This is an optimization exercise on Yosys and OpenROAD, whose aim is small area, not a production implementation.
The RTL was checked by simulation tests, not by an equivalence proof against the original design.
The series may have gaps, and a smaller design here may also do less where the tests do not look.
Power and IR-drop figures of this design are not reliable: the tool's default activity estimate is inflated in some of its runs.

run_1/metal_stack.png
Drawn at 2 px/um.
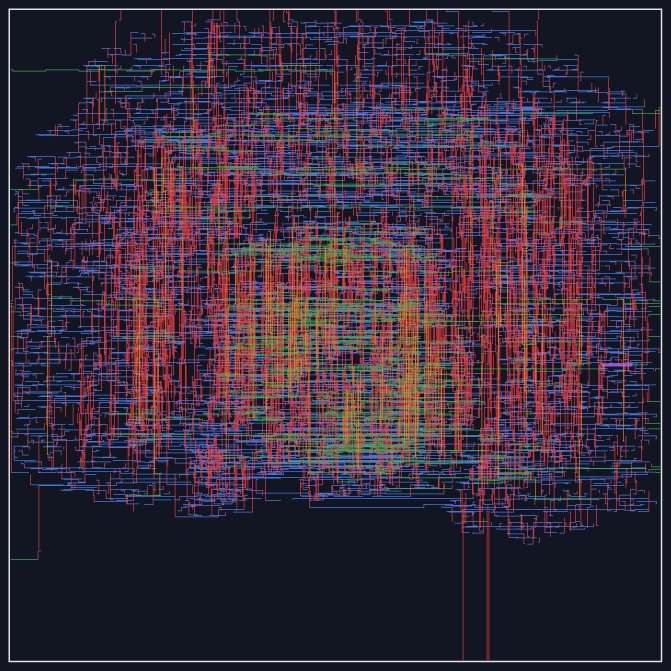
run_1/wire_density.png
Drawn at 1 px/um. The die is cut into 33 by 33 equal tiles; dark blue is low, red is high, scaled to the fullest tile. Values are wire area over tile area, all layers added.
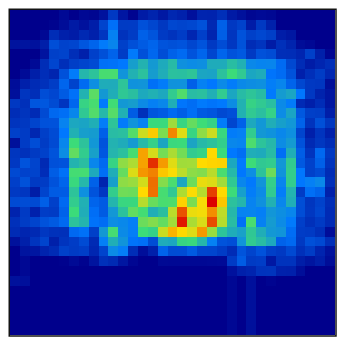
run_1/registers.png
Drawn at 2 px/um. Other sequential cells in the stronger grey, the rest of the logic in the fainter grey.
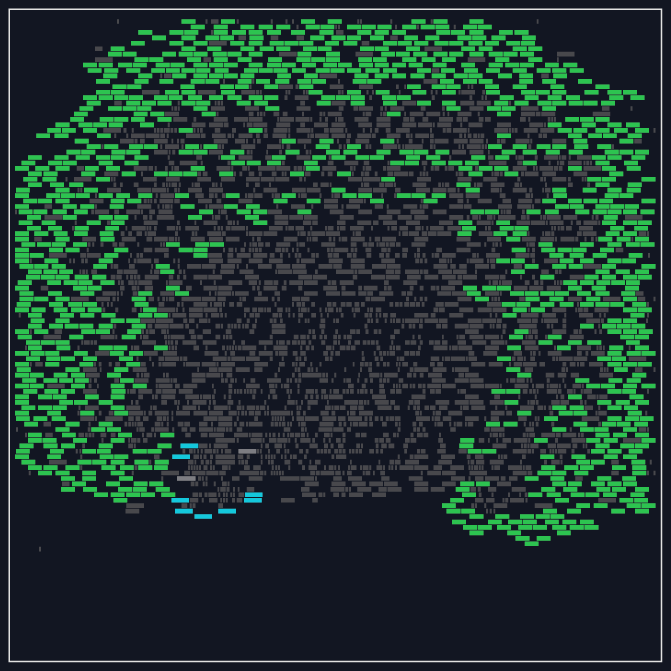
run_1/final_ir_drop.png
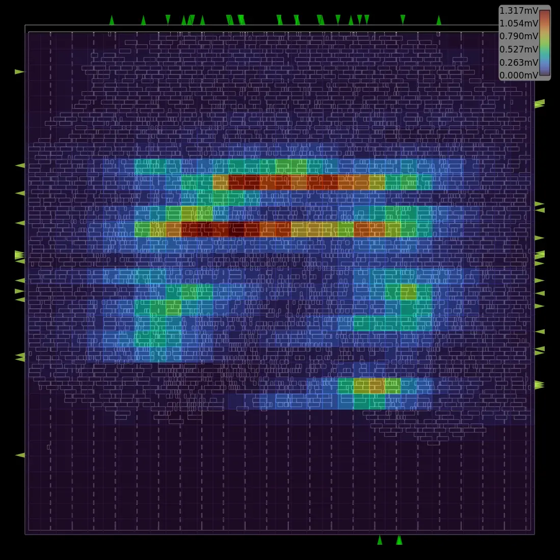
`flow/design.v`:
```
module FFT(
input clk,
input rst_n,
input in_valid,
input signed [11:0] din_r,
input signed [11:0] din_i,
output out_valid,
output signed [15:0] dout_r,
output signed [15:0] dout_i
);
reg [31:0] R [0:31];       
reg [7:0]  t;              
reg        ov;             
reg        osel;           
wire run = in_valid | (t != 8'd0);
wire [7:0] tn = t + 8'd1;
always @(posedge clk or negedge rst_n) begin
	if (!rst_n) begin
		t    <= 8'd0;
		ov   <= 1'b0;
		osel <= 1'b0;
	end else begin
		if (run && t != 8'd160) t <= tn;
		ov   <= (t >= 8'd106 && t < 8'd122) || (t >= 8'd139 && t < 8'd155);
		osel <= (t < 8'd122) ? t[0] : !t[0];
	end
end
assign out_valid = ov;
assign dout_r = osel ? R[27][31:16] : R[10][31:16];
assign dout_i = osel ? R[27][15:0]  : R[10][15:0];
function [15:0] radd(input [15:0] a, input [15:0] b, input ci);
	integer j;
	reg c;
	begin
		c = ci;
		for (j = 0; j < 16; j = j + 1) begin
			radd[j] = a[j] ^ b[j] ^ c;
			c = (a[j] & b[j]) | (a[j] & c) | (b[j] & c);
		end
	end
endfunction
function [31:0] cadd(input [31:0] a, input [31:0] b);
	cadd = {radd(a[31:16], b[31:16], 1'b0), radd(a[15:0], b[15:0], 1'b0)};
endfunction
function [31:0] csub(input [31:0] a, input [31:0] b);
	csub = {radd(a[31:16], ~b[31:16], 1'b1), radd(a[15:0], ~b[15:0], 1'b1)};
endfunction
function [15:0] nadd(input [15:0] a, input [15:0] b, input ci, input [4:0] w);
	integer j;
	reg c;
	begin
		c = ci;
		for (j = 0; j < 16; j = j + 1) begin
			if (j < w) begin
				nadd[j] = a[j] ^ b[j] ^ c;
				c = (a[j] & b[j]) | (a[j] & c) | (b[j] & c);
			end else
				nadd[j] = nadd[w - 1];
		end
	end
endfunction
function [31:0] nsum(input [31:0] a, input [31:0] b, input [4:0] w);
	nsum = {nadd(a[31:16], b[31:16], 1'b0, w), nadd(a[15:0], b[15:0], 1'b0, w)};
endfunction
function [31:0] ndif(input [31:0] a, input [31:0] b, input [4:0] w);
	ndif = {nadd(a[31:16], ~b[31:16], 1'b1, w), nadd(a[15:0], ~b[15:0], 1'b1, w)};
endfunction
wire [31:0] din = {{4{din_r[11]}}, din_r, {4{din_i[11]}}, din_i};
wire w_s1  = (t < 8'd32);
wire w2    = (t >= 8'd24) && (t < 8'd56);
wire w3    = (t >= 8'd52) && (t < 8'd84);
wire w4    = (t >= 8'd56) && (t < 8'd88);
wire w5    = (t >= 8'd58) && (t < 8'd90);
wire wB    = (t >= 8'd90) && (t < 8'd122);
wire [3:0] u90 = t[3:0] + 4'd6;     
wire s1_in = (t < 8'd16);
wire s1_bf = w_s1 && t[4];
wire bf2  = w2 && !t[3];
wire bf3  = w3 && !t[2];
wire bf4  = w4 && t[1];
wire w84  = w5 && (t[1:0] == 2'd1);
wire bf5  = w5 && t[0];
wire exB  = wB && u90[1] && !u90[3];
wire [31:0] d1 = ndif(R[15], din, 5'd13);
wire [31:0] d2 = ndif(R[31], R[23], 5'd15);
wire [31:0] d3 = csub(R[23], R[19]);
wire m1 = w_s1;
wire m2 = !m1 && (t < 8'd56);
wire m3 = !m1 && !m2;
wire [31:0] mz = ({32{m1}} & d1) | ({32{m2}} & d2) | ({32{m3}} & d3);
wire [3:0]  mk = m1 ? t[3:0] : (m2 ? {t[2:0], 1'b0} : {t[1:0], 2'b00});
wire [31:0] mo;
Twiddle TW(.k(mk), .z(mz), .o(mo));
wire [31:0] c1 = nsum(R[15], din, 5'd13);
wire [31:0] c2 = nsum(R[31], R[23], 5'd15);
wire [31:0] c3 = cadd(R[23], R[19]);
wire [31:0] fw3 = bf3 ? c3 : R[23];
wire [31:0] d4 = csub(R[25], fw3);
wire [31:0] c4 = cadd(R[25], fw3);
wire p4 = !bf4 && !w84;
wire [31:0] fw4 = ({32{bf4}} & c4) | ({32{w84}} & {R[25][15:0], radd(~R[25][31:16], 16'd0, 1'b1)}) | ({32{p4}} & R[25]);
wire [31:0] d5 = csub(R[26], fw4);
wire [31:0] c5 = cadd(R[26], fw4);
wire s0_mo = s1_bf;
wire s0_c2 = !s1_in && !s1_bf && bf2;
wire s0_p  = !s1_in && !s1_bf && !bf2;
wire s20_p = !bf3 && !exB;
wire s24_d = !bf2 && bf4;
wire s24_p = !bf2 && !bf4;
wire s26_p = !bf5 && !exB;
integer i;
always @(posedge clk) begin
	for (i = 1; i < 32; i = i + 1) R[i] <= R[i-1];
	R[0]  <= ({32{s1_in}} & din) | ({32{s0_mo}} & mo) | ({32{s0_c2}} & c2) | ({32{s0_p}} & R[31]);
	R[16] <= s1_bf ? c1 : R[15];
	R[20] <= ({32{bf3}} & mo) | ({32{exB}} & R[25]) | ({32{s20_p}} & R[19]);
	R[24] <= ({32{bf2}} & mo) | ({32{s24_d}} & d4) | ({32{s24_p}} & fw3);
	R[26] <= ({32{bf5}} & d5) | ({32{exB}} & R[19]) | ({32{s26_p}} & fw4);
	R[27] <= bf5 ? c5 : R[26];
end
endmodule
module Twiddle(
	input  [3:0]  k,
	input  [31:0] z,
	output [31:0] o
);
wire [15:0] a = z[31:16];
wire [15:0] b = z[15:0];
wire [15:0] na = ~a;
wire [15:0] nb = ~b;
wire s1_000 = |{(k==4'd1),(k==4'd5),(k==4'd9),(k==4'd10),(k==4'd12),(k==4'd13),(k==4'd14)};
wire s2_000 = |{(k==4'd2),(k==4'd3),(k==4'd4),(k==4'd15)};
wire ng_000 = |{(k==4'd2),(k==4'd5),(k==4'd9),(k==4'd10)};
wire p1_000 = |{(k==4'd1),(k==4'd12),(k==4'd13),(k==4'd14)};
wire n1_000 = |{(k==4'd5),(k==4'd9),(k==4'd10)};
wire p2_000 = |{(k==4'd3),(k==4'd4),(k==4'd15)};
wire n2_000 = |{(k==4'd2)};
wire s1_001 = |{(k==4'd1),(k==4'd12),(k==4'd13)};
wire s2_001 = |{(k==4'd2),(k==4'd3),(k==4'd4),(k==4'd5),(k==4'd7),(k==4'd9),(k==4'd11),(k==4'd14)};
wire ng_001 = |{(k==4'd1),(k==4'd2),(k==4'd11)};
wire p1_001 = |{(k==4'd12),(k==4'd13)};
wire n1_001 = |{(k==4'd1)};
wire p2_001 = |{(k==4'd3),(k==4'd4),(k==4'd5),(k==4'd7),(k==4'd9),(k==4'd14)};
wire n2_001 = |{(k==4'd2),(k==4'd11)};
wire s1_002 = |{(k==4'd4),(k==4'd6),(k==4'd7),(k==4'd10),(k==4'd13)};
wire s2_002 = |{(k==4'd3),(k==4'd9),(k==4'd12)};
wire ng_002 = |{(k==4'd6),(k==4'd9)};
wire p1_002 = |{(k==4'd4),(k==4'd7),(k==4'd10),(k==4'd13)};
wire n1_002 = |{(k==4'd6)};
wire p2_002 = |{(k==4'd3),(k==4'd12)};
wire n2_002 = |{(k==4'd9)};
wire s1_003 = |{(k==4'd3),(k==4'd4),(k==4'd5),(k==4'd6),(k==4'd10),(k==4'd11)};
wire s2_003 = |{(k==4'd0),(k==4'd1),(k==4'd2),(k==4'd12),(k==4'd13),(k==4'd14),(k==4'd15)};
wire ng_003 = |{(k==4'd10),(k==4'd11),(k==4'd12),(k==4'd13),(k==4'd14),(k==4'd15)};
wire p1_003 = |{(k==4'd3),(k==4'd4),(k==4'd5),(k==4'd6)};
wire n1_003 = |{(k==4'd10),(k==4'd11)};
wire p2_003 = |{(k==4'd0),(k==4'd1),(k==4'd2)};
wire n2_003 = |{(k==4'd12),(k==4'd13),(k==4'd14),(k==4'd15)};
wire s1_010 = |{(k==4'd1),(k==4'd2),(k==4'd4),(k==4'd5),(k==4'd6),(k==4'd10),(k==4'd11),(k==4'd12),(k==4'd14),(k==4'd15)};
wire s2_010 = |{(k==4'd7),(k==4'd9)};
wire ng_010 = |{(k==4'd4),(k==4'd5),(k==4'd6),(k==4'd7),(k==4'd9),(k==4'd10),(k==4'd11),(k==4'd12)};
wire p1_010 = |{(k==4'd1),(k==4'd2),(k==4'd14),(k==4'd15)};
wire n1_010 = |{(k==4'd4),(k==4'd5),(k==4'd6),(k==4'd10),(k==4'd11),(k==4'd12)};
wire p2_010 = 1'b0;
wire n2_010 = |{(k==4'd7),(k==4'd9)};
wire s1_011 = |{(k==4'd4),(k==4'd5),(k==4'd11),(k==4'd12)};
wire s2_011 = |{(k==4'd1),(k==4'd3),(k==4'd6),(k==4'd10),(k==4'd13),(k==4'd15)};
wire ng_011 = |{(k==4'd4),(k==4'd5),(k==4'd6),(k==4'd10),(k==4'd11),(k==4'd12)};
wire p1_011 = 1'b0;
wire n1_011 = |{(k==4'd4),(k==4'd5),(k==4'd11),(k==4'd12)};
wire p2_011 = |{(k==4'd1),(k==4'd3),(k==4'd13),(k==4'd15)};
wire n2_011 = |{(k==4'd6),(k==4'd10)};
wire s1_012 = |{(k==4'd1),(k==4'd2),(k==4'd5),(k==4'd11),(k==4'd14),(k==4'd15)};
wire s2_012 = |{(k==4'd4),(k==4'd12)};
wire ng_012 = |{(k==4'd2),(k==4'd5),(k==4'd11),(k==4'd14)};
wire p1_012 = |{(k==4'd1),(k==4'd15)};
wire n1_012 = |{(k==4'd2),(k==4'd5),(k==4'd11),(k==4'd14)};
wire p2_012 = |{(k==4'd4),(k==4'd12)};
wire n2_012 = 1'b0;
wire s1_013 = |{(k==4'd2),(k==4'd3),(k==4'd4),(k==4'd12),(k==4'd13),(k==4'd14)};
wire s2_013 = |{(k==4'd5),(k==4'd6),(k==4'd7),(k==4'd8),(k==4'd9),(k==4'd10),(k==4'd11)};
wire ng_013 = 1'b0;
wire p1_013 = |{(k==4'd2),(k==4'd3),(k==4'd4),(k==4'd12),(k==4'd13),(k==4'd14)};
wire n1_013 = 1'b0;
wire p2_013 = |{(k==4'd5),(k==4'd6),(k==4'd7),(k==4'd8),(k==4'd9),(k==4'd10),(k==4'd11)};
wire n2_013 = 1'b0;
wire s1_100 = |{(k==4'd1),(k==4'd2),(k==4'd4),(k==4'd5),(k==4'd6),(k==4'd10),(k==4'd11),(k==4'd12),(k==4'd14),(k==4'd15)};
wire s2_100 = |{(k==4'd7),(k==4'd9)};
wire ng_100 = |{(k==4'd1),(k==4'd2),(k==4'd14),(k==4'd15)};
wire p1_100 = |{(k==4'd4),(k==4'd5),(k==4'd6),(k==4'd10),(k==4'd11),(k==4'd12)};
wire n1_100 = |{(k==4'd1),(k==4'd2),(k==4'd14),(k==4'd15)};
wire p2_100 = |{(k==4'd7),(k==4'd9)};
wire n2_100 = 1'b0;
wire s1_101 = |{(k==4'd4),(k==4'd5),(k==4'd11),(k==4'd12)};
wire s2_101 = |{(k==4'd1),(k==4'd3),(k==4'd6),(k==4'd10),(k==4'd13),(k==4'd15)};
wire ng_101 = |{(k==4'd3),(k==4'd13)};
wire p1_101 = |{(k==4'd4),(k==4'd5),(k==4'd11),(k==4'd12)};
wire n1_101 = 1'b0;
wire p2_101 = |{(k==4'd1),(k==4'd6),(k==4'd10),(k==4'd15)};
wire n2_101 = |{(k==4'd3),(k==4'd13)};
wire s1_102 = |{(k==4'd2),(k==4'd5),(k==4'd11),(k==4'd14)};
wire s2_102 = |{(k==4'd1),(k==4'd4),(k==4'd12),(k==4'd15)};
wire ng_102 = |{(k==4'd1),(k==4'd15)};
wire p1_102 = |{(k==4'd2),(k==4'd5),(k==4'd11),(k==4'd14)};
wire n1_102 = 1'b0;
wire p2_102 = |{(k==4'd4),(k==4'd12)};
wire n2_102 = |{(k==4'd1),(k==4'd15)};
wire s1_103 = |{(k==4'd2),(k==4'd3),(k==4'd13),(k==4'd14)};
wire s2_103 = |{(k==4'd4),(k==4'd5),(k==4'd6),(k==4'd7),(k==4'd8),(k==4'd9),(k==4'd10),(k==4'd11),(k==4'd12)};
wire ng_103 = |{(k==4'd2),(k==4'd3),(k==4'd4),(k==4'd5),(k==4'd6),(k==4'd7),(k==4'd8),(k==4'd9),(k==4'd10),(k==4'd11),(k==4'd12),(k==4'd13),(k==4'd14)};
wire p1_103 = 1'b0;
wire n1_103 = |{(k==4'd2),(k==4'd3),(k==4'd13),(k==4'd14)};
wire p2_103 = 1'b0;
wire n2_103 = |{(k==4'd4),(k==4'd5),(k==4'd6),(k==4'd7),(k==4'd8),(k==4'd9),(k==4'd10),(k==4'd11),(k==4'd12)};
wire s1_110 = |{(k==4'd1),(k==4'd5),(k==4'd9),(k==4'd10),(k==4'd12),(k==4'd13),(k==4'd14)};
wire s2_110 = |{(k==4'd2),(k==4'd3),(k==4'd4),(k==4'd15)};
wire ng_110 = |{(k==4'd2),(k==4'd5),(k==4'd9),(k==4'd10)};
wire p1_110 = |{(k==4'd1),(k==4'd12),(k==4'd13),(k==4'd14)};
wire n1_110 = |{(k==4'd5),(k==4'd9),(k==4'd10)};
wire p2_110 = |{(k==4'd3),(k==4'd4),(k==4'd15)};
wire n2_110 = |{(k==4'd2)};
wire s1_111 = |{(k==4'd1),(k==4'd12),(k==4'd13)};
wire s2_111 = |{(k==4'd2),(k==4'd3),(k==4'd4),(k==4'd5),(k==4'd7),(k==4'd9),(k==4'd11),(k==4'd14)};
wire ng_111 = |{(k==4'd1),(k==4'd2),(k==4'd11)};
wire p1_111 = |{(k==4'd12),(k==4'd13)};
wire n1_111 = |{(k==4'd1)};
wire p2_111 = |{(k==4'd3),(k==4'd4),(k==4'd5),(k==4'd7),(k==4'd9),(k==4'd14)};
wire n2_111 = |{(k==4'd2),(k==4'd11)};
wire s1_112 = |{(k==4'd4),(k==4'd6),(k==4'd7),(k==4'd10),(k==4'd13)};
wire s2_112 = |{(k==4'd3),(k==4'd9),(k==4'd12)};
wire ng_112 = |{(k==4'd6),(k==4'd9)};
wire p1_112 = |{(k==4'd4),(k==4'd7),(k==4'd10),(k==4'd13)};
wire n1_112 = |{(k==4'd6)};
wire p2_112 = |{(k==4'd3),(k==4'd12)};
wire n2_112 = |{(k==4'd9)};
wire s1_113 = |{(k==4'd3),(k==4'd4),(k==4'd5),(k==4'd6),(k==4'd10),(k==4'd11)};
wire s2_113 = |{(k==4'd0),(k==4'd1),(k==4'd2),(k==4'd12),(k==4'd13),(k==4'd14),(k==4'd15)};
wire ng_113 = |{(k==4'd10),(k==4'd11),(k==4'd12),(k==4'd13),(k==4'd14),(k==4'd15)};
wire p1_113 = |{(k==4'd3),(k==4'd4),(k==4'd5),(k==4'd6)};
wire n1_113 = |{(k==4'd10),(k==4'd11)};
wire p2_113 = |{(k==4'd0),(k==4'd1),(k==4'd2)};
wire n2_113 = |{(k==4'd12),(k==4'd13),(k==4'd14),(k==4'd15)};
wire n1 = (p1_000&a[0])|(n1_000&na[0])|n2_000;
wire n2 = (p1_000&a[1])|(n1_000&na[1])|(p2_000&a[0])|(n2_000&na[0]);
wire n3 = (p1_000&a[2])|(n1_000&na[2])|(p2_000&a[1])|(n2_000&na[1]);
wire n4 = (p1_000&a[3])|(n1_000&na[3])|(p2_000&a[2])|(n2_000&na[2]);
wire n5 = (p1_000&a[4])|(n1_000&na[4])|(p2_000&a[3])|(n2_000&na[3]);
wire n6 = (p1_000&a[5])|(n1_000&na[5])|(p2_000&a[4])|(n2_000&na[4]);
wire n7 = (p1_000&a[6])|(n1_000&na[6])|(p2_000&a[5])|(n2_000&na[5]);
wire n8 = (p1_000&a[7])|(n1_000&na[7])|(p2_000&a[6])|(n2_000&na[6]);
wire n9 = (p1_000&a[8])|(n1_000&na[8])|(p2_000&a[7])|(n2_000&na[7]);
wire n10 = (p1_000&a[9])|(n1_000&na[9])|(p2_000&a[8])|(n2_000&na[8]);
wire n11 = (p1_000&a[10])|(n1_000&na[10])|(p2_000&a[9])|(n2_000&na[9]);
wire n12 = (p1_000&a[11])|(n1_000&na[11])|(p2_000&a[10])|(n2_000&na[10]);
wire n13 = (p1_000&a[12])|(n1_000&na[12])|(p2_000&a[11])|(n2_000&na[11]);
wire n14 = (p1_000&a[13])|(n1_000&na[13])|(p2_000&a[12])|(n2_000&na[12]);
wire n15 = (p1_000&a[14])|(n1_000&na[14])|(p2_000&a[13])|(n2_000&na[13]);
wire n16 = (p1_000&a[15])|(n1_000&na[15])|(p2_000&a[14])|(n2_000&na[14]);
wire n17 = (p1_000&a[15])|(n1_000&na[15])|(p2_000&a[15])|(n2_000&na[15]);
wire n18 = ~((p1_000&a[15])|(n1_000&na[15])|(p2_000&a[15])|(n2_000&na[15]));
wire n19 = (p1_001&a[0])|(n1_001&na[0])|n2_001;
wire n20 = (p1_001&a[1])|(n1_001&na[1])|(p2_001&a[0])|(n2_001&na[0]);
wire n21 = (p1_001&a[2])|(n1_001&na[2])|(p2_001&a[1])|(n2_001&na[1]);
wire n22 = (p1_001&a[3])|(n1_001&na[3])|(p2_001&a[2])|(n2_001&na[2]);
wire n23 = (p1_001&a[4])|(n1_001&na[4])|(p2_001&a[3])|(n2_001&na[3]);
wire n24 = (p1_001&a[5])|(n1_001&na[5])|(p2_001&a[4])|(n2_001&na[4]);
wire n25 = (p1_001&a[6])|(n1_001&na[6])|(p2_001&a[5])|(n2_001&na[5]);
wire n26 = (p1_001&a[7])|(n1_001&na[7])|(p2_001&a[6])|(n2_001&na[6]);
wire n27 = (p1_001&a[8])|(n1_001&na[8])|(p2_001&a[7])|(n2_001&na[7]);
wire n28 = (p1_001&a[9])|(n1_001&na[9])|(p2_001&a[8])|(n2_001&na[8]);
wire n29 = (p1_001&a[10])|(n1_001&na[10])|(p2_001&a[9])|(n2_001&na[9]);
wire n30 = (p1_001&a[11])|(n1_001&na[11])|(p2_001&a[10])|(n2_001&na[10]);
wire n31 = (p1_001&a[12])|(n1_001&na[12])|(p2_001&a[11])|(n2_001&na[11]);
wire n32 = (p1_001&a[13])|(n1_001&na[13])|(p2_001&a[12])|(n2_001&na[12]);
wire n33 = (p1_001&a[14])|(n1_001&na[14])|(p2_001&a[13])|(n2_001&na[13]);
wire n34 = (p1_001&a[15])|(n1_001&na[15])|(p2_001&a[14])|(n2_001&na[14]);
wire n35 = (p1_001&a[15])|(n1_001&na[15])|(p2_001&a[15])|(n2_001&na[15]);
wire n36 = ~((p1_001&a[15])|(n1_001&na[15])|(p2_001&a[15])|(n2_001&na[15]));
wire n37 = (p1_002&a[0])|(n1_002&na[0])|n2_002;
wire n38 = (p1_002&a[1])|(n1_002&na[1])|(p2_002&a[0])|(n2_002&na[0]);
wire n39 = (p1_002&a[2])|(n1_002&na[2])|(p2_002&a[1])|(n2_002&na[1]);
wire n40 = (p1_002&a[3])|(n1_002&na[3])|(p2_002&a[2])|(n2_002&na[2]);
wire n41 = (p1_002&a[4])|(n1_002&na[4])|(p2_002&a[3])|(n2_002&na[3]);
wire n42 = (p1_002&a[5])|(n1_002&na[5])|(p2_002&a[4])|(n2_002&na[4]);
wire n43 = (p1_002&a[6])|(n1_002&na[6])|(p2_002&a[5])|(n2_002&na[5]);
wire n44 = (p1_002&a[7])|(n1_002&na[7])|(p2_002&a[6])|(n2_002&na[6]);
wire n45 = (p1_002&a[8])|(n1_002&na[8])|(p2_002&a[7])|(n2_002&na[7]);
wire n46 = (p1_002&a[9])|(n1_002&na[9])|(p2_002&a[8])|(n2_002&na[8]);
wire n47 = (p1_002&a[10])|(n1_002&na[10])|(p2_002&a[9])|(n2_002&na[9]);
wire n48 = (p1_002&a[11])|(n1_002&na[11])|(p2_002&a[10])|(n2_002&na[10]);
wire n49 = (p1_002&a[12])|(n1_002&na[12])|(p2_002&a[11])|(n2_002&na[11]);
wire n50 = (p1_002&a[13])|(n1_002&na[13])|(p2_002&a[12])|(n2_002&na[12]);
wire n51 = (p1_002&a[14])|(n1_002&na[14])|(p2_002&a[13])|(n2_002&na[13]);
wire n52 = (p1_002&a[15])|(n1_002&na[15])|(p2_002&a[14])|(n2_002&na[14]);
wire n53 = (p1_002&a[15])|(n1_002&na[15])|(p2_002&a[15])|(n2_002&na[15]);
wire n54 = ~((p1_002&a[15])|(n1_002&na[15])|(p2_002&a[15])|(n2_002&na[15]));
wire n55 = (p1_003&a[0])|(n1_003&na[0])|n2_003;
wire n56 = (p1_003&a[1])|(n1_003&na[1])|(p2_003&a[0])|(n2_003&na[0]);
wire n57 = (p1_003&a[2])|(n1_003&na[2])|(p2_003&a[1])|(n2_003&na[1]);
wire n58 = (p1_003&a[3])|(n1_003&na[3])|(p2_003&a[2])|(n2_003&na[2]);
wire n59 = (p1_003&a[4])|(n1_003&na[4])|(p2_003&a[3])|(n2_003&na[3]);
wire n60 = (p1_003&a[5])|(n1_003&na[5])|(p2_003&a[4])|(n2_003&na[4]);
wire n61 = (p1_003&a[6])|(n1_003&na[6])|(p2_003&a[5])|(n2_003&na[5]);
wire n62 = (p1_003&a[7])|(n1_003&na[7])|(p2_003&a[6])|(n2_003&na[6]);
wire n63 = (p1_003&a[8])|(n1_003&na[8])|(p2_003&a[7])|(n2_003&na[7]);
wire n64 = (p1_003&a[9])|(n1_003&na[9])|(p2_003&a[8])|(n2_003&na[8]);
wire n65 = (p1_003&a[10])|(n1_003&na[10])|(p2_003&a[9])|(n2_003&na[9]);
wire n66 = (p1_003&a[11])|(n1_003&na[11])|(p2_003&a[10])|(n2_003&na[10]);
wire n67 = (p1_003&a[12])|(n1_003&na[12])|(p2_003&a[11])|(n2_003&na[11]);
wire n68 = (p1_003&a[13])|(n1_003&na[13])|(p2_003&a[12])|(n2_003&na[12]);
wire n69 = (p1_003&a[14])|(n1_003&na[14])|(p2_003&a[13])|(n2_003&na[13]);
wire n70 = (p1_003&a[15])|(n1_003&na[15])|(p2_003&a[14])|(n2_003&na[14]);
wire n71 = (p1_003&a[15])|(n1_003&na[15])|(p2_003&a[15])|(n2_003&na[15]);
wire n72 = (p1_010&b[0])|(n1_010&nb[0])|n2_010;
wire n73 = (p1_010&b[1])|(n1_010&nb[1])|(p2_010&b[0])|(n2_010&nb[0]);
wire n74 = (p1_010&b[2])|(n1_010&nb[2])|(p2_010&b[1])|(n2_010&nb[1]);
wire n75 = (p1_010&b[3])|(n1_010&nb[3])|(p2_010&b[2])|(n2_010&nb[2]);
wire n76 = (p1_010&b[4])|(n1_010&nb[4])|(p2_010&b[3])|(n2_010&nb[3]);
wire n77 = (p1_010&b[5])|(n1_010&nb[5])|(p2_010&b[4])|(n2_010&nb[4]);
wire n78 = (p1_010&b[6])|(n1_010&nb[6])|(p2_010&b[5])|(n2_010&nb[5]);
wire n79 = (p1_010&b[7])|(n1_010&nb[7])|(p2_010&b[6])|(n2_010&nb[6]);
wire n80 = (p1_010&b[8])|(n1_010&nb[8])|(p2_010&b[7])|(n2_010&nb[7]);
wire n81 = (p1_010&b[9])|(n1_010&nb[9])|(p2_010&b[8])|(n2_010&nb[8]);
wire n82 = (p1_010&b[10])|(n1_010&nb[10])|(p2_010&b[9])|(n2_010&nb[9]);
wire n83 = (p1_010&b[11])|(n1_010&nb[11])|(p2_010&b[10])|(n2_010&nb[10]);
wire n84 = (p1_010&b[12])|(n1_010&nb[12])|(p2_010&b[11])|(n2_010&nb[11]);
wire n85 = (p1_010&b[13])|(n1_010&nb[13])|(p2_010&b[12])|(n2_010&nb[12]);
wire n86 = (p1_010&b[14])|(n1_010&nb[14])|(p2_010&b[13])|(n2_010&nb[13]);
wire n87 = (p1_010&b[15])|(n1_010&nb[15])|(p2_010&b[14])|(n2_010&nb[14]);
wire n88 = (p1_010&b[15])|(n1_010&nb[15])|(p2_010&b[15])|(n2_010&nb[15]);
wire n89 = ~((p1_010&b[15])|(n1_010&nb[15])|(p2_010&b[15])|(n2_010&nb[15]));
wire n90 = (p1_011&b[0])|(n1_011&nb[0])|n2_011;
wire n91 = (p1_011&b[1])|(n1_011&nb[1])|(p2_011&b[0])|(n2_011&nb[0]);
wire n92 = (p1_011&b[2])|(n1_011&nb[2])|(p2_011&b[1])|(n2_011&nb[1]);
wire n93 = (p1_011&b[3])|(n1_011&nb[3])|(p2_011&b[2])|(n2_011&nb[2]);
wire n94 = (p1_011&b[4])|(n1_011&nb[4])|(p2_011&b[3])|(n2_011&nb[3]);
wire n95 = (p1_011&b[5])|(n1_011&nb[5])|(p2_011&b[4])|(n2_011&nb[4]);
wire n96 = (p1_011&b[6])|(n1_011&nb[6])|(p2_011&b[5])|(n2_011&nb[5]);
wire n97 = (p1_011&b[7])|(n1_011&nb[7])|(p2_011&b[6])|(n2_011&nb[6]);
wire n98 = (p1_011&b[8])|(n1_011&nb[8])|(p2_011&b[7])|(n2_011&nb[7]);
wire n99 = (p1_011&b[9])|(n1_011&nb[9])|(p2_011&b[8])|(n2_011&nb[8]);
wire n100 = (p1_011&b[10])|(n1_011&nb[10])|(p2_011&b[9])|(n2_011&nb[9]);
wire n101 = (p1_011&b[11])|(n1_011&nb[11])|(p2_011&b[10])|(n2_011&nb[10]);
wire n102 = (p1_011&b[12])|(n1_011&nb[12])|(p2_011&b[11])|(n2_011&nb[11]);
wire n103 = (p1_011&b[13])|(n1_011&nb[13])|(p2_011&b[12])|(n2_011&nb[12]);
wire n104 = (p1_011&b[14])|(n1_011&nb[14])|(p2_011&b[13])|(n2_011&nb[13]);
wire n105 = (p1_011&b[15])|(n1_011&nb[15])|(p2_011&b[14])|(n2_011&nb[14]);
wire n106 = (p1_011&b[15])|(n1_011&nb[15])|(p2_011&b[15])|(n2_011&nb[15]);
wire n107 = ~((p1_011&b[15])|(n1_011&nb[15])|(p2_011&b[15])|(n2_011&nb[15]));
wire n108 = (p1_012&b[0])|(n1_012&nb[0])|n2_012;
wire n109 = (p1_012&b[1])|(n1_012&nb[1])|(p2_012&b[0])|(n2_012&nb[0]);
wire n110 = (p1_012&b[2])|(n1_012&nb[2])|(p2_012&b[1])|(n2_012&nb[1]);
wire n111 = (p1_012&b[3])|(n1_012&nb[3])|(p2_012&b[2])|(n2_012&nb[2]);
wire n112 = (p1_012&b[4])|(n1_012&nb[4])|(p2_012&b[3])|(n2_012&nb[3]);
wire n113 = (p1_012&b[5])|(n1_012&nb[5])|(p2_012&b[4])|(n2_012&nb[4]);
wire n114 = (p1_012&b[6])|(n1_012&nb[6])|(p2_012&b[5])|(n2_012&nb[5]);
wire n115 = (p1_012&b[7])|(n1_012&nb[7])|(p2_012&b[6])|(n2_012&nb[6]);
wire n116 = (p1_012&b[8])|(n1_012&nb[8])|(p2_012&b[7])|(n2_012&nb[7]);
wire n117 = (p1_012&b[9])|(n1_012&nb[9])|(p2_012&b[8])|(n2_012&nb[8]);
wire n118 = (p1_012&b[10])|(n1_012&nb[10])|(p2_012&b[9])|(n2_012&nb[9]);
wire n119 = (p1_012&b[11])|(n1_012&nb[11])|(p2_012&b[10])|(n2_012&nb[10]);
wire n120 = (p1_012&b[12])|(n1_012&nb[12])|(p2_012&b[11])|(n2_012&nb[11]);
wire n121 = (p1_012&b[13])|(n1_012&nb[13])|(p2_012&b[12])|(n2_012&nb[12]);
wire n122 = (p1_012&b[14])|(n1_012&nb[14])|(p2_012&b[13])|(n2_012&nb[13]);
wire n123 = (p1_012&b[15])|(n1_012&nb[15])|(p2_012&b[14])|(n2_012&nb[14]);
wire n124 = (p1_012&b[15])|(n1_012&nb[15])|(p2_012&b[15])|(n2_012&nb[15]);
wire n125 = ~((p1_012&b[15])|(n1_012&nb[15])|(p2_012&b[15])|(n2_012&nb[15]));
wire n126 = (p1_013&b[0])|(n1_013&nb[0])|n2_013;
wire n127 = (p1_013&b[1])|(n1_013&nb[1])|(p2_013&b[0])|(n2_013&nb[0]);
wire n128 = (p1_013&b[2])|(n1_013&nb[2])|(p2_013&b[1])|(n2_013&nb[1]);
wire n129 = (p1_013&b[3])|(n1_013&nb[3])|(p2_013&b[2])|(n2_013&nb[2]);
wire n130 = (p1_013&b[4])|(n1_013&nb[4])|(p2_013&b[3])|(n2_013&nb[3]);
wire n131 = (p1_013&b[5])|(n1_013&nb[5])|(p2_013&b[4])|(n2_013&nb[4]);
wire n132 = (p1_013&b[6])|(n1_013&nb[6])|(p2_013&b[5])|(n2_013&nb[5]);
wire n133 = (p1_013&b[7])|(n1_013&nb[7])|(p2_013&b[6])|(n2_013&nb[6]);
wire n134 = (p1_013&b[8])|(n1_013&nb[8])|(p2_013&b[7])|(n2_013&nb[7]);
wire n135 = (p1_013&b[9])|(n1_013&nb[9])|(p2_013&b[8])|(n2_013&nb[8]);
wire n136 = (p1_013&b[10])|(n1_013&nb[10])|(p2_013&b[9])|(n2_013&nb[9]);
wire n137 = (p1_013&b[11])|(n1_013&nb[11])|(p2_013&b[10])|(n2_013&nb[10]);
wire n138 = (p1_013&b[12])|(n1_013&nb[12])|(p2_013&b[11])|(n2_013&nb[11]);
wire n139 = (p1_013&b[13])|(n1_013&nb[13])|(p2_013&b[12])|(n2_013&nb[12]);
wire n140 = (p1_013&b[14])|(n1_013&nb[14])|(p2_013&b[13])|(n2_013&nb[13]);
wire n141 = (p1_013&b[15])|(n1_013&nb[15])|(p2_013&b[14])|(n2_013&nb[14]);
wire n142 = (p1_013&b[15])|(n1_013&nb[15])|(p2_013&b[15])|(n2_013&nb[15]);
wire n143 = ng_013^n126;
wire n144 = ng_013&n126;
wire n145 = ng_012^n108^n92;
wire n146 = (ng_012&n108)|(ng_012&n92)|(n108&n92);
wire n147 = n109^n93;
wire n148 = n109&n93;
wire n149 = n110^n94^n78;
wire n150 = (n110&n94)|(n110&n78)|(n94&n78);
wire n151 = ng_003^n55^n39;
wire n152 = (ng_003&n55)|(ng_003&n39)|(n55&n39);
wire n153 = n127^n111^n95;
wire n154 = (n127&n111)|(n127&n95)|(n111&n95);
wire n155 = n79^n56^n40;
wire n156 = (n79&n56)|(n79&n40)|(n56&n40);
wire n157 = n24^n8;
wire n158 = n24&n8;
wire n159 = n128^n112^n96;
wire n160 = (n128&n112)|(n128&n96)|(n112&n96);
wire n161 = n80^n57^n41;
wire n162 = (n80&n57)|(n80&n41)|(n57&n41);
wire n163 = n25^n9;
wire n164 = n25&n9;
wire n165 = n129^n113^n97;
wire n166 = (n129&n113)|(n129&n97)|(n113&n97);
wire n167 = n81^n58^n42;
wire n168 = (n81&n58)|(n81&n42)|(n58&n42);
wire n169 = n26^n10;
wire n170 = n26&n10;
wire n171 = n130^n114^n98;
wire n172 = (n130&n114)|(n130&n98)|(n114&n98);
wire n173 = n82^n59^n43;
wire n174 = (n82&n59)|(n82&n43)|(n59&n43);
wire n175 = n27^n11;
wire n176 = n27&n11;
wire n177 = n131^n115^n99;
wire n178 = (n131&n115)|(n131&n99)|(n115&n99);
wire n179 = n83^n60^n44;
wire n180 = (n83&n60)|(n83&n44)|(n60&n44);
wire n181 = n28^n12;
wire n182 = n28&n12;
wire n183 = n132^n116^n100;
wire n184 = (n132&n116)|(n132&n100)|(n116&n100);
wire n185 = n84^n61^n45;
wire n186 = (n84&n61)|(n84&n45)|(n61&n45);
wire n187 = n29^n13;
wire n188 = n29&n13;
wire n189 = n133^n117^n101;
wire n190 = (n133&n117)|(n133&n101)|(n117&n101);
wire n191 = n85^n62^n46;
wire n192 = (n85&n62)|(n85&n46)|(n62&n46);
wire n193 = n30^n14;
wire n194 = n30&n14;
wire n195 = n134^n118^n102;
wire n196 = (n134&n118)|(n134&n102)|(n118&n102);
wire n197 = n86^n63^n47;
wire n198 = (n86&n63)|(n86&n47)|(n63&n47);
wire n199 = n31^n15;
wire n200 = n31&n15;
wire n201 = n135^n119^n103;
wire n202 = (n135&n119)|(n135&n103)|(n119&n103);
wire n203 = n87^n64^n48;
wire n204 = (n87&n64)|(n87&n48)|(n64&n48);
wire n205 = n32^n16;
wire n206 = n32&n16;
wire n207 = n136^n120^n104;
wire n208 = (n136&n120)|(n136&n104)|(n120&n104);
wire n209 = n88^n65^n49;
wire n210 = (n88&n65)|(n88&n49)|(n65&n49);
wire n211 = n33^n17;
wire n212 = n33&n17;
wire n213 = n137^n121^n105;
wire n214 = (n137&n121)|(n137&n105)|(n121&n105);
wire n215 = n89^n66^n50;
wire n216 = (n89&n66)|(n89&n50)|(n66&n50);
wire n217 = n34^n18;
wire n218 = n34&n18;
wire n219 = 1'b1^n138^n122;
wire n220 = (1'b1&n138)|(1'b1&n122)|(n138&n122);
wire n221 = n106^n67^n51;
wire n222 = (n106&n67)|(n106&n51)|(n67&n51);
wire n223 = 1'b1^n139^n123;
wire n224 = (1'b1&n139)|(1'b1&n123)|(n139&n123);
wire n225 = n107^n68;
wire n226 = n107&n68;
wire n227 = ng_011^n90^n74;
wire n228 = (ng_011&n90)|(ng_011&n74)|(n90&n74);
wire n229 = n91^n75;
wire n230 = n91&n75;
wire n231 = n76^ng_002^n37;
wire n232 = (n76&ng_002)|(n76&n37)|(ng_002&n37);
wire n233 = n21^n5;
wire n234 = n21&n5;
wire n235 = n77^n38^n22;
wire n236 = (n77&n38)|(n77&n22)|(n38&n22);
wire n237 = n6^n147^n146;
wire n238 = (n6&n147)|(n6&n146)|(n147&n146);
wire n239 = n23^n7^n143;
wire n240 = (n23&n7)|(n23&n143)|(n7&n143);
wire n241 = n151^n149^n148;
wire n242 = (n151&n149)|(n151&n148)|(n149&n148);
wire n243 = n144^n157^n155;
wire n244 = (n144&n157)|(n144&n155)|(n157&n155);
wire n245 = n153^n152^n150;
wire n246 = (n153&n152)|(n153&n150)|(n152&n150);
wire n247 = n163^n161^n159;
wire n248 = (n163&n161)|(n163&n159)|(n161&n159);
wire n249 = n158^n156^n154;
wire n250 = (n158&n156)|(n158&n154)|(n156&n154);
wire n251 = n169^n167^n165;
wire n252 = (n169&n167)|(n169&n165)|(n167&n165);
wire n253 = n164^n162^n160;
wire n254 = (n164&n162)|(n164&n160)|(n162&n160);
wire n255 = n175^n173^n171;
wire n256 = (n175&n173)|(n175&n171)|(n173&n171);
wire n257 = n170^n168^n166;
wire n258 = (n170&n168)|(n170&n166)|(n168&n166);
wire n259 = n181^n179^n177;
wire n260 = (n181&n179)|(n181&n177)|(n179&n177);
wire n261 = n176^n174^n172;
wire n262 = (n176&n174)|(n176&n172)|(n174&n172);
wire n263 = n187^n185^n183;
wire n264 = (n187&n185)|(n187&n183)|(n185&n183);
wire n265 = n182^n180^n178;
wire n266 = (n182&n180)|(n182&n178)|(n180&n178);
wire n267 = n193^n191^n189;
wire n268 = (n193&n191)|(n193&n189)|(n191&n189);
wire n269 = n188^n186^n184;
wire n270 = (n188&n186)|(n188&n184)|(n186&n184);
wire n271 = n199^n197^n195;
wire n272 = (n199&n197)|(n199&n195)|(n197&n195);
wire n273 = n194^n192^n190;
wire n274 = (n194&n192)|(n194&n190)|(n192&n190);
wire n275 = n205^n203^n201;
wire n276 = (n205&n203)|(n205&n201)|(n203&n201);
wire n277 = n200^n198^n196;
wire n278 = (n200&n198)|(n200&n196)|(n198&n196);
wire n279 = n211^n209^n207;
wire n280 = (n211&n209)|(n211&n207)|(n209&n207);
wire n281 = n206^n204^n202;
wire n282 = (n206&n204)|(n206&n202)|(n204&n202);
wire n283 = n217^n215^n213;
wire n284 = (n217&n215)|(n217&n213)|(n215&n213);
wire n285 = n212^n210^n208;
wire n286 = (n212&n210)|(n212&n208)|(n210&n208);
wire n287 = n35^n221^n219;
wire n288 = (n35&n221)|(n35&n219)|(n221&n219);
wire n289 = n218^n216^n214;
wire n290 = (n218&n216)|(n218&n214)|(n216&n214);
wire n291 = n52^n36^n225;
wire n292 = (n52&n36)|(n52&n225)|(n36&n225);
wire n293 = n223^n222^n220;
wire n294 = (n223&n222)|(n223&n220)|(n222&n220);
wire n295 = n140^n124^n69;
wire n296 = (n140&n124)|(n140&n69)|(n124&n69);
wire n297 = n53^n226^n224;
wire n298 = (n53&n226)|(n53&n224)|(n226&n224);
wire n299 = 1'b1^n141^n125;
wire n300 = (1'b1&n141)|(1'b1&n125)|(n141&n125);
wire n301 = n70^n54;
wire n302 = n70&n54;
wire n303 = ng_010^n72;
wire n304 = ng_010&n72;
wire n305 = ng_001^n19;
wire n306 = ng_001&n19;
wire n307 = n20^n4^n229;
wire n308 = (n20&n4)|(n20&n229)|(n4&n229);
wire n309 = n145^n233^n231;
wire n310 = (n145&n233)|(n145&n231)|(n233&n231);
wire n311 = n237^n235^n234;
wire n312 = (n237&n235)|(n237&n234)|(n235&n234);
wire n313 = n241^n239^n238;
wire n314 = (n241&n239)|(n241&n238)|(n239&n238);
wire n315 = n245^n243^n242;
wire n316 = (n245&n243)|(n245&n242)|(n243&n242);
wire n317 = n249^n247^n246;
wire n318 = (n249&n247)|(n249&n246)|(n247&n246);
wire n319 = n253^n251^n250;
wire n320 = (n253&n251)|(n253&n250)|(n251&n250);
wire n321 = n257^n255^n254;
wire n322 = (n257&n255)|(n257&n254)|(n255&n254);
wire n323 = n261^n259^n258;
wire n324 = (n261&n259)|(n261&n258)|(n259&n258);
wire n325 = n265^n263^n262;
wire n326 = (n265&n263)|(n265&n262)|(n263&n262);
wire n327 = n269^n267^n266;
wire n328 = (n269&n267)|(n269&n266)|(n267&n266);
wire n329 = n273^n271^n270;
wire n330 = (n273&n271)|(n273&n270)|(n271&n270);
wire n331 = n277^n275^n274;
wire n332 = (n277&n275)|(n277&n274)|(n275&n274);
wire n333 = n281^n279^n278;
wire n334 = (n281&n279)|(n281&n278)|(n279&n278);
wire n335 = n285^n283^n282;
wire n336 = (n285&n283)|(n285&n282)|(n283&n282);
wire n337 = n289^n287^n286;
wire n338 = (n289&n287)|(n289&n286)|(n287&n286);
wire n339 = n293^n291^n290;
wire n340 = (n293&n291)|(n293&n290)|(n291&n290);
wire n341 = n297^n295^n294;
wire n342 = (n297&n295)|(n297&n294)|(n295&n294);
wire n343 = n301^n299^n298;
wire n344 = (n301&n299)|(n301&n298)|(n299&n298);
wire n345 = n142^n71^n302;
wire n346 = (n142&n71)|(n142&n302)|(n71&n302);
wire n347 = ng_000^n1;
wire n348 = ng_000&n1;
wire n349 = n73^n2^n304;
wire n350 = (n73&n2)|(n73&n304)|(n2&n304);
wire n351 = n3^n227^n305;
wire n352 = (n3&n227)|(n3&n305)|(n227&n305);
wire n353 = n228^n307^n306;
wire n354 = (n228&n307)|(n228&n306)|(n307&n306);
wire n355 = n230^n309^n308;
wire n356 = (n230&n309)|(n230&n308)|(n309&n308);
wire n357 = n232^n311^n310;
wire n358 = (n232&n311)|(n232&n310)|(n311&n310);
wire n359 = n236^n313^n312;
wire n360 = (n236&n313)|(n236&n312)|(n313&n312);
wire n361 = n240^n315^n314;
wire n362 = (n240&n315)|(n240&n314)|(n315&n314);
wire n363 = n244^n317^n316;
wire n364 = (n244&n317)|(n244&n316)|(n317&n316);
wire n365 = n248^n319^n318;
wire n366 = (n248&n319)|(n248&n318)|(n319&n318);
wire n367 = n252^n321^n320;
wire n368 = (n252&n321)|(n252&n320)|(n321&n320);
wire n369 = n256^n323^n322;
wire n370 = (n256&n323)|(n256&n322)|(n323&n322);
wire n371 = n260^n325^n324;
wire n372 = (n260&n325)|(n260&n324)|(n325&n324);
wire n373 = n264^n327^n326;
wire n374 = (n264&n327)|(n264&n326)|(n327&n326);
wire n375 = n268^n329^n328;
wire n376 = (n268&n329)|(n268&n328)|(n329&n328);
wire n377 = n272^n331^n330;
wire n378 = (n272&n331)|(n272&n330)|(n331&n330);
wire n379 = n276^n333^n332;
wire n380 = (n276&n333)|(n276&n332)|(n333&n332);
wire n381 = n280^n335^n334;
wire n382 = (n280&n335)|(n280&n334)|(n335&n334);
wire n383 = n284^n337^n336;
wire n384 = (n284&n337)|(n284&n336)|(n337&n336);
wire n385 = n288^n339^n338;
wire n386 = (n288&n339)|(n288&n338)|(n339&n338);
wire n387 = n292^n341^n340;
wire n388 = (n292&n341)|(n292&n340)|(n341&n340);
wire n389 = n296^n343^n342;
wire n390 = (n296&n343)|(n296&n342)|(n343&n342);
wire n391 = n300^n345^n344;
wire n392 = (n300&n345)|(n300&n344)|(n345&n344);
wire n393 = n347^n303;
wire n394 = n347&n303;
wire n395 = n348^n349^n394;
wire n396 = (n348&n349)|(n348&n394)|(n349&n394);
wire n397 = n350^n351^n396;
wire n398 = (n350&n351)|(n350&n396)|(n351&n396);
wire n399 = n352^n353^n398;
wire n400 = (n352&n353)|(n352&n398)|(n353&n398);
wire n401 = n354^n355^n400;
wire n402 = (n354&n355)|(n354&n400)|(n355&n400);
wire n403 = n356^n357^n402;
wire n404 = (n356&n357)|(n356&n402)|(n357&n402);
wire n405 = n358^n359^n404;
wire n406 = (n358&n359)|(n358&n404)|(n359&n404);
wire n407 = n360^n361^n406;
wire n408 = (n360&n361)|(n360&n406)|(n361&n406);
wire n409 = n362^n363^n408;
wire n410 = (n362&n363)|(n362&n408)|(n363&n408);
wire n411 = n364^n365^n410;
wire n412 = (n364&n365)|(n364&n410)|(n365&n410);
wire n413 = n366^n367^n412;
wire n414 = (n366&n367)|(n366&n412)|(n367&n412);
wire n415 = n368^n369^n414;
wire n416 = (n368&n369)|(n368&n414)|(n369&n414);
wire n417 = n370^n371^n416;
wire n418 = (n370&n371)|(n370&n416)|(n371&n416);
wire n419 = n372^n373^n418;
wire n420 = (n372&n373)|(n372&n418)|(n373&n418);
wire n421 = n374^n375^n420;
wire n422 = (n374&n375)|(n374&n420)|(n375&n420);
wire n423 = n376^n377^n422;
wire n424 = (n376&n377)|(n376&n422)|(n377&n422);
wire n425 = n378^n379^n424;
wire n426 = (n378&n379)|(n378&n424)|(n379&n424);
wire n427 = n380^n381^n426;
wire n428 = (n380&n381)|(n380&n426)|(n381&n426);
wire n429 = n382^n383^n428;
wire n430 = (n382&n383)|(n382&n428)|(n383&n428);
wire n431 = n384^n385^n430;
wire n432 = (n384&n385)|(n384&n430)|(n385&n430);
wire n433 = n386^n387^n432;
wire n434 = (n386&n387)|(n386&n432)|(n387&n432);
wire n435 = n388^n389^n434;
wire n436 = (n388&n389)|(n388&n434)|(n389&n434);
wire n437 = n390^n391^n436;
wire n438 = (n390&n391)|(n390&n436)|(n391&n436);
wire n439 = (p1_100&a[0])|(n1_100&na[0])|n2_100;
wire n440 = (p1_100&a[1])|(n1_100&na[1])|(p2_100&a[0])|(n2_100&na[0]);
wire n441 = (p1_100&a[2])|(n1_100&na[2])|(p2_100&a[1])|(n2_100&na[1]);
wire n442 = (p1_100&a[3])|(n1_100&na[3])|(p2_100&a[2])|(n2_100&na[2]);
wire n443 = (p1_100&a[4])|(n1_100&na[4])|(p2_100&a[3])|(n2_100&na[3]);
wire n444 = (p1_100&a[5])|(n1_100&na[5])|(p2_100&a[4])|(n2_100&na[4]);
wire n445 = (p1_100&a[6])|(n1_100&na[6])|(p2_100&a[5])|(n2_100&na[5]);
wire n446 = (p1_100&a[7])|(n1_100&na[7])|(p2_100&a[6])|(n2_100&na[6]);
wire n447 = (p1_100&a[8])|(n1_100&na[8])|(p2_100&a[7])|(n2_100&na[7]);
wire n448 = (p1_100&a[9])|(n1_100&na[9])|(p2_100&a[8])|(n2_100&na[8]);
wire n449 = (p1_100&a[10])|(n1_100&na[10])|(p2_100&a[9])|(n2_100&na[9]);
wire n450 = (p1_100&a[11])|(n1_100&na[11])|(p2_100&a[10])|(n2_100&na[10]);
wire n451 = (p1_100&a[12])|(n1_100&na[12])|(p2_100&a[11])|(n2_100&na[11]);
wire n452 = (p1_100&a[13])|(n1_100&na[13])|(p2_100&a[12])|(n2_100&na[12]);
wire n453 = (p1_100&a[14])|(n1_100&na[14])|(p2_100&a[13])|(n2_100&na[13]);
wire n454 = (p1_100&a[15])|(n1_100&na[15])|(p2_100&a[14])|(n2_100&na[14]);
wire n455 = (p1_100&a[15])|(n1_100&na[15])|(p2_100&a[15])|(n2_100&na[15]);
wire n456 = ~((p1_100&a[15])|(n1_100&na[15])|(p2_100&a[15])|(n2_100&na[15]));
wire n457 = (p1_101&a[0])|(n1_101&na[0])|n2_101;
wire n458 = (p1_101&a[1])|(n1_101&na[1])|(p2_101&a[0])|(n2_101&na[0]);
wire n459 = (p1_101&a[2])|(n1_101&na[2])|(p2_101&a[1])|(n2_101&na[1]);
wire n460 = (p1_101&a[3])|(n1_101&na[3])|(p2_101&a[2])|(n2_101&na[2]);
wire n461 = (p1_101&a[4])|(n1_101&na[4])|(p2_101&a[3])|(n2_101&na[3]);
wire n462 = (p1_101&a[5])|(n1_101&na[5])|(p2_101&a[4])|(n2_101&na[4]);
wire n463 = (p1_101&a[6])|(n1_101&na[6])|(p2_101&a[5])|(n2_101&na[5]);
wire n464 = (p1_101&a[7])|(n1_101&na[7])|(p2_101&a[6])|(n2_101&na[6]);
wire n465 = (p1_101&a[8])|(n1_101&na[8])|(p2_101&a[7])|(n2_101&na[7]);
wire n466 = (p1_101&a[9])|(n1_101&na[9])|(p2_101&a[8])|(n2_101&na[8]);
wire n467 = (p1_101&a[10])|(n1_101&na[10])|(p2_101&a[9])|(n2_101&na[9]);
wire n468 = (p1_101&a[11])|(n1_101&na[11])|(p2_101&a[10])|(n2_101&na[10]);
wire n469 = (p1_101&a[12])|(n1_101&na[12])|(p2_101&a[11])|(n2_101&na[11]);
wire n470 = (p1_101&a[13])|(n1_101&na[13])|(p2_101&a[12])|(n2_101&na[12]);
wire n471 = (p1_101&a[14])|(n1_101&na[14])|(p2_101&a[13])|(n2_101&na[13]);
wire n472 = (p1_101&a[15])|(n1_101&na[15])|(p2_101&a[14])|(n2_101&na[14]);
wire n473 = (p1_101&a[15])|(n1_101&na[15])|(p2_101&a[15])|(n2_101&na[15]);
wire n474 = ~((p1_101&a[15])|(n1_101&na[15])|(p2_101&a[15])|(n2_101&na[15]));
wire n475 = (p1_102&a[0])|(n1_102&na[0])|n2_102;
wire n476 = (p1_102&a[1])|(n1_102&na[1])|(p2_102&a[0])|(n2_102&na[0]);
wire n477 = (p1_102&a[2])|(n1_102&na[2])|(p2_102&a[1])|(n2_102&na[1]);
wire n478 = (p1_102&a[3])|(n1_102&na[3])|(p2_102&a[2])|(n2_102&na[2]);
wire n479 = (p1_102&a[4])|(n1_102&na[4])|(p2_102&a[3])|(n2_102&na[3]);
wire n480 = (p1_102&a[5])|(n1_102&na[5])|(p2_102&a[4])|(n2_102&na[4]);
wire n481 = (p1_102&a[6])|(n1_102&na[6])|(p2_102&a[5])|(n2_102&na[5]);
wire n482 = (p1_102&a[7])|(n1_102&na[7])|(p2_102&a[6])|(n2_102&na[6]);
wire n483 = (p1_102&a[8])|(n1_102&na[8])|(p2_102&a[7])|(n2_102&na[7]);
wire n484 = (p1_102&a[9])|(n1_102&na[9])|(p2_102&a[8])|(n2_102&na[8]);
wire n485 = (p1_102&a[10])|(n1_102&na[10])|(p2_102&a[9])|(n2_102&na[9]);
wire n486 = (p1_102&a[11])|(n1_102&na[11])|(p2_102&a[10])|(n2_102&na[10]);
wire n487 = (p1_102&a[12])|(n1_102&na[12])|(p2_102&a[11])|(n2_102&na[11]);
wire n488 = (p1_102&a[13])|(n1_102&na[13])|(p2_102&a[12])|(n2_102&na[12]);
wire n489 = (p1_102&a[14])|(n1_102&na[14])|(p2_102&a[13])|(n2_102&na[13]);
wire n490 = (p1_102&a[15])|(n1_102&na[15])|(p2_102&a[14])|(n2_102&na[14]);
wire n491 = (p1_102&a[15])|(n1_102&na[15])|(p2_102&a[15])|(n2_102&na[15]);
wire n492 = ~((p1_102&a[15])|(n1_102&na[15])|(p2_102&a[15])|(n2_102&na[15]));
wire n493 = (p1_103&a[0])|(n1_103&na[0])|n2_103;
wire n494 = (p1_103&a[1])|(n1_103&na[1])|(p2_103&a[0])|(n2_103&na[0]);
wire n495 = (p1_103&a[2])|(n1_103&na[2])|(p2_103&a[1])|(n2_103&na[1]);
wire n496 = (p1_103&a[3])|(n1_103&na[3])|(p2_103&a[2])|(n2_103&na[2]);
wire n497 = (p1_103&a[4])|(n1_103&na[4])|(p2_103&a[3])|(n2_103&na[3]);
wire n498 = (p1_103&a[5])|(n1_103&na[5])|(p2_103&a[4])|(n2_103&na[4]);
wire n499 = (p1_103&a[6])|(n1_103&na[6])|(p2_103&a[5])|(n2_103&na[5]);
wire n500 = (p1_103&a[7])|(n1_103&na[7])|(p2_103&a[6])|(n2_103&na[6]);
wire n501 = (p1_103&a[8])|(n1_103&na[8])|(p2_103&a[7])|(n2_103&na[7]);
wire n502 = (p1_103&a[9])|(n1_103&na[9])|(p2_103&a[8])|(n2_103&na[8]);
wire n503 = (p1_103&a[10])|(n1_103&na[10])|(p2_103&a[9])|(n2_103&na[9]);
wire n504 = (p1_103&a[11])|(n1_103&na[11])|(p2_103&a[10])|(n2_103&na[10]);
wire n505 = (p1_103&a[12])|(n1_103&na[12])|(p2_103&a[11])|(n2_103&na[11]);
wire n506 = (p1_103&a[13])|(n1_103&na[13])|(p2_103&a[12])|(n2_103&na[12]);
wire n507 = (p1_103&a[14])|(n1_103&na[14])|(p2_103&a[13])|(n2_103&na[13]);
wire n508 = (p1_103&a[15])|(n1_103&na[15])|(p2_103&a[14])|(n2_103&na[14]);
wire n509 = (p1_103&a[15])|(n1_103&na[15])|(p2_103&a[15])|(n2_103&na[15]);
wire n510 = (p1_110&b[0])|(n1_110&nb[0])|n2_110;
wire n511 = (p1_110&b[1])|(n1_110&nb[1])|(p2_110&b[0])|(n2_110&nb[0]);
wire n512 = (p1_110&b[2])|(n1_110&nb[2])|(p2_110&b[1])|(n2_110&nb[1]);
wire n513 = (p1_110&b[3])|(n1_110&nb[3])|(p2_110&b[2])|(n2_110&nb[2]);
wire n514 = (p1_110&b[4])|(n1_110&nb[4])|(p2_110&b[3])|(n2_110&nb[3]);
wire n515 = (p1_110&b[5])|(n1_110&nb[5])|(p2_110&b[4])|(n2_110&nb[4]);
wire n516 = (p1_110&b[6])|(n1_110&nb[6])|(p2_110&b[5])|(n2_110&nb[5]);
wire n517 = (p1_110&b[7])|(n1_110&nb[7])|(p2_110&b[6])|(n2_110&nb[6]);
wire n518 = (p1_110&b[8])|(n1_110&nb[8])|(p2_110&b[7])|(n2_110&nb[7]);
wire n519 = (p1_110&b[9])|(n1_110&nb[9])|(p2_110&b[8])|(n2_110&nb[8]);
wire n520 = (p1_110&b[10])|(n1_110&nb[10])|(p2_110&b[9])|(n2_110&nb[9]);
wire n521 = (p1_110&b[11])|(n1_110&nb[11])|(p2_110&b[10])|(n2_110&nb[10]);
wire n522 = (p1_110&b[12])|(n1_110&nb[12])|(p2_110&b[11])|(n2_110&nb[11]);
wire n523 = (p1_110&b[13])|(n1_110&nb[13])|(p2_110&b[12])|(n2_110&nb[12]);
wire n524 = (p1_110&b[14])|(n1_110&nb[14])|(p2_110&b[13])|(n2_110&nb[13]);
wire n525 = (p1_110&b[15])|(n1_110&nb[15])|(p2_110&b[14])|(n2_110&nb[14]);
wire n526 = (p1_110&b[15])|(n1_110&nb[15])|(p2_110&b[15])|(n2_110&nb[15]);
wire n527 = ~((p1_110&b[15])|(n1_110&nb[15])|(p2_110&b[15])|(n2_110&nb[15]));
wire n528 = (p1_111&b[0])|(n1_111&nb[0])|n2_111;
wire n529 = (p1_111&b[1])|(n1_111&nb[1])|(p2_111&b[0])|(n2_111&nb[0]);
wire n530 = (p1_111&b[2])|(n1_111&nb[2])|(p2_111&b[1])|(n2_111&nb[1]);
wire n531 = (p1_111&b[3])|(n1_111&nb[3])|(p2_111&b[2])|(n2_111&nb[2]);
wire n532 = (p1_111&b[4])|(n1_111&nb[4])|(p2_111&b[3])|(n2_111&nb[3]);
wire n533 = (p1_111&b[5])|(n1_111&nb[5])|(p2_111&b[4])|(n2_111&nb[4]);
wire n534 = (p1_111&b[6])|(n1_111&nb[6])|(p2_111&b[5])|(n2_111&nb[5]);
wire n535 = (p1_111&b[7])|(n1_111&nb[7])|(p2_111&b[6])|(n2_111&nb[6]);
wire n536 = (p1_111&b[8])|(n1_111&nb[8])|(p2_111&b[7])|(n2_111&nb[7]);
wire n537 = (p1_111&b[9])|(n1_111&nb[9])|(p2_111&b[8])|(n2_111&nb[8]);
wire n538 = (p1_111&b[10])|(n1_111&nb[10])|(p2_111&b[9])|(n2_111&nb[9]);
wire n539 = (p1_111&b[11])|(n1_111&nb[11])|(p2_111&b[10])|(n2_111&nb[10]);
wire n540 = (p1_111&b[12])|(n1_111&nb[12])|(p2_111&b[11])|(n2_111&nb[11]);
wire n541 = (p1_111&b[13])|(n1_111&nb[13])|(p2_111&b[12])|(n2_111&nb[12]);
wire n542 = (p1_111&b[14])|(n1_111&nb[14])|(p2_111&b[13])|(n2_111&nb[13]);
wire n543 = (p1_111&b[15])|(n1_111&nb[15])|(p2_111&b[14])|(n2_111&nb[14]);
wire n544 = (p1_111&b[15])|(n1_111&nb[15])|(p2_111&b[15])|(n2_111&nb[15]);
wire n545 = ~((p1_111&b[15])|(n1_111&nb[15])|(p2_111&b[15])|(n2_111&nb[15]));
wire n546 = (p1_112&b[0])|(n1_112&nb[0])|n2_112;
wire n547 = (p1_112&b[1])|(n1_112&nb[1])|(p2_112&b[0])|(n2_112&nb[0]);
wire n548 = (p1_112&b[2])|(n1_112&nb[2])|(p2_112&b[1])|(n2_112&nb[1]);
wire n549 = (p1_112&b[3])|(n1_112&nb[3])|(p2_112&b[2])|(n2_112&nb[2]);
wire n550 = (p1_112&b[4])|(n1_112&nb[4])|(p2_112&b[3])|(n2_112&nb[3]);
wire n551 = (p1_112&b[5])|(n1_112&nb[5])|(p2_112&b[4])|(n2_112&nb[4]);
wire n552 = (p1_112&b[6])|(n1_112&nb[6])|(p2_112&b[5])|(n2_112&nb[5]);
wire n553 = (p1_112&b[7])|(n1_112&nb[7])|(p2_112&b[6])|(n2_112&nb[6]);
wire n554 = (p1_112&b[8])|(n1_112&nb[8])|(p2_112&b[7])|(n2_112&nb[7]);
wire n555 = (p1_112&b[9])|(n1_112&nb[9])|(p2_112&b[8])|(n2_112&nb[8]);
wire n556 = (p1_112&b[10])|(n1_112&nb[10])|(p2_112&b[9])|(n2_112&nb[9]);
wire n557 = (p1_112&b[11])|(n1_112&nb[11])|(p2_112&b[10])|(n2_112&nb[10]);
wire n558 = (p1_112&b[12])|(n1_112&nb[12])|(p2_112&b[11])|(n2_112&nb[11]);
wire n559 = (p1_112&b[13])|(n1_112&nb[13])|(p2_112&b[12])|(n2_112&nb[12]);
wire n560 = (p1_112&b[14])|(n1_112&nb[14])|(p2_112&b[13])|(n2_112&nb[13]);
wire n561 = (p1_112&b[15])|(n1_112&nb[15])|(p2_112&b[14])|(n2_112&nb[14]);
wire n562 = (p1_112&b[15])|(n1_112&nb[15])|(p2_112&b[15])|(n2_112&nb[15]);
wire n563 = ~((p1_112&b[15])|(n1_112&nb[15])|(p2_112&b[15])|(n2_112&nb[15]));
wire n564 = (p1_113&b[0])|(n1_113&nb[0])|n2_113;
wire n565 = (p1_113&b[1])|(n1_113&nb[1])|(p2_113&b[0])|(n2_113&nb[0]);
wire n566 = (p1_113&b[2])|(n1_113&nb[2])|(p2_113&b[1])|(n2_113&nb[1]);
wire n567 = (p1_113&b[3])|(n1_113&nb[3])|(p2_113&b[2])|(n2_113&nb[2]);
wire n568 = (p1_113&b[4])|(n1_113&nb[4])|(p2_113&b[3])|(n2_113&nb[3]);
wire n569 = (p1_113&b[5])|(n1_113&nb[5])|(p2_113&b[4])|(n2_113&nb[4]);
wire n570 = (p1_113&b[6])|(n1_113&nb[6])|(p2_113&b[5])|(n2_113&nb[5]);
wire n571 = (p1_113&b[7])|(n1_113&nb[7])|(p2_113&b[6])|(n2_113&nb[6]);
wire n572 = (p1_113&b[8])|(n1_113&nb[8])|(p2_113&b[7])|(n2_113&nb[7]);
wire n573 = (p1_113&b[9])|(n1_113&nb[9])|(p2_113&b[8])|(n2_113&nb[8]);
wire n574 = (p1_113&b[10])|(n1_113&nb[10])|(p2_113&b[9])|(n2_113&nb[9]);
wire n575 = (p1_113&b[11])|(n1_113&nb[11])|(p2_113&b[10])|(n2_113&nb[10]);
wire n576 = (p1_113&b[12])|(n1_113&nb[12])|(p2_113&b[11])|(n2_113&nb[11]);
wire n577 = (p1_113&b[13])|(n1_113&nb[13])|(p2_113&b[12])|(n2_113&nb[12]);
wire n578 = (p1_113&b[14])|(n1_113&nb[14])|(p2_113&b[13])|(n2_113&nb[13]);
wire n579 = (p1_113&b[15])|(n1_113&nb[15])|(p2_113&b[14])|(n2_113&nb[14]);
wire n580 = (p1_113&b[15])|(n1_113&nb[15])|(p2_113&b[15])|(n2_113&nb[15]);
wire n581 = ng_113^n564;
wire n582 = ng_113&n564;
wire n583 = ng_112^n546^n530;
wire n584 = (ng_112&n546)|(ng_112&n530)|(n546&n530);
wire n585 = n547^n531;
wire n586 = n547&n531;
wire n587 = n548^n532^n516;
wire n588 = (n548&n532)|(n548&n516)|(n532&n516);
wire n589 = ng_103^n493^n477;
wire n590 = (ng_103&n493)|(ng_103&n477)|(n493&n477);
wire n591 = n565^n549^n533;
wire n592 = (n565&n549)|(n565&n533)|(n549&n533);
wire n593 = n517^n494^n478;
wire n594 = (n517&n494)|(n517&n478)|(n494&n478);
wire n595 = n462^n446;
wire n596 = n462&n446;
wire n597 = n566^n550^n534;
wire n598 = (n566&n550)|(n566&n534)|(n550&n534);
wire n599 = n518^n495^n479;
wire n600 = (n518&n495)|(n518&n479)|(n495&n479);
wire n601 = n463^n447;
wire n602 = n463&n447;
wire n603 = n567^n551^n535;
wire n604 = (n567&n551)|(n567&n535)|(n551&n535);
wire n605 = n519^n496^n480;
wire n606 = (n519&n496)|(n519&n480)|(n496&n480);
wire n607 = n464^n448;
wire n608 = n464&n448;
wire n609 = n568^n552^n536;
wire n610 = (n568&n552)|(n568&n536)|(n552&n536);
wire n611 = n520^n497^n481;
wire n612 = (n520&n497)|(n520&n481)|(n497&n481);
wire n613 = n465^n449;
wire n614 = n465&n449;
wire n615 = n569^n553^n537;
wire n616 = (n569&n553)|(n569&n537)|(n553&n537);
wire n617 = n521^n498^n482;
wire n618 = (n521&n498)|(n521&n482)|(n498&n482);
wire n619 = n466^n450;
wire n620 = n466&n450;
wire n621 = n570^n554^n538;
wire n622 = (n570&n554)|(n570&n538)|(n554&n538);
wire n623 = n522^n499^n483;
wire n624 = (n522&n499)|(n522&n483)|(n499&n483);
wire n625 = n467^n451;
wire n626 = n467&n451;
wire n627 = n571^n555^n539;
wire n628 = (n571&n555)|(n571&n539)|(n555&n539);
wire n629 = n523^n500^n484;
wire n630 = (n523&n500)|(n523&n484)|(n500&n484);
wire n631 = n468^n452;
wire n632 = n468&n452;
wire n633 = n572^n556^n540;
wire n634 = (n572&n556)|(n572&n540)|(n556&n540);
wire n635 = n524^n501^n485;
wire n636 = (n524&n501)|(n524&n485)|(n501&n485);
wire n637 = n469^n453;
wire n638 = n469&n453;
wire n639 = n573^n557^n541;
wire n640 = (n573&n557)|(n573&n541)|(n557&n541);
wire n641 = n525^n502^n486;
wire n642 = (n525&n502)|(n525&n486)|(n502&n486);
wire n643 = n470^n454;
wire n644 = n470&n454;
wire n645 = n574^n558^n542;
wire n646 = (n574&n558)|(n574&n542)|(n558&n542);
wire n647 = n526^n503^n487;
wire n648 = (n526&n503)|(n526&n487)|(n503&n487);
wire n649 = n471^n455;
wire n650 = n471&n455;
wire n651 = n575^n559^n543;
wire n652 = (n575&n559)|(n575&n543)|(n559&n543);
wire n653 = n527^n504^n488;
wire n654 = (n527&n504)|(n527&n488)|(n504&n488);
wire n655 = n472^n456;
wire n656 = n472&n456;
wire n657 = 1'b1^n576^n560;
wire n658 = (1'b1&n576)|(1'b1&n560)|(n576&n560);
wire n659 = n544^n505^n489;
wire n660 = (n544&n505)|(n544&n489)|(n505&n489);
wire n661 = 1'b1^n577^n561;
wire n662 = (1'b1&n577)|(1'b1&n561)|(n577&n561);
wire n663 = n545^n506;
wire n664 = n545&n506;
wire n665 = ng_111^n528^n512;
wire n666 = (ng_111&n528)|(ng_111&n512)|(n528&n512);
wire n667 = n529^n513;
wire n668 = n529&n513;
wire n669 = n514^ng_102^n475;
wire n670 = (n514&ng_102)|(n514&n475)|(ng_102&n475);
wire n671 = n459^n443;
wire n672 = n459&n443;
wire n673 = n515^n476^n460;
wire n674 = (n515&n476)|(n515&n460)|(n476&n460);
wire n675 = n444^n585^n584;
wire n676 = (n444&n585)|(n444&n584)|(n585&n584);
wire n677 = n461^n445^n581;
wire n678 = (n461&n445)|(n461&n581)|(n445&n581);
wire n679 = n589^n587^n586;
wire n680 = (n589&n587)|(n589&n586)|(n587&n586);
wire n681 = n582^n595^n593;
wire n682 = (n582&n595)|(n582&n593)|(n595&n593);
wire n683 = n591^n590^n588;
wire n684 = (n591&n590)|(n591&n588)|(n590&n588);
wire n685 = n601^n599^n597;
wire n686 = (n601&n599)|(n601&n597)|(n599&n597);
wire n687 = n596^n594^n592;
wire n688 = (n596&n594)|(n596&n592)|(n594&n592);
wire n689 = n607^n605^n603;
wire n690 = (n607&n605)|(n607&n603)|(n605&n603);
wire n691 = n602^n600^n598;
wire n692 = (n602&n600)|(n602&n598)|(n600&n598);
wire n693 = n613^n611^n609;
wire n694 = (n613&n611)|(n613&n609)|(n611&n609);
wire n695 = n608^n606^n604;
wire n696 = (n608&n606)|(n608&n604)|(n606&n604);
wire n697 = n619^n617^n615;
wire n698 = (n619&n617)|(n619&n615)|(n617&n615);
wire n699 = n614^n612^n610;
wire n700 = (n614&n612)|(n614&n610)|(n612&n610);
wire n701 = n625^n623^n621;
wire n702 = (n625&n623)|(n625&n621)|(n623&n621);
wire n703 = n620^n618^n616;
wire n704 = (n620&n618)|(n620&n616)|(n618&n616);
wire n705 = n631^n629^n627;
wire n706 = (n631&n629)|(n631&n627)|(n629&n627);
wire n707 = n626^n624^n622;
wire n708 = (n626&n624)|(n626&n622)|(n624&n622);
wire n709 = n637^n635^n633;
wire n710 = (n637&n635)|(n637&n633)|(n635&n633);
wire n711 = n632^n630^n628;
wire n712 = (n632&n630)|(n632&n628)|(n630&n628);
wire n713 = n643^n641^n639;
wire n714 = (n643&n641)|(n643&n639)|(n641&n639);
wire n715 = n638^n636^n634;
wire n716 = (n638&n636)|(n638&n634)|(n636&n634);
wire n717 = n649^n647^n645;
wire n718 = (n649&n647)|(n649&n645)|(n647&n645);
wire n719 = n644^n642^n640;
wire n720 = (n644&n642)|(n644&n640)|(n642&n640);
wire n721 = n655^n653^n651;
wire n722 = (n655&n653)|(n655&n651)|(n653&n651);
wire n723 = n650^n648^n646;
wire n724 = (n650&n648)|(n650&n646)|(n648&n646);
wire n725 = n473^n659^n657;
wire n726 = (n473&n659)|(n473&n657)|(n659&n657);
wire n727 = n656^n654^n652;
wire n728 = (n656&n654)|(n656&n652)|(n654&n652);
wire n729 = n490^n474^n663;
wire n730 = (n490&n474)|(n490&n663)|(n474&n663);
wire n731 = n661^n660^n658;
wire n732 = (n661&n660)|(n661&n658)|(n660&n658);
wire n733 = n578^n562^n507;
wire n734 = (n578&n562)|(n578&n507)|(n562&n507);
wire n735 = n491^n664^n662;
wire n736 = (n491&n664)|(n491&n662)|(n664&n662);
wire n737 = 1'b1^n579^n563;
wire n738 = (1'b1&n579)|(1'b1&n563)|(n579&n563);
wire n739 = n508^n492;
wire n740 = n508&n492;
wire n741 = ng_110^n510;
wire n742 = ng_110&n510;
wire n743 = ng_101^n457;
wire n744 = ng_101&n457;
wire n745 = n458^n442^n667;
wire n746 = (n458&n442)|(n458&n667)|(n442&n667);
wire n747 = n583^n671^n669;
wire n748 = (n583&n671)|(n583&n669)|(n671&n669);
wire n749 = n675^n673^n672;
wire n750 = (n675&n673)|(n675&n672)|(n673&n672);
wire n751 = n679^n677^n676;
wire n752 = (n679&n677)|(n679&n676)|(n677&n676);
wire n753 = n683^n681^n680;
wire n754 = (n683&n681)|(n683&n680)|(n681&n680);
wire n755 = n687^n685^n684;
wire n756 = (n687&n685)|(n687&n684)|(n685&n684);
wire n757 = n691^n689^n688;
wire n758 = (n691&n689)|(n691&n688)|(n689&n688);
wire n759 = n695^n693^n692;
wire n760 = (n695&n693)|(n695&n692)|(n693&n692);
wire n761 = n699^n697^n696;
wire n762 = (n699&n697)|(n699&n696)|(n697&n696);
wire n763 = n703^n701^n700;
wire n764 = (n703&n701)|(n703&n700)|(n701&n700);
wire n765 = n707^n705^n704;
wire n766 = (n707&n705)|(n707&n704)|(n705&n704);
wire n767 = n711^n709^n708;
wire n768 = (n711&n709)|(n711&n708)|(n709&n708);
wire n769 = n715^n713^n712;
wire n770 = (n715&n713)|(n715&n712)|(n713&n712);
wire n771 = n719^n717^n716;
wire n772 = (n719&n717)|(n719&n716)|(n717&n716);
wire n773 = n723^n721^n720;
wire n774 = (n723&n721)|(n723&n720)|(n721&n720);
wire n775 = n727^n725^n724;
wire n776 = (n727&n725)|(n727&n724)|(n725&n724);
wire n777 = n731^n729^n728;
wire n778 = (n731&n729)|(n731&n728)|(n729&n728);
wire n779 = n735^n733^n732;
wire n780 = (n735&n733)|(n735&n732)|(n733&n732);
wire n781 = n739^n737^n736;
wire n782 = (n739&n737)|(n739&n736)|(n737&n736);
wire n783 = n580^n509^n740;
wire n784 = (n580&n509)|(n580&n740)|(n509&n740);
wire n785 = ng_100^n439;
wire n786 = ng_100&n439;
wire n787 = n511^n440^n742;
wire n788 = (n511&n440)|(n511&n742)|(n440&n742);
wire n789 = n441^n665^n743;
wire n790 = (n441&n665)|(n441&n743)|(n665&n743);
wire n791 = n666^n745^n744;
wire n792 = (n666&n745)|(n666&n744)|(n745&n744);
wire n793 = n668^n747^n746;
wire n794 = (n668&n747)|(n668&n746)|(n747&n746);
wire n795 = n670^n749^n748;
wire n796 = (n670&n749)|(n670&n748)|(n749&n748);
wire n797 = n674^n751^n750;
wire n798 = (n674&n751)|(n674&n750)|(n751&n750);
wire n799 = n678^n753^n752;
wire n800 = (n678&n753)|(n678&n752)|(n753&n752);
wire n801 = n682^n755^n754;
wire n802 = (n682&n755)|(n682&n754)|(n755&n754);
wire n803 = n686^n757^n756;
wire n804 = (n686&n757)|(n686&n756)|(n757&n756);
wire n805 = n690^n759^n758;
wire n806 = (n690&n759)|(n690&n758)|(n759&n758);
wire n807 = n694^n761^n760;
wire n808 = (n694&n761)|(n694&n760)|(n761&n760);
wire n809 = n698^n763^n762;
wire n810 = (n698&n763)|(n698&n762)|(n763&n762);
wire n811 = n702^n765^n764;
wire n812 = (n702&n765)|(n702&n764)|(n765&n764);
wire n813 = n706^n767^n766;
wire n814 = (n706&n767)|(n706&n766)|(n767&n766);
wire n815 = n710^n769^n768;
wire n816 = (n710&n769)|(n710&n768)|(n769&n768);
wire n817 = n714^n771^n770;
wire n818 = (n714&n771)|(n714&n770)|(n771&n770);
wire n819 = n718^n773^n772;
wire n820 = (n718&n773)|(n718&n772)|(n773&n772);
wire n821 = n722^n775^n774;
wire n822 = (n722&n775)|(n722&n774)|(n775&n774);
wire n823 = n726^n777^n776;
wire n824 = (n726&n777)|(n726&n776)|(n777&n776);
wire n825 = n730^n779^n778;
wire n826 = (n730&n779)|(n730&n778)|(n779&n778);
wire n827 = n734^n781^n780;
wire n828 = (n734&n781)|(n734&n780)|(n781&n780);
wire n829 = n738^n783^n782;
wire n830 = (n738&n783)|(n738&n782)|(n783&n782);
wire n831 = n785^n741;
wire n832 = n785&n741;
wire n833 = n786^n787^n832;
wire n834 = (n786&n787)|(n786&n832)|(n787&n832);
wire n835 = n788^n789^n834;
wire n836 = (n788&n789)|(n788&n834)|(n789&n834);
wire n837 = n790^n791^n836;
wire n838 = (n790&n791)|(n790&n836)|(n791&n836);
wire n839 = n792^n793^n838;
wire n840 = (n792&n793)|(n792&n838)|(n793&n838);
wire n841 = n794^n795^n840;
wire n842 = (n794&n795)|(n794&n840)|(n795&n840);
wire n843 = n796^n797^n842;
wire n844 = (n796&n797)|(n796&n842)|(n797&n842);
wire n845 = n798^n799^n844;
wire n846 = (n798&n799)|(n798&n844)|(n799&n844);
wire n847 = n800^n801^n846;
wire n848 = (n800&n801)|(n800&n846)|(n801&n846);
wire n849 = n802^n803^n848;
wire n850 = (n802&n803)|(n802&n848)|(n803&n848);
wire n851 = n804^n805^n850;
wire n852 = (n804&n805)|(n804&n850)|(n805&n850);
wire n853 = n806^n807^n852;
wire n854 = (n806&n807)|(n806&n852)|(n807&n852);
wire n855 = n808^n809^n854;
wire n856 = (n808&n809)|(n808&n854)|(n809&n854);
wire n857 = n810^n811^n856;
wire n858 = (n810&n811)|(n810&n856)|(n811&n856);
wire n859 = n812^n813^n858;
wire n860 = (n812&n813)|(n812&n858)|(n813&n858);
wire n861 = n814^n815^n860;
wire n862 = (n814&n815)|(n814&n860)|(n815&n860);
wire n863 = n816^n817^n862;
wire n864 = (n816&n817)|(n816&n862)|(n817&n862);
wire n865 = n818^n819^n864;
wire n866 = (n818&n819)|(n818&n864)|(n819&n864);
wire n867 = n820^n821^n866;
wire n868 = (n820&n821)|(n820&n866)|(n821&n866);
wire n869 = n822^n823^n868;
wire n870 = (n822&n823)|(n822&n868)|(n823&n868);
wire n871 = n824^n825^n870;
wire n872 = (n824&n825)|(n824&n870)|(n825&n870);
wire n873 = n826^n827^n872;
wire n874 = (n826&n827)|(n826&n872)|(n827&n872);
wire n875 = n828^n829^n874;
wire n876 = (n828&n829)|(n828&n874)|(n829&n874);
assign o = {n437,n435,n433,n431,n429,n427,n425,n423,n421,n419,n417,n415,n413,n411,n409,n407, n875,n873,n871,n869,n867,n865,n863,n861,n859,n857,n855,n853,n851,n849,n847,n845};
endmodule
```
`flow/constraint.sdc`:
```
create_clock -name core_clock -period 36.0 [get_ports {clk}]
set_input_delay 7.2000 -clock core_clock [delete_from_list [all_inputs] [get_ports {clk}]]
set_output_delay 7.2000 -clock core_clock [all_outputs]
set_load 0.01 [all_outputs]
```
`flow/config.mk`:
```
export PLATFORM = sky130hd
export DESIGN_NAME = FFT
export DESIGN_NICKNAME = FFT
export VERILOG_FILES = /design/flow/design.v
export SDC_FILE = /design/flow/constraint.sdc
export NUM_CORES = 4
export LEC_CHECK = 0
export ABC_AREA = 1
export CAP_MARGIN = 10
export CORE_MARGIN = 2
export CORE_UTILIZATION = 40
export CTS_BUF_LIST = sky130_fd_sc_hd__clkbuf_16
export CTS_CLUSTER_DIAMETER = 100
export CTS_CLUSTER_SIZE = 27
export GPL_TIMING_DRIVEN = 0
export SLEW_MARGIN = 10
```
`flow/flow/synth_wrap.tcl`:
```
# The standard flow's synthesis script (synth_recipe.tcl, which sources ORFS's synth.tcl) with one change:
# the final ABC technology mapping runs flow/area.abc, an area-only mapping script, in place of
# ORFS's abc_area.script. Everything else (passes, flattening, renaming, registers) is unchanged.
proc abc {args} {
  set i [lsearch $args -script]
  if {$i >= 0} { set args [lreplace $args $i [expr {$i + 1}] -script $::env(AREA_ABC_SCRIPT)] }
  yosys abc {*}$args
}
source $::env(FLOW_SYNTH_TCL)
```
`flow/flow/area.abc`:
```
strash
dch
map -a
strash
dch
map -a
topo
dnsize -c
```
`flow/standard.sh`:
```
#!/bin/bash
# synth_recipe.tcl (not shown) runs the flow's synth.tcl, then flattens the netlist and writes it again
# the make line also repeats each setting of config.mk as NAME=value (left out here)
make -C /OpenROAD-flow-scripts/flow DESIGN_CONFIG=/design/flow/config.mk WORK_HOME=/design/flow/orfs CLKGATE_MAP_FILE= SYNTH_SCRIPT=/design/flow/synth_recipe.tcl "${@:-finish}"
```
`flow/flow/run.sh`:
```
#!/bin/bash
# The standard layout (standard.sh), with these changes:
# - synthesis: Yosys's early ABC pass (in synth's "fine" step) is skipped (SYNTH_ARGS=-noabc), so
#   the full adders written in the RTL reach extract_fa in their own polarity; the final ABC
#   mapping uses flow/area.abc (area-only mapping) through flow/synth_wrap.tcl, which otherwise
#   runs synth_recipe.tcl unchanged, so the registers and their names are the standard ones.
# - every port still gets its own buffer, but the smallest one (buf_1).
set -euo pipefail
here=$(pwd)
bash standard.sh SYNTH_ARGS=-noabc \
  "BUFFER_PORTS_ARGS=-buffer_cell sky130_fd_sc_hd__buf_1" \
  SYNTH_SCRIPT="$here/flow/synth_wrap.tcl" \
  FLOW_SYNTH_TCL="$here/synth_recipe.tcl" \
  AREA_ABC_SCRIPT="$here/flow/area.abc" \
  finish > flow_make.log 2>&1
```
==> run summary, run 1 <==
Critical path
The worst path arrival time is 23.37 ns. The worst setup path is launched from a primary input. The slowest stage of the critical path is the nor2_1 cell. The highest cell delay on the worst timing path is 0.97 ns. The worst path required time is 36.55 ns. By instance count, the cell type seen most on the critical path is fa_1.

STA
The worst-margin pin slew is 1.38 ns. The final hold violation count is 0. Setup repair after global routing left no endpoint under its margin. The worst setup skew after layout is 0.0408 ns. Measured against its own limit, the worst slew margin works out to 7.38%. Based on the critical path, the design can be clocked at up to 0.0438 GHz. The final number of max-transition violations came to 0.

For the final routed database, the setup TNS stands at 0 ns. After layout, the minimum clock period comes to 22.82 ns.

Die
The height of the die is 325 um. The cell row count is 117. In this run the standard cell core region covers 102000 um2. Pin placement for this block handled 60 I/O pins. From left edge to right edge, the die measures 325 um. Once the floorplan was initialized, standard cells occupied 40.5% of the core.

Global routing
The wire length of the first global-routing pass is 170000 um. The number of antenna violations at the first check in global routing is 2. The number of global-route vias before repair is 26601. For this run the aggregate overflow at the end of global routing stands at 0. The pin count of the biggest net entering global routing is 67.

Layout
In the final design database the tool counted 4137 nets. The area of the multi-input gates is 19600 um2. In the layout the commonest cells are dfxtp_1, fa_1, clkinv_1. The number of antenna cells inserted is 0. The proportion of layout cells with a drive suffix above 1 is 5.24%.

The post-layout instance count excluding filler cells is 4898. Relative to the synthesized area, the layout overhead comes to 9.88%.

CTS
For the worst-skew pair, the clock arrives at the later sink with an insertion delay of 0.64 ns. The cts-stage hold buffer count is 0. After clock tree synthesis, the repair step resized 0 gates. The H-tree was split into 2 levels. TritonCTS built the clock tree. Counting the buffers created by CTS gives 45. In this run the deepest clock path goes through 3 buffers. Clock-pin slew was measured on the worst setup and hold paths at 0.10 ns. CTS placed an instance of clkbuf_16 at the clock tree root.

The number of sinks handled by clock tree synthesis is 1034. The number of setup buffers added after CTS is 0.

Routing
The average via count per standard cell is 5.45. The detail route stage leaves a number of antenna-violating nets equal to 0. The detailed router finished its first iteration with 3012 violations. The total iterations of the first detailed-routing run is 9.

The remaining design rule violation count is 0.

Synthesis
The post-synthesis register bit count is 1034. The post-synthesis net count is 3992. The number of unique standard cell types used by synthesis is 29. Counting every instance in the synthesized netlist gives 3378. Summing every instance area after synthesis gives 41300 um2. After synthesis, the cell types taking the most area are dfxtp_1, fa_1, o221ai_1.

The synthesized design devotes to its leading area cell type 49.6% of total area. The cell accounting for the most synthesized area is dfxtp_1. The share of the Yosys chip area taken by registers is 50.2%. Averaged over all synthesized cells, the footprint is 12.2 um2.

Placement
The count of buffers added on input and output ports is 59. The instance count after placement with tap cells included is 4843. The congestion estimate from routability-driven global placement came to 0.981.

Status
The run finished with no timing, DRC or antenna violations.

Pwr
Back to the opening pictures, metal_stack.png:
Key: green = met3 [wire length 10000 um]; red = met2 [wire length 49.2 mm]; blue = met1 [wire length 46.8 mm]; purple = met5 [wire length 13.8 um]; orange = met4 [wire length 4640 um]
DR vias: 26708
routed len/inst: 22.6 um
GRT Overall Usage: 21.0%

Back to the opening pictures, wire_density.png:
The fullest tile reaches 0.84. The densest ninth of the die: centre. 9.8% of the tiles are over half the peak. 26% of the tiles are nearly empty. The emptiest ninth of the die: south-west.
routed wire length: 111000 um

Back to the opening pictures, registers.png:
Key: cyan = `t` [placed flops 8]; green = `R` [placed flops 1024, where spread over the die]
area occupied by registers: 20800 um2
final core utilization: 44.5%
Seq area share: 45.7%

Back to the opening pictures, final_ir_drop.png:

[run 1: layer usage]
metal  track usage, %  vias up  part of all wire [%]  wire length, um
met2             32.8     1309                    44            49200
met4             7.31        2                   4.2             4640
met1             29.0    13143                    42            46800
li1                 -    11938                     -                -
met5                0        -                 0.012               13
met3             4.42      316                   9.1            10000
[run 1: critical path, delay by kind of cell]
kind | cells | cell delay, ns
XOR/XNOR | 4 | 0.81
adder cells (fa/ha/maj) | 27 | 12.48
buffers and inverters | 2 | 0.99
AO/OA/AOI/OAI | 6 | 0.89
AND/OR/NAND/NOR | 1 | 0.97
[run 1: flip-flops by register name, summed over array words and instances (netlist names)]
register,cells
ov,1
R,1024
osel,1
t,8
[run 1: Yosys cell counts]
library cell and instances:
dfxtp_1 1024, fa_1 493, clkinv_1 318, nand2_1 288, o21ai_0 247, nor2_1 182, o221ai_1 176, a22oi_1 151
a21oi_1 129, o22ai_1 98, ha_1 94, mux2_2 32, o211ai_1 31, xor2_1 26, o2111ai_1 14, a221oi_1 12
nand3_1 12, xnor2_1 12, dfrtp_1 10, nor3_1 9, a31oi_1 4, buf_1 4, a211oi_1 3, or2_2 3
o21a_1 2, a2111oi_0 1, nand4_1 1, nor4_1 1, o21bai_1 1
[run 1: metrics by stage]
| step | cell area (um2) | util (%) | hold slack, ns | worst slack, ns |
|---|---|---|---|---|
| 2_1_floorplan | 41300 | - | 0.310 | 14.74 |
| 3_3_place_gp | 43200 | 42.4 | 0.310 | 12.29 |
| 3_5_place_dp | 44200 | 43.3 | 0.312 | 12.58 |
| 4_1_cts | 45400 | 44.5 | 0.312 | 13.29 |
| 5_1_grt | 45400 | 44.5 | 0.314 | 12.67 |
| 6_report | 45400 | 44.5 | 0.315 | 13.18 |
[run 1: cells by family (layout without fill, tap and decap cells)]
family | count (synthesis) | in the layout | synth area share (%)
flip-flops | 1034 | 1034 | 50.2
AO/OA/AOI/OAI | 869 | 869 | 13.8
adder cells (fa/ha/maj) | 587 | 587 | 26.7
AND/OR/NAND/NOR | 496 | 496 | 4.60
buffers and inverters | 322 | 474 | 2.93
XOR/XNOR | 38 | 38 | 0.806
multiplexers | 32 | 32 | 0.872
[run 1: final timing paths]
check	start	endpoint	slack [ns]	cells after the start
hold / removal	R[29][15]	R[30][15]	0.31	0
min in group asynchronous	rst_n	t[5]	6.54	1
setup / recovery	din_i[0]	R[20][15]	13.18	40
hold reg to reg	R[29][15]	R[30][15]	0.31	0
setup reg to reg	t[4]	R[20][15]	17.43	44
max in group asynchronous	rst_n	osel	29.06	1
[run 1: final cells by class]
class / instances / area share, %
plain buffers: 4 / 0.0331
inverters: 318 / 2.65
repair buffers: 98 / 2.04
multi-input cells: 2022 / 43.1
clock buffers: 45 / 2.48
flip-flops and latches: 1034 / 45.7
clock inverters: 9 / 0.171
well taps: 1368 / 3.77
## Run 2: what changed since run 1
--- a/flow/config.mk
+++ b/flow/config.mk
@@ -12,5 +12,4 @@
 export CTS_BUF_LIST = sky130_fd_sc_hd__clkbuf_16
 export CTS_CLUSTER_DIAMETER = 100
 export CTS_CLUSTER_SIZE = 27
-export GPL_TIMING_DRIVEN = 0
 export SLEW_MARGIN = 10
==> run 2 against run 1 <==
Net effect:
- clock skew shrank 0.011 ns
- die area is the same
- largest cell class unchanged
- wire length increased by 4.6%
==> run summary, run 2 <==
CTS
The clock tree synthesis step divided the H-tree into 2 levels. Once the clock tree was built, the resizer swapped 0 gates to a different size. The number of hold buffers added after CTS was 0.

The cell sitting at the root of the clock tree is a clkbuf_16. The TritonCTS clock tree is done. The total setup buffers inserted after CTS is 0. In this run the deepest clock path goes through 3 buffers.

Critical path
The critical path contains buffers and inverters numbering 3 combined. The source of the worst register-to-register timing path is t[4]. The worst register-to-register path ends at R[20][15]. The cell repeated most along the worst path is fa_1. The worst path required time is 36.50 ns.

The largest single stage delay on the critical path is 0.54 ns. The cell count of the worst reg-to-reg path is 45. STA classifies the critical path startpoint as a primary input. On the critical path the largest part of the delay comes from adder cells. The worst register-to-register path has a setup slack of 20.12 ns. Among all stages on the critical path, the largest delay is contributed by fa_1.

Synthesis
The share of the synthesized area in the top cell type is 49.6%. In the post-synthesis netlist, the biggest area contributors are dfxtp_1, fa_1, o221ai_1. After synthesis, flip-flops and latches occupy 50.2% of the total area. Synthesis inferred 1034 register bits. By instance count, the leading cell after synthesis is dfxtp_1.

The cell accounting for the most synthesized area is dfxtp_1. The post-synthesis instance area is 41300 um2. Of all flip-flops after synthesis, the portion carrying an async set or reset was 0.967%. Each instance of the synthesized netlist takes up on average 12.2 um2.

Counting every instance in the synthesized netlist gives 3378. The synthesized design contains 0 enable-type register cells. After synthesis, the most frequently instantiated cells are dfxtp_1, fa_1, clkinv_1.

STA
The accumulated negative setup slack is 0 ns. Setup slack on the critical path of the routed design comes to 14.80 ns. The final number of max-transition violations is 0. Derived from the worst setup path, the maximum achievable clock frequency is 0.0472 GHz. The normalized max-slew margin is 22.8%. The routed design could run at a clock period as short as 21.20 ns. Setup repair after global routing left no endpoint under its margin.

Across all hold checks on the routed design, the worst slack comes to 0.320 ns.

Status
The run finished with no timing, DRC or antenna violations.

Die
The die is 325 um wide. The height of the die is 325 um. The initial cell density of the core is 40.5%. The count of boundary I/O pins is 60. The area of the core is 102000 um2. The cell row count is 117.

Layout
The proportion of layout cells with a drive suffix above 1 is 5.45%. The post-layout instance count excluding filler cells is 4945. The net count of the finished layout is 4185.

In the layout the commonest cells are dfxtp_1, fa_1, clkinv_1. The number of antenna cells inserted is 0. The register with the most flip-flops is R.

The largest registers in the layout are R x1024, t x8. The growth of design area from synthesis to finish is 9.51%.

Hold path
The end point of the most critical hold path is R[21][19]. The worst hold path begins at R[20][19]. Along the worst hold path, the cell count comes to 0.

Routing
The number of DRC markers in iteration 0 is 2724. Using the TritonRoute via totals, the vias-per-cell ratio works out to 5.44. The detail route stage leaves a number of antenna-violating nets equal to 0. For this run, design rule violations remaining after detail routing come to 0. The first detailed-routing pass took 7 iterations.

Global routing
The first global-routing pass estimated 176000 um of wire. The number of antenna violations at the first check in global routing is 5. The pin count of the biggest net entering global routing is 67. The total grt overflow is 0.

Placement
Prior to clock tree synthesis, the placed netlist has a worst setup slack of 14.08 ns. The number of buffers inserted by port buffering is 59.
-- run 2: cell counts after synthesis --
Identical to the previous run, type by type.
-- run 2: cell type report --
| type | instances | area [um2] | share of cell area [%] |
|---|---|---|---|
| timing repair buffer | 151 | 925 | 2.04 |
| sequential | 1034 | 20800 | 45.9 |
| multi-input combinational | 2022 | 19400 | 43.0 |
| inverter | 318 | 1190 | 2.64 |
| tap | 1368 | 1710 | 3.78 |
| clock inverter | 7 | 96.3 | 0.213 |
| clock buffer | 45 | 1130 | 2.49 |
-- run 2: worst max path at each step --
stage	start	to	cells after the start
2_1_floorplan	din_i[0]	R[20][15]	39
5_1_grt	din_i[0]	R[20][15]	41
4_1_cts	din_i[0]	R[20][15]	41
6_report	din_i[0]	R[20][15]	41
3_3_place_gp	din_i[0]	R[20][15]	41
3_5_place_dp	din_i[0]	R[20][15]	41
-- run 2: stage by stage --
step / cell area [um2]
floorplan: 41300
global placement: 44000
detailed placement: 44000
CTS: 45200
global route: 45200
finish: 45200
-- run 2: cells by family after synthesis --
| kind of cell | count (synthesis) | share of synthesized area [%] |
|---|---|---|
| adder cells (fa/ha/maj) | 587 | 26.7 |
| multiplexers | 32 | 0.872 |
| AO/OA/AOI/OAI | 869 | 13.8 |
| XOR/XNOR | 38 | 0.806 |
| flip-flops | 1034 | 50.2 |
| AND/OR/NAND/NOR | 496 | 4.60 |
| buffers and inverters | 322 | 2.93 |
-- run 2: per-layer routing --
metal / vias up / part of all wire (%) / track usage (%)
met5: - / 0.0086 / 0
met4: 2 / 5.1 / 9.62
met3: 340 / 8.6 / 5.25
met2: 1239 / 45 / 34.7
met1: 13272 / 41 / 28.9
li1: 12029 / - / -
-- run 2: worst register-to-register path, delay by kind of cell (launching register included) --
family	cells	cell delay, ns
fa+ha+maj	18	8.64
buf+inv	5	2.47
compound gates	9	1.86
simple gates	9	1.77
xor+xnor	4	0.64
flops	1	0.41
run_2/metal_stack.png
Drawn at 2 px/um.
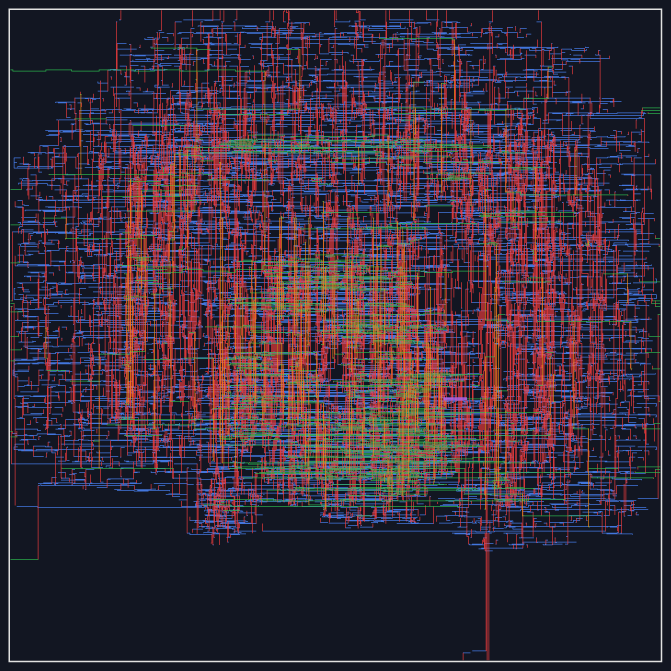
Key: red = met2 [wire length 52.4 mm]; blue = met1 [wire length 47.6 mm]; green = met3 [wire length 9910 um]; orange = met4 [wire length 5920 um]; purple = met5 [wire length 10.1 um]
GRT Overall Usage: 22.0%
DR vias: 26882

run_2/registers.png
Drawn at 2 px/um. Other sequential cells in the stronger grey, the rest of the logic in the fainter grey.
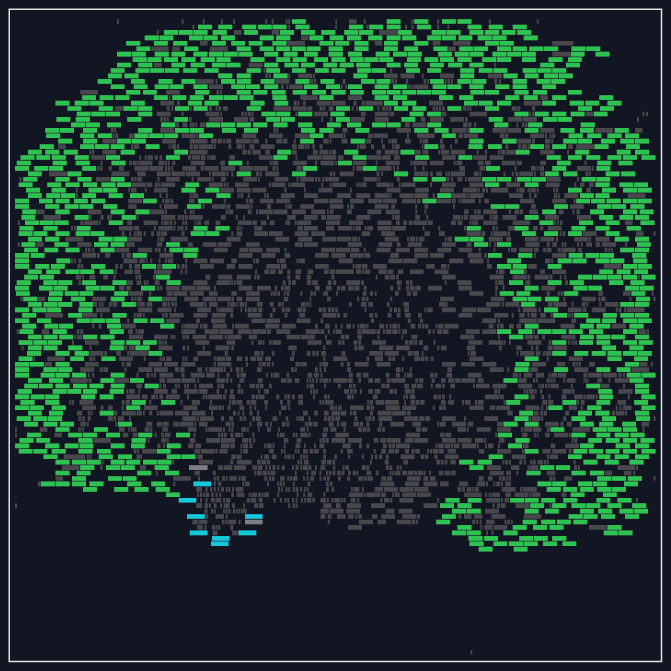
Key: green = `R` [placed flops 1024, where spread over the die]; cyan = `t` [placed flops 8]
Another 2 sequential cells are not coloured.
Seq area share: 45.9%
final core utilization: 44.3%

run_2/final_ir_drop.png
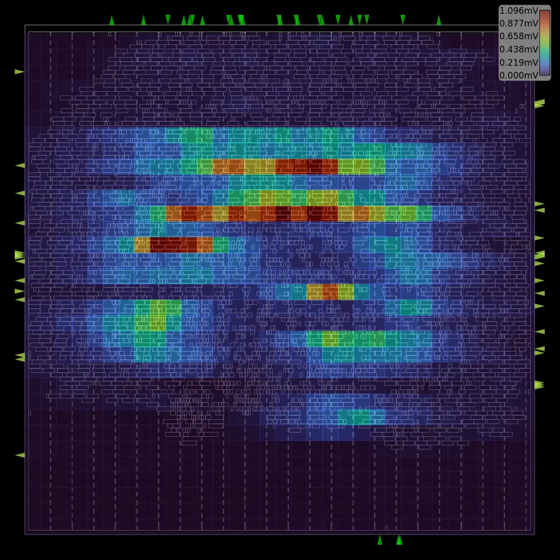

run_2/wire_density.png
Drawn at 1 px/um. The die is cut into 33 by 33 equal tiles; dark blue is low, red is high, scaled to the fullest tile. Values are wire area over tile area, all layers added.
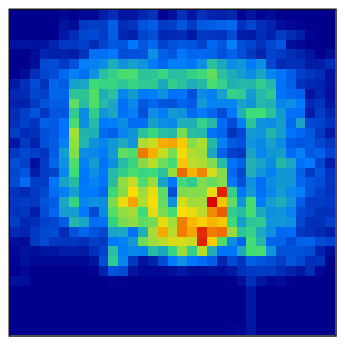
The densest ninth of the die: centre. The emptiest ninth of the die: south-west. The fullest tile reaches 0.85. The mean over all tiles is 0.18. 24% of the tiles are nearly empty. 11% of the tiles are over half the peak.
routed len/inst: 23.4 um
routed wire length: 116000 um

## Run 3: what changed since run 2
--- a/flow/flow/run.sh
+++ b/flow/flow/run.sh
@@ -2,7 +2,7 @@
 # The standard layout (standard.sh), with these changes:
 # - synthesis: Yosys's early ABC pass (in synth's "fine" step) is skipped (SYNTH_ARGS=-noabc), so
 #   the full adders written in the RTL reach extract_fa in their own polarity; the final ABC
-#   mapping uses flow/area.abc (area-only mapping) through flow/synth_wrap.tcl, which otherwise
+#   mapping uses flow/area.abc (area-oriented amap mapping) through flow/synth_wrap.tcl, which otherwise
 #   runs synth_recipe.tcl unchanged, so the registers and their names are the standard ones.
 # - every port still gets its own buffer, but the smallest one (buf_1).
 set -euo pipefail
==> flow/flow/area.abc (replaced) <==
strash
dch -f
amap
topo
dnsize -c
==> flow/flow/synth_wrap.tcl (replaced) <==
# The standard flow's synthesis script (synth_recipe.tcl, which sources ORFS's synth.tcl) with one change:
# the final ABC technology mapping runs flow/area.abc, an area-oriented mapping script (amap), in place of
# ORFS's abc_area.script. Everything else (passes, flattening, renaming, registers) is unchanged.
proc abc {args} {
  set i [lsearch $args -script]
  if {$i >= 0} { set args [lreplace $args $i [expr {$i + 1}] -script $::env(AREA_ABC_SCRIPT)] }
  yosys abc {*}$args
}
source $::env(FLOW_SYNTH_TCL)
--- a/flow/config.mk
+++ b/flow/config.mk
@@ -6,10 +6,10 @@
 export NUM_CORES = 4
 export LEC_CHECK = 0
 export ABC_AREA = 1
-export CAP_MARGIN = 10
+export CAP_MARGIN = 0
 export CORE_MARGIN = 2
 export CORE_UTILIZATION = 40
 export CTS_BUF_LIST = sky130_fd_sc_hd__clkbuf_16
 export CTS_CLUSTER_DIAMETER = 100
 export CTS_CLUSTER_SIZE = 27
-export SLEW_MARGIN = 10
+export SLEW_MARGIN = 0
==> run 3 against run 2 <==
Net effect:
- still clean on timing, DRC and antenna
- fmax shrank 3.5%
- clock skew grew 0.0046 ns
- wire length increased by 2.3%
- final cell count is 1.7% lower
- sequential cell count stayed put
- global-route usage rose by 0.96 points
- clock-buffer cell count increased by 2
- synthesized cell count decreased by 2.5%
- synthesized area fell by 0.71%
- core utilization down 0.15 points
- critical endpoint is now R[24][15]
==> run summary, run 3 <==
Status
The flow ran to the end and the layout has no timing, DRC or antenna violations.

Global routing
The number of global-route vias before repair was 27653. The total grt overflow is 0. Entering global routing, the biggest net connects 66 pins. The first global-routing pass estimated 179000 um of wire. The number of antenna violations at the first check in global routing is 6.

STA
The minimum clock period after layout is 21.97 ns. At the pin with the least slew margin, the transition time is 1.22 ns. The final hold violation count is 0. Measured against its own limit, the worst slew margin works out to 18.5%.

Between clock sinks in the finished design, the worst skew comes to 0.0347 ns. The final number of max-transition violations came to 0. Dividing the final minimum period by the clock period gives 61.0%. In the final timing run, aggregate negative setup slack is 0 ns. Setup violations remaining at the end of the flow were counted as 0. The fmax is 0.0455 GHz. Setup repair after global routing left no endpoint under its margin.

Layout
The most frequent standard cell in the layout excluding fill and tap cells is dfxtp_1. The register with the most flip-flops is R. The number of flip-flops under the largest register name is 1024. The largest registers in the layout are R x1024, t x8.

The proportion of layout cells with a drive suffix above 1 is 4.79%. Summing all multi-input logic gate instances after layout gives 18900 um2. From synthesis to final layout, the design area changed by 9.62%.

The count of cells in the finished layout, fillers not included, comes to 4860. In the layout the commonest cells are dfxtp_1, fa_1, clkinv_1. Registers take 20800 um2. The layout net count is 4095. The number of fill cells in the layout is 9427.

Placement
During placement, the flow inserted port buffers numbering 59. After legalization and detailed placement, the total HPWL measured 84400 um. The routability congestion estimate from global placement is 0.997. Including well taps, the total number of placed cells is 4801.

Critical path
At the worst endpoint, the required time is 36.48 ns. The capturing point of the worst reg2reg path is R[24][15]. The worst path arrival time is 22.45 ns. On the worst path, the slowest cell contributes a delay of 0.82 ns.

The startpoint-to-endpoint class of the critical path is in -> reg. The worst setup path is launched from a primary input. The cell count of the worst reg-to-reg path is 44. The start point of the critical path is din_i[0].

The cell repeated most along the worst path is fa_1. The worst setup path is captured at a flop. Of all nets on the critical path, the largest fanout is 16. The setup check on the worst reg-to-reg path leaves a slack of 19.09 ns. The end of the critical path is R[24][15]. The slowest stage of the critical path is the nor2_1 cell.

The worst register-to-register path begins at t[7].

CTS
In this run the deepest clock path goes through 3 buffers. The later pin in the worst-skew pair is clocked with a latency of 0.64 ns. The post-CTS clock slew at the launch and capture registers of the worst setup and hold paths is 0.10 ns.

The number of gates resized after CTS was 0. Post-CTS timing repair inserted 0 buffers for setup. The clock tree synthesis step divided the H-tree into 2 levels. After clock tree synthesis, the flow added hold-fix buffers numbering 0. TritonCTS built the clock tree. The clock root buffer is clkbuf_16. The number of clock buffers added by TritonCTS is 46. Clock tree synthesis found a total of 1034 sinks.

Die
The initial utilization of the core area, before any placement, comes to 40.3%. The height of the die is 324 um. The die is 324 um wide. The area of the core is 102000 um2. The count of boundary I/O pins is 60. Row generation in the floorplan step produced 117 rows. The floorplan step defined a die boundary enclosing 105000 um2.

Synthesis
Synthesis produced a netlist whose cell count is 3295. After synthesis, the mean cell area works out to 12.4 um2. Yosys attributes the largest share of cell area to dfxtp_1, fa_1, o221ai_1. The number of enable flip-flop cells after synthesis is 0. Summing the sequential cell areas from Yosys gives 50.6% of the chip area. The share of the synthesized area in the top cell type is 50.0%. By count the netlist is led by dfxtp_1, fa_1, clkinv_1. Yosys printed 2 warnings. The cell accounting for the most synthesized area is dfxtp_1. The post-synthesis net count is 3909.

The most common cell in the synthesized netlist is dfxtp_1. Of all flip-flops after synthesis, the portion carrying an async set or reset was 0.967%. The synthesized netlist occupies a cell area of 41000 um2. The post-synthesis register bit count is 1034.

Synthesis instantiated 33 different standard cells from the library. The prevailing post-synth register cell is dfxtp_1.

Routing
Once detail routing completed, the nets flagged for antenna violations numbered 0. The total iterations of the first detailed-routing run is 9. The remaining design rule violation count is 0. The number of DRC markers in iteration 0 is 3189. In the routed layout, each cell is associated on average with a via count of 5.64.

Hold path
The path class of the tightest hold or removal check is reg -> reg. In this run the most critical hold path is launched from R[17][16]. The depth of the worst hold-timing path is 0.

Run
The number of violations of the max-capacitance limit is 0.
[run 3: through the flow]
step / hold slack [ns] / worst slack [ns] / instance area, um2 / util [%]
floorplan: 0.310 / 14.78 / 41000 / -
global placement: 0.310 / 13.50 / 43700 / 42.9
detailed placement: 0.312 / 13.40 / 43700 / 42.9
CTS: 0.302 / 14.13 / 45000 / 44.2
global route: 0.294 / 13.43 / 45000 / 44.2
finish: 0.300 / 14.03 / 45000 / 44.2
[run 3: cells by family after synthesis]
family / count (synthesis) / share of synthesized area (%)
compound gates: 875 / 15.0
xor+xnor: 1 / 0.0214
fa+ha+maj: 587 / 26.9
buf+inv: 384 / 3.51
flops: 1034 / 50.6
simple gates: 414 / 3.92
[run 3: worst min-delay path by stage]
| stage | end |
|---|---|
| floorplan | R[10][0] |
| global placement | R[23][1] |
| detailed placement | R[19][0] |
| CTS | R[18][16] |
| global route | R[18][16] |
| finish | R[18][16] |
[run 3: worst max-delay path: cells and delay by family]
family | cells | cell delay [ns]
fa+ha+maj | 27 | 12.25
compound gates | 7 | 1.27
simple gates | 3 | 0.94
buf+inv | 2 | 0.75
[run 3: final cells by class]
type | instances | share of cell area [%]
tap | 1368 | 3.81
inverter | 380 | 3.18
timing repair buffer | 142 | 1.88
sequential | 1034 | 46.2
clock buffer | 47 | 2.62
multi-input combinational | 1877 | 42.1
clock inverter | 9 | 0.225
antenna | 3 | 0.0167
[run 3: per-layer routing]
| layer | vias to the layer above | share of wire [%] | GRT usage (%) |
|---|---|---|---|
| met5 | - | 0.073 | 0 |
| li1 | 12006 | - | - |
| met4 | 12 | 5.1 | 10.4 |
| met3 | 333 | 9.9 | 5.79 |
| met1 | 13613 | 40 | 30.0 |
| met2 | 1438 | 45 | 36.0 |
run_3/met1.png
Drawn at 2 px/um.
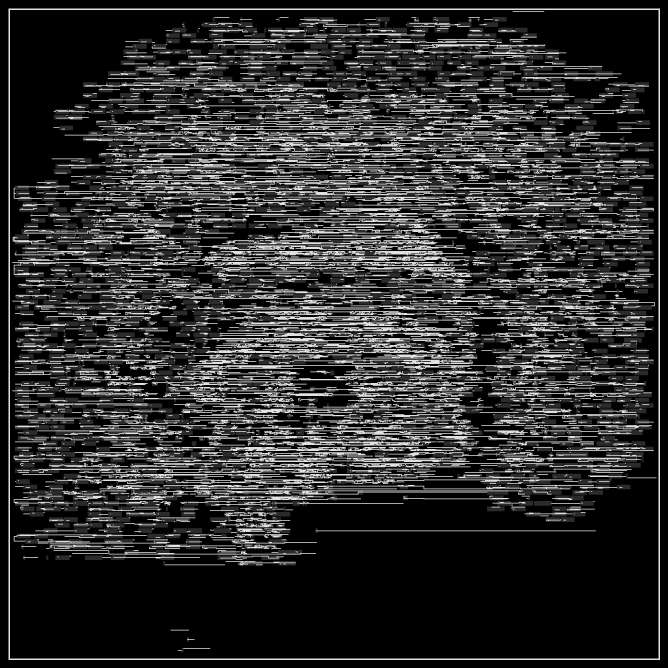
The layer carries 47.5 mm of wire. 3821 nets have wire on it. The longest straight run is 140 um. The layer holds 40% of the routed length. The wires run mostly horizontal.
global routing usage on met1: 30.0%
DR vias: 27402
routed wire length: 119000 um

run_3/wire_density.png
Drawn at 1 px/um. The die is cut into 32 by 32 equal tiles; dark blue is low, red is high, scaled to the fullest tile. Values are wire area over tile area, all layers added.
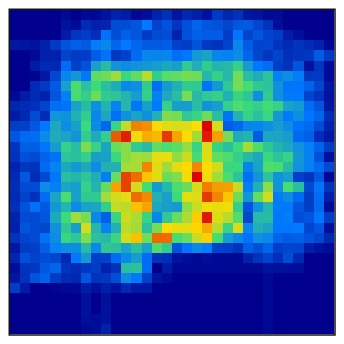
The fullest tile reaches 0.75. 22% of the tiles are nearly empty. The densest ninth of the die: centre. The mean over all tiles is 0.19. The emptiest ninth of the die: south-east. 16% of the tiles are over half the peak.
routed len/inst: 24.4 um
GRT Overall Usage: 23.0%

run_3/final_congestion.png
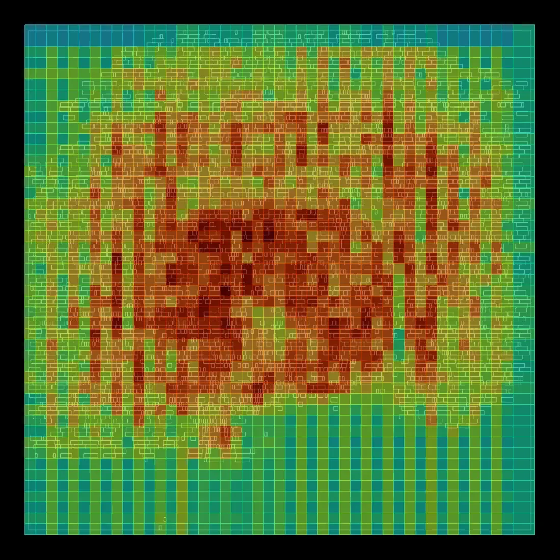
most used routing layer: met2
final core utilization: 44.2%
met2 demand-to-capacity share in global routing: 36.0%
GRT met3 Usage: 5.79%

run_3/final_ir_drop.png
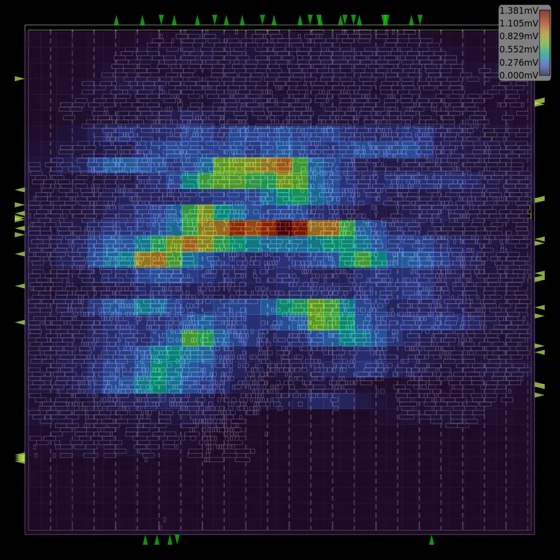

## Run 4: what changed since run 3
--- a/flow/config.mk
+++ b/flow/config.mk
@@ -6,10 +6,10 @@
 export NUM_CORES = 4
 export LEC_CHECK = 0
 export ABC_AREA = 1
-export CAP_MARGIN = 0
+export CAP_MARGIN = 10
 export CORE_MARGIN = 2
 export CORE_UTILIZATION = 40
 export CTS_BUF_LIST = sky130_fd_sc_hd__clkbuf_16
 export CTS_CLUSTER_DIAMETER = 100
 export CTS_CLUSTER_SIZE = 27
-export SLEW_MARGIN = 0
+export SLEW_MARGIN = 10
==> run 4 against run 3 <==
Net effect:
- still clean on timing, DRC and antenna
- non-clock buffer count unchanged
- core utilization unchanged
- sequential share of layout area unchanged
- largest cell class unchanged
==> run summary, run 4 <==
Synthesis
In the synthesized netlist, mux cells make up 0% of the area. The adder-cell share of the synthesized area is 26.9%. The post-synthesis compound-gate area fraction is 15.0%. After synthesis, the largest family of logic cells by area is adder cells. The share of the synthesized area in the top cell type is 50.0%. The sequential-to-total area share from yosys stat is 50.6%.

The number of unique standard cell types used by synthesis is 33. Summing the areas of all and, or, nand and nor instances in the mapped netlist gives 3.92% of the synthesized area. dfxtp_1 takes more of the synthesized area than any other cell. Counting flops and latches in the post-synthesis netlist gives 1034. The commonest cells after synthesis are dfxtp_1, fa_1, clkinv_1. dfxtp_1 is the most common cell in the netlist. The number of enable flip-flop cells after synthesis is 0. The post-synthesis net count is 3909.

In this run the cell area of the synthesized design comes to 41000 um2. In the synthesized netlist the dominant register cell turns out to be dfxtp_1. The cell count after synthesis is 3295. Of all flip-flops after synthesis, the portion carrying an async set or reset was 0.967%. By area the synthesized netlist is led by dfxtp_1, fa_1, o221ai_1. The number of synthesis warnings is 2. A synthesized cell averages 12.4 um2.

After Yosys synthesis, XOR and XNOR cells account for 0.0214% of the synthesized area.

Placement
The detailed placer's ending HPWL is 84400 um. Input and output buffers added on the ports amount to 59. The instance count after placement with tap cells included is 4801.

The congestion estimate from routability-driven global placement came to 0.997. The placement-stage cell area is 43700 um2.

STA
Of the available clock period, the critical path in the final layout requires 61.0%. The accumulated negative setup slack is 0 ns. Final hold analysis gives a worst-case slack of 0.300 ns. The worst setup skew after layout is 0.0347 ns.

The minimum clock period after layout is 21.97 ns. The final hold violation count is 0. The final number of max-transition violations is 0.

The normalized max-slew margin is 18.5%. The fmax is 0.0455 GHz. The total of endpoints with negative setup slack in the final report is 0. Setup repair after global routing left no endpoint under its margin. At the pin with the least slew margin, the transition time is 1.22 ns.

Layout
The library cells used most frequently in the layout, excluding fill and tap cells, are dfxtp_1, fa_1, clkinv_1. The register with the most flip-flops in the layout has 1024 of them. In the final layout, the multi-input gates occupy 18900 um2. The combined flip-flop and latch cell area is 20800 um2. The post-layout utilization of the core is 44.2%.

R holds more flip-flops than any other register. The growth of design area from synthesis to finish is 9.62%. The post-layout instance count excluding filler cells is 4860. The finished cells cover 45000 um2. After the last flow step, the layout net total stands at 4095. The largest registers in the layout are R x1024, t x8. The most frequent standard cell in the layout excluding fill and tap cells is dfxtp_1.

The number of fill cells in the layout is 9427. The proportion of layout cells with a drive suffix above 1 is 4.79%.

Routing
The final layout contains routed wiring with a total length of 119000 um. The post-detailed-route wirelength per cell is 24.4 um. The number of DRC markers in iteration 0 is 3189.

Summing over every cut layer, the via total after detailed routing is 27402. The remaining design rule violation count is 0. The average via count per standard cell is 5.64. The count of nets left with antenna violations after detail routing is 0. The total iterations of the first detailed-routing run is 9.

Critical path
For this design, the slowest cell found on the critical path is nor2_1. The kind of start point of the critical path is a primary input. In this run the worst path has a maximum fanout of 16. The highest cell delay on the worst timing path is 0.82 ns. For the worst setup path, the data required time is 36.48 ns. The cell family contributing the most delay on the critical path is adder cells. The critical path is of the in -> reg type. STA classifies the critical path endpoint as a flop. The cell repeated most along the worst path is fa_1. Counting both buffers and inverters, the worst setup path holds a total of 2.

For the worst setup path, the data arrival time is 22.45 ns.

CTS
The number of hold buffers added after CTS was 0. The clock reaches the later pin of the worst-skew pair after 0.64 ns. The post-CTS clock slew at the launch and capture registers of the worst setup and hold paths is 0.10 ns. The clock root buffer is clkbuf_16.

The level count of the clock H-tree is 2. The longest clock path from root to sink contains 3 buffers. Counting the buffers created by CTS gives 46. Post-CTS repair changed the size of 0 cells. The number of sinks handled by clock tree synthesis is 1034.

The number of setup buffers added after CTS is 0. TritonCTS built the clock tree.

Global routing
The wire length of the first global-routing pass is 179000 um. The number of antenna violations at the first check in global routing is 6. Entering global routing, the biggest net connects 66 pins. Global routing finished with a remaining overflow of 0. The number of global-route vias before repair is 27653. The all-layer global routing usage is 23.0%.

Die
The initial utilization of the core area, before any placement, comes to 40.3%. The count of boundary I/O pins is 60. The area enclosed by the die boundary is 105000 um2. After floorplanning, the core was divided into 117 placement rows. The height of the die is 324 um. The horizontal die dimension is 324 um. The area of the core is 102000 um2.

Status
The flow ran to the end and the layout has no timing, DRC or antenna violations.

Run
Across the run, the number of max-cap violations was 0.

Hold path
The path class of the tightest hold or removal check is reg -> reg.
==> run 4: path summary, 6_finish.rpt <==
kind	slack, ns	cells past startpoint	start	end
hold reg to reg	0.30	0	R[17][16]	R[18][16]
setup reg to reg	19.09	44	t[7]	R[24][15]
setup / recovery	14.03	39	din_i[0]	R[24][15]
max in group asynchronous	29.04	1	rst_n	osel
min in group asynchronous	6.54	1	rst_n	t[7]
hold / removal	0.30	0	R[17][16]	R[18][16]
==> run 4: logic make-up after synthesis <==
family	after synthesis
DFF	1034
buffers and inverters	384
AOI/OAI and AO/OA	875
xor gates and xnor gates	1
and+or+nand+nor	414
adders and majority gates	587
==> run 4: worst reg2reg max path, delay by kind of cell (launching register included) <==
kind / cells / cell delay (ns)
AO/OA/AOI/OAI: 9 / 1.95
AND/OR/NAND/NOR: 11 / 3.44
flip-flops: 1 / 0.46
buffers and inverters: 6 / 2.39
adder cells (fa/ha/maj): 18 / 8.49
==> run 4: through the flow <==
step	setup slack, ns
CTS	14.13
global route	13.43
global placement	13.50
finish	14.03
floorplan	14.78
detailed placement	13.40
==> run 4: metal layers <==
layer / GRT usage (%) / wire, um / vias to the layer above
li1: - / - / 12006
met1: 30.0 / 47500 / 13613
met2: 36.0 / 53200 / 1438
met3: 5.79 / 11800 / 333
met4: 10.4 / 6020 / 12
met5: 0 / 86 / -
==> run 4: cell type report <==
| cell class | instances | share of cell area [%] |
|---|---|---|
| repair buffers | 142 | 1.88 |
| clock buffers | 47 | 2.62 |
| flip-flops and latches | 1034 | 46.2 |
| multi-input cells | 1877 | 42.1 |
| well taps | 1368 | 3.81 |
| clock inverters | 9 | 0.225 |
| inverters | 380 | 3.18 |
| diodes | 3 | 0.0167 |
run_4/metal_stack.png
Drawn at 2 px/um.
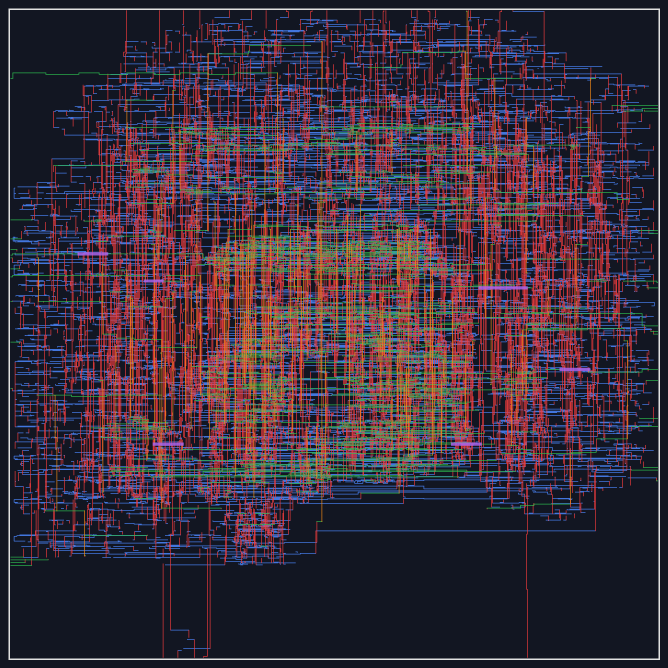
Key: blue = met1 [wire length 47.5 mm]; red = met2 [wire length 53.2 mm]; orange = met4 [wire length 6020 um]; purple = met5 [wire length 86.5 um]; green = met3 [wire length 11800 um]

run_4/registers.png
Drawn at 2 px/um. Other sequential cells in the stronger grey, the rest of the logic in the fainter grey.
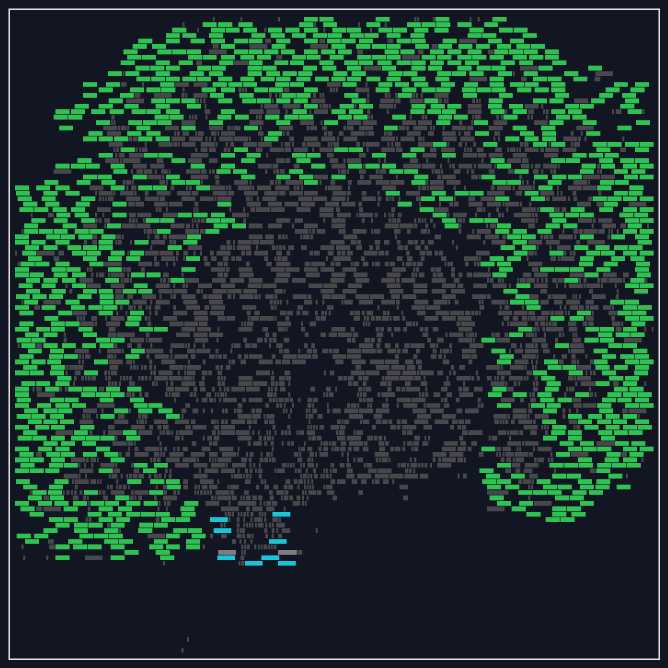
Key: green = `R` [placed flops 1024, where spread over the die]; cyan = `t` [placed flops 8, where south]
Seq area share: 46.2%

[afterwards: timing with drivers on the ports]
How much do the figures lean on ideal ports? The routed layouts below were timed once more, with nothing changed but the port constraints. Step 1 (the two cells are an assumption about what drives the block):
set clk [get_ports {clk}]
set_driving_cell -lib_cell sky130_fd_sc_hd__clkbuf_16 $clk
set_driving_cell -lib_cell sky130_fd_sc_hd__buf_2 [delete_from_list [all_inputs] $clk]
Step 2 also shifts input and output timing later by t, the mid clock arrival at the registers, as if the neighbouring blocks saw the same clock. Slacks: ideal / step 1 / step 2; pairs: ideal / step 1.
run	t (ns)	setup WS [ns]	worst hold slack (ns)	pins driven straight from the clock port
run 1	0.685	13.181 / 13.221 / 12.536	0.315 / 0.315 / 0.315	1
run 2	0.683	14.798 / 14.845 / 14.161	0.320 / 0.320 / 0.320	1
run 3	0.680	14.031 / 14.073 / 13.393	0.300 / 0.300 / 0.300	1
run 4	0.680	14.031 / 14.073 / 13.393	0.300 / 0.300 / 0.300	1
After both steps every run listed still meets setup and hold. The setup slack of run 1, which loses most, moves by +0.040 ns with the drivers and by -0.645 ns with both steps.
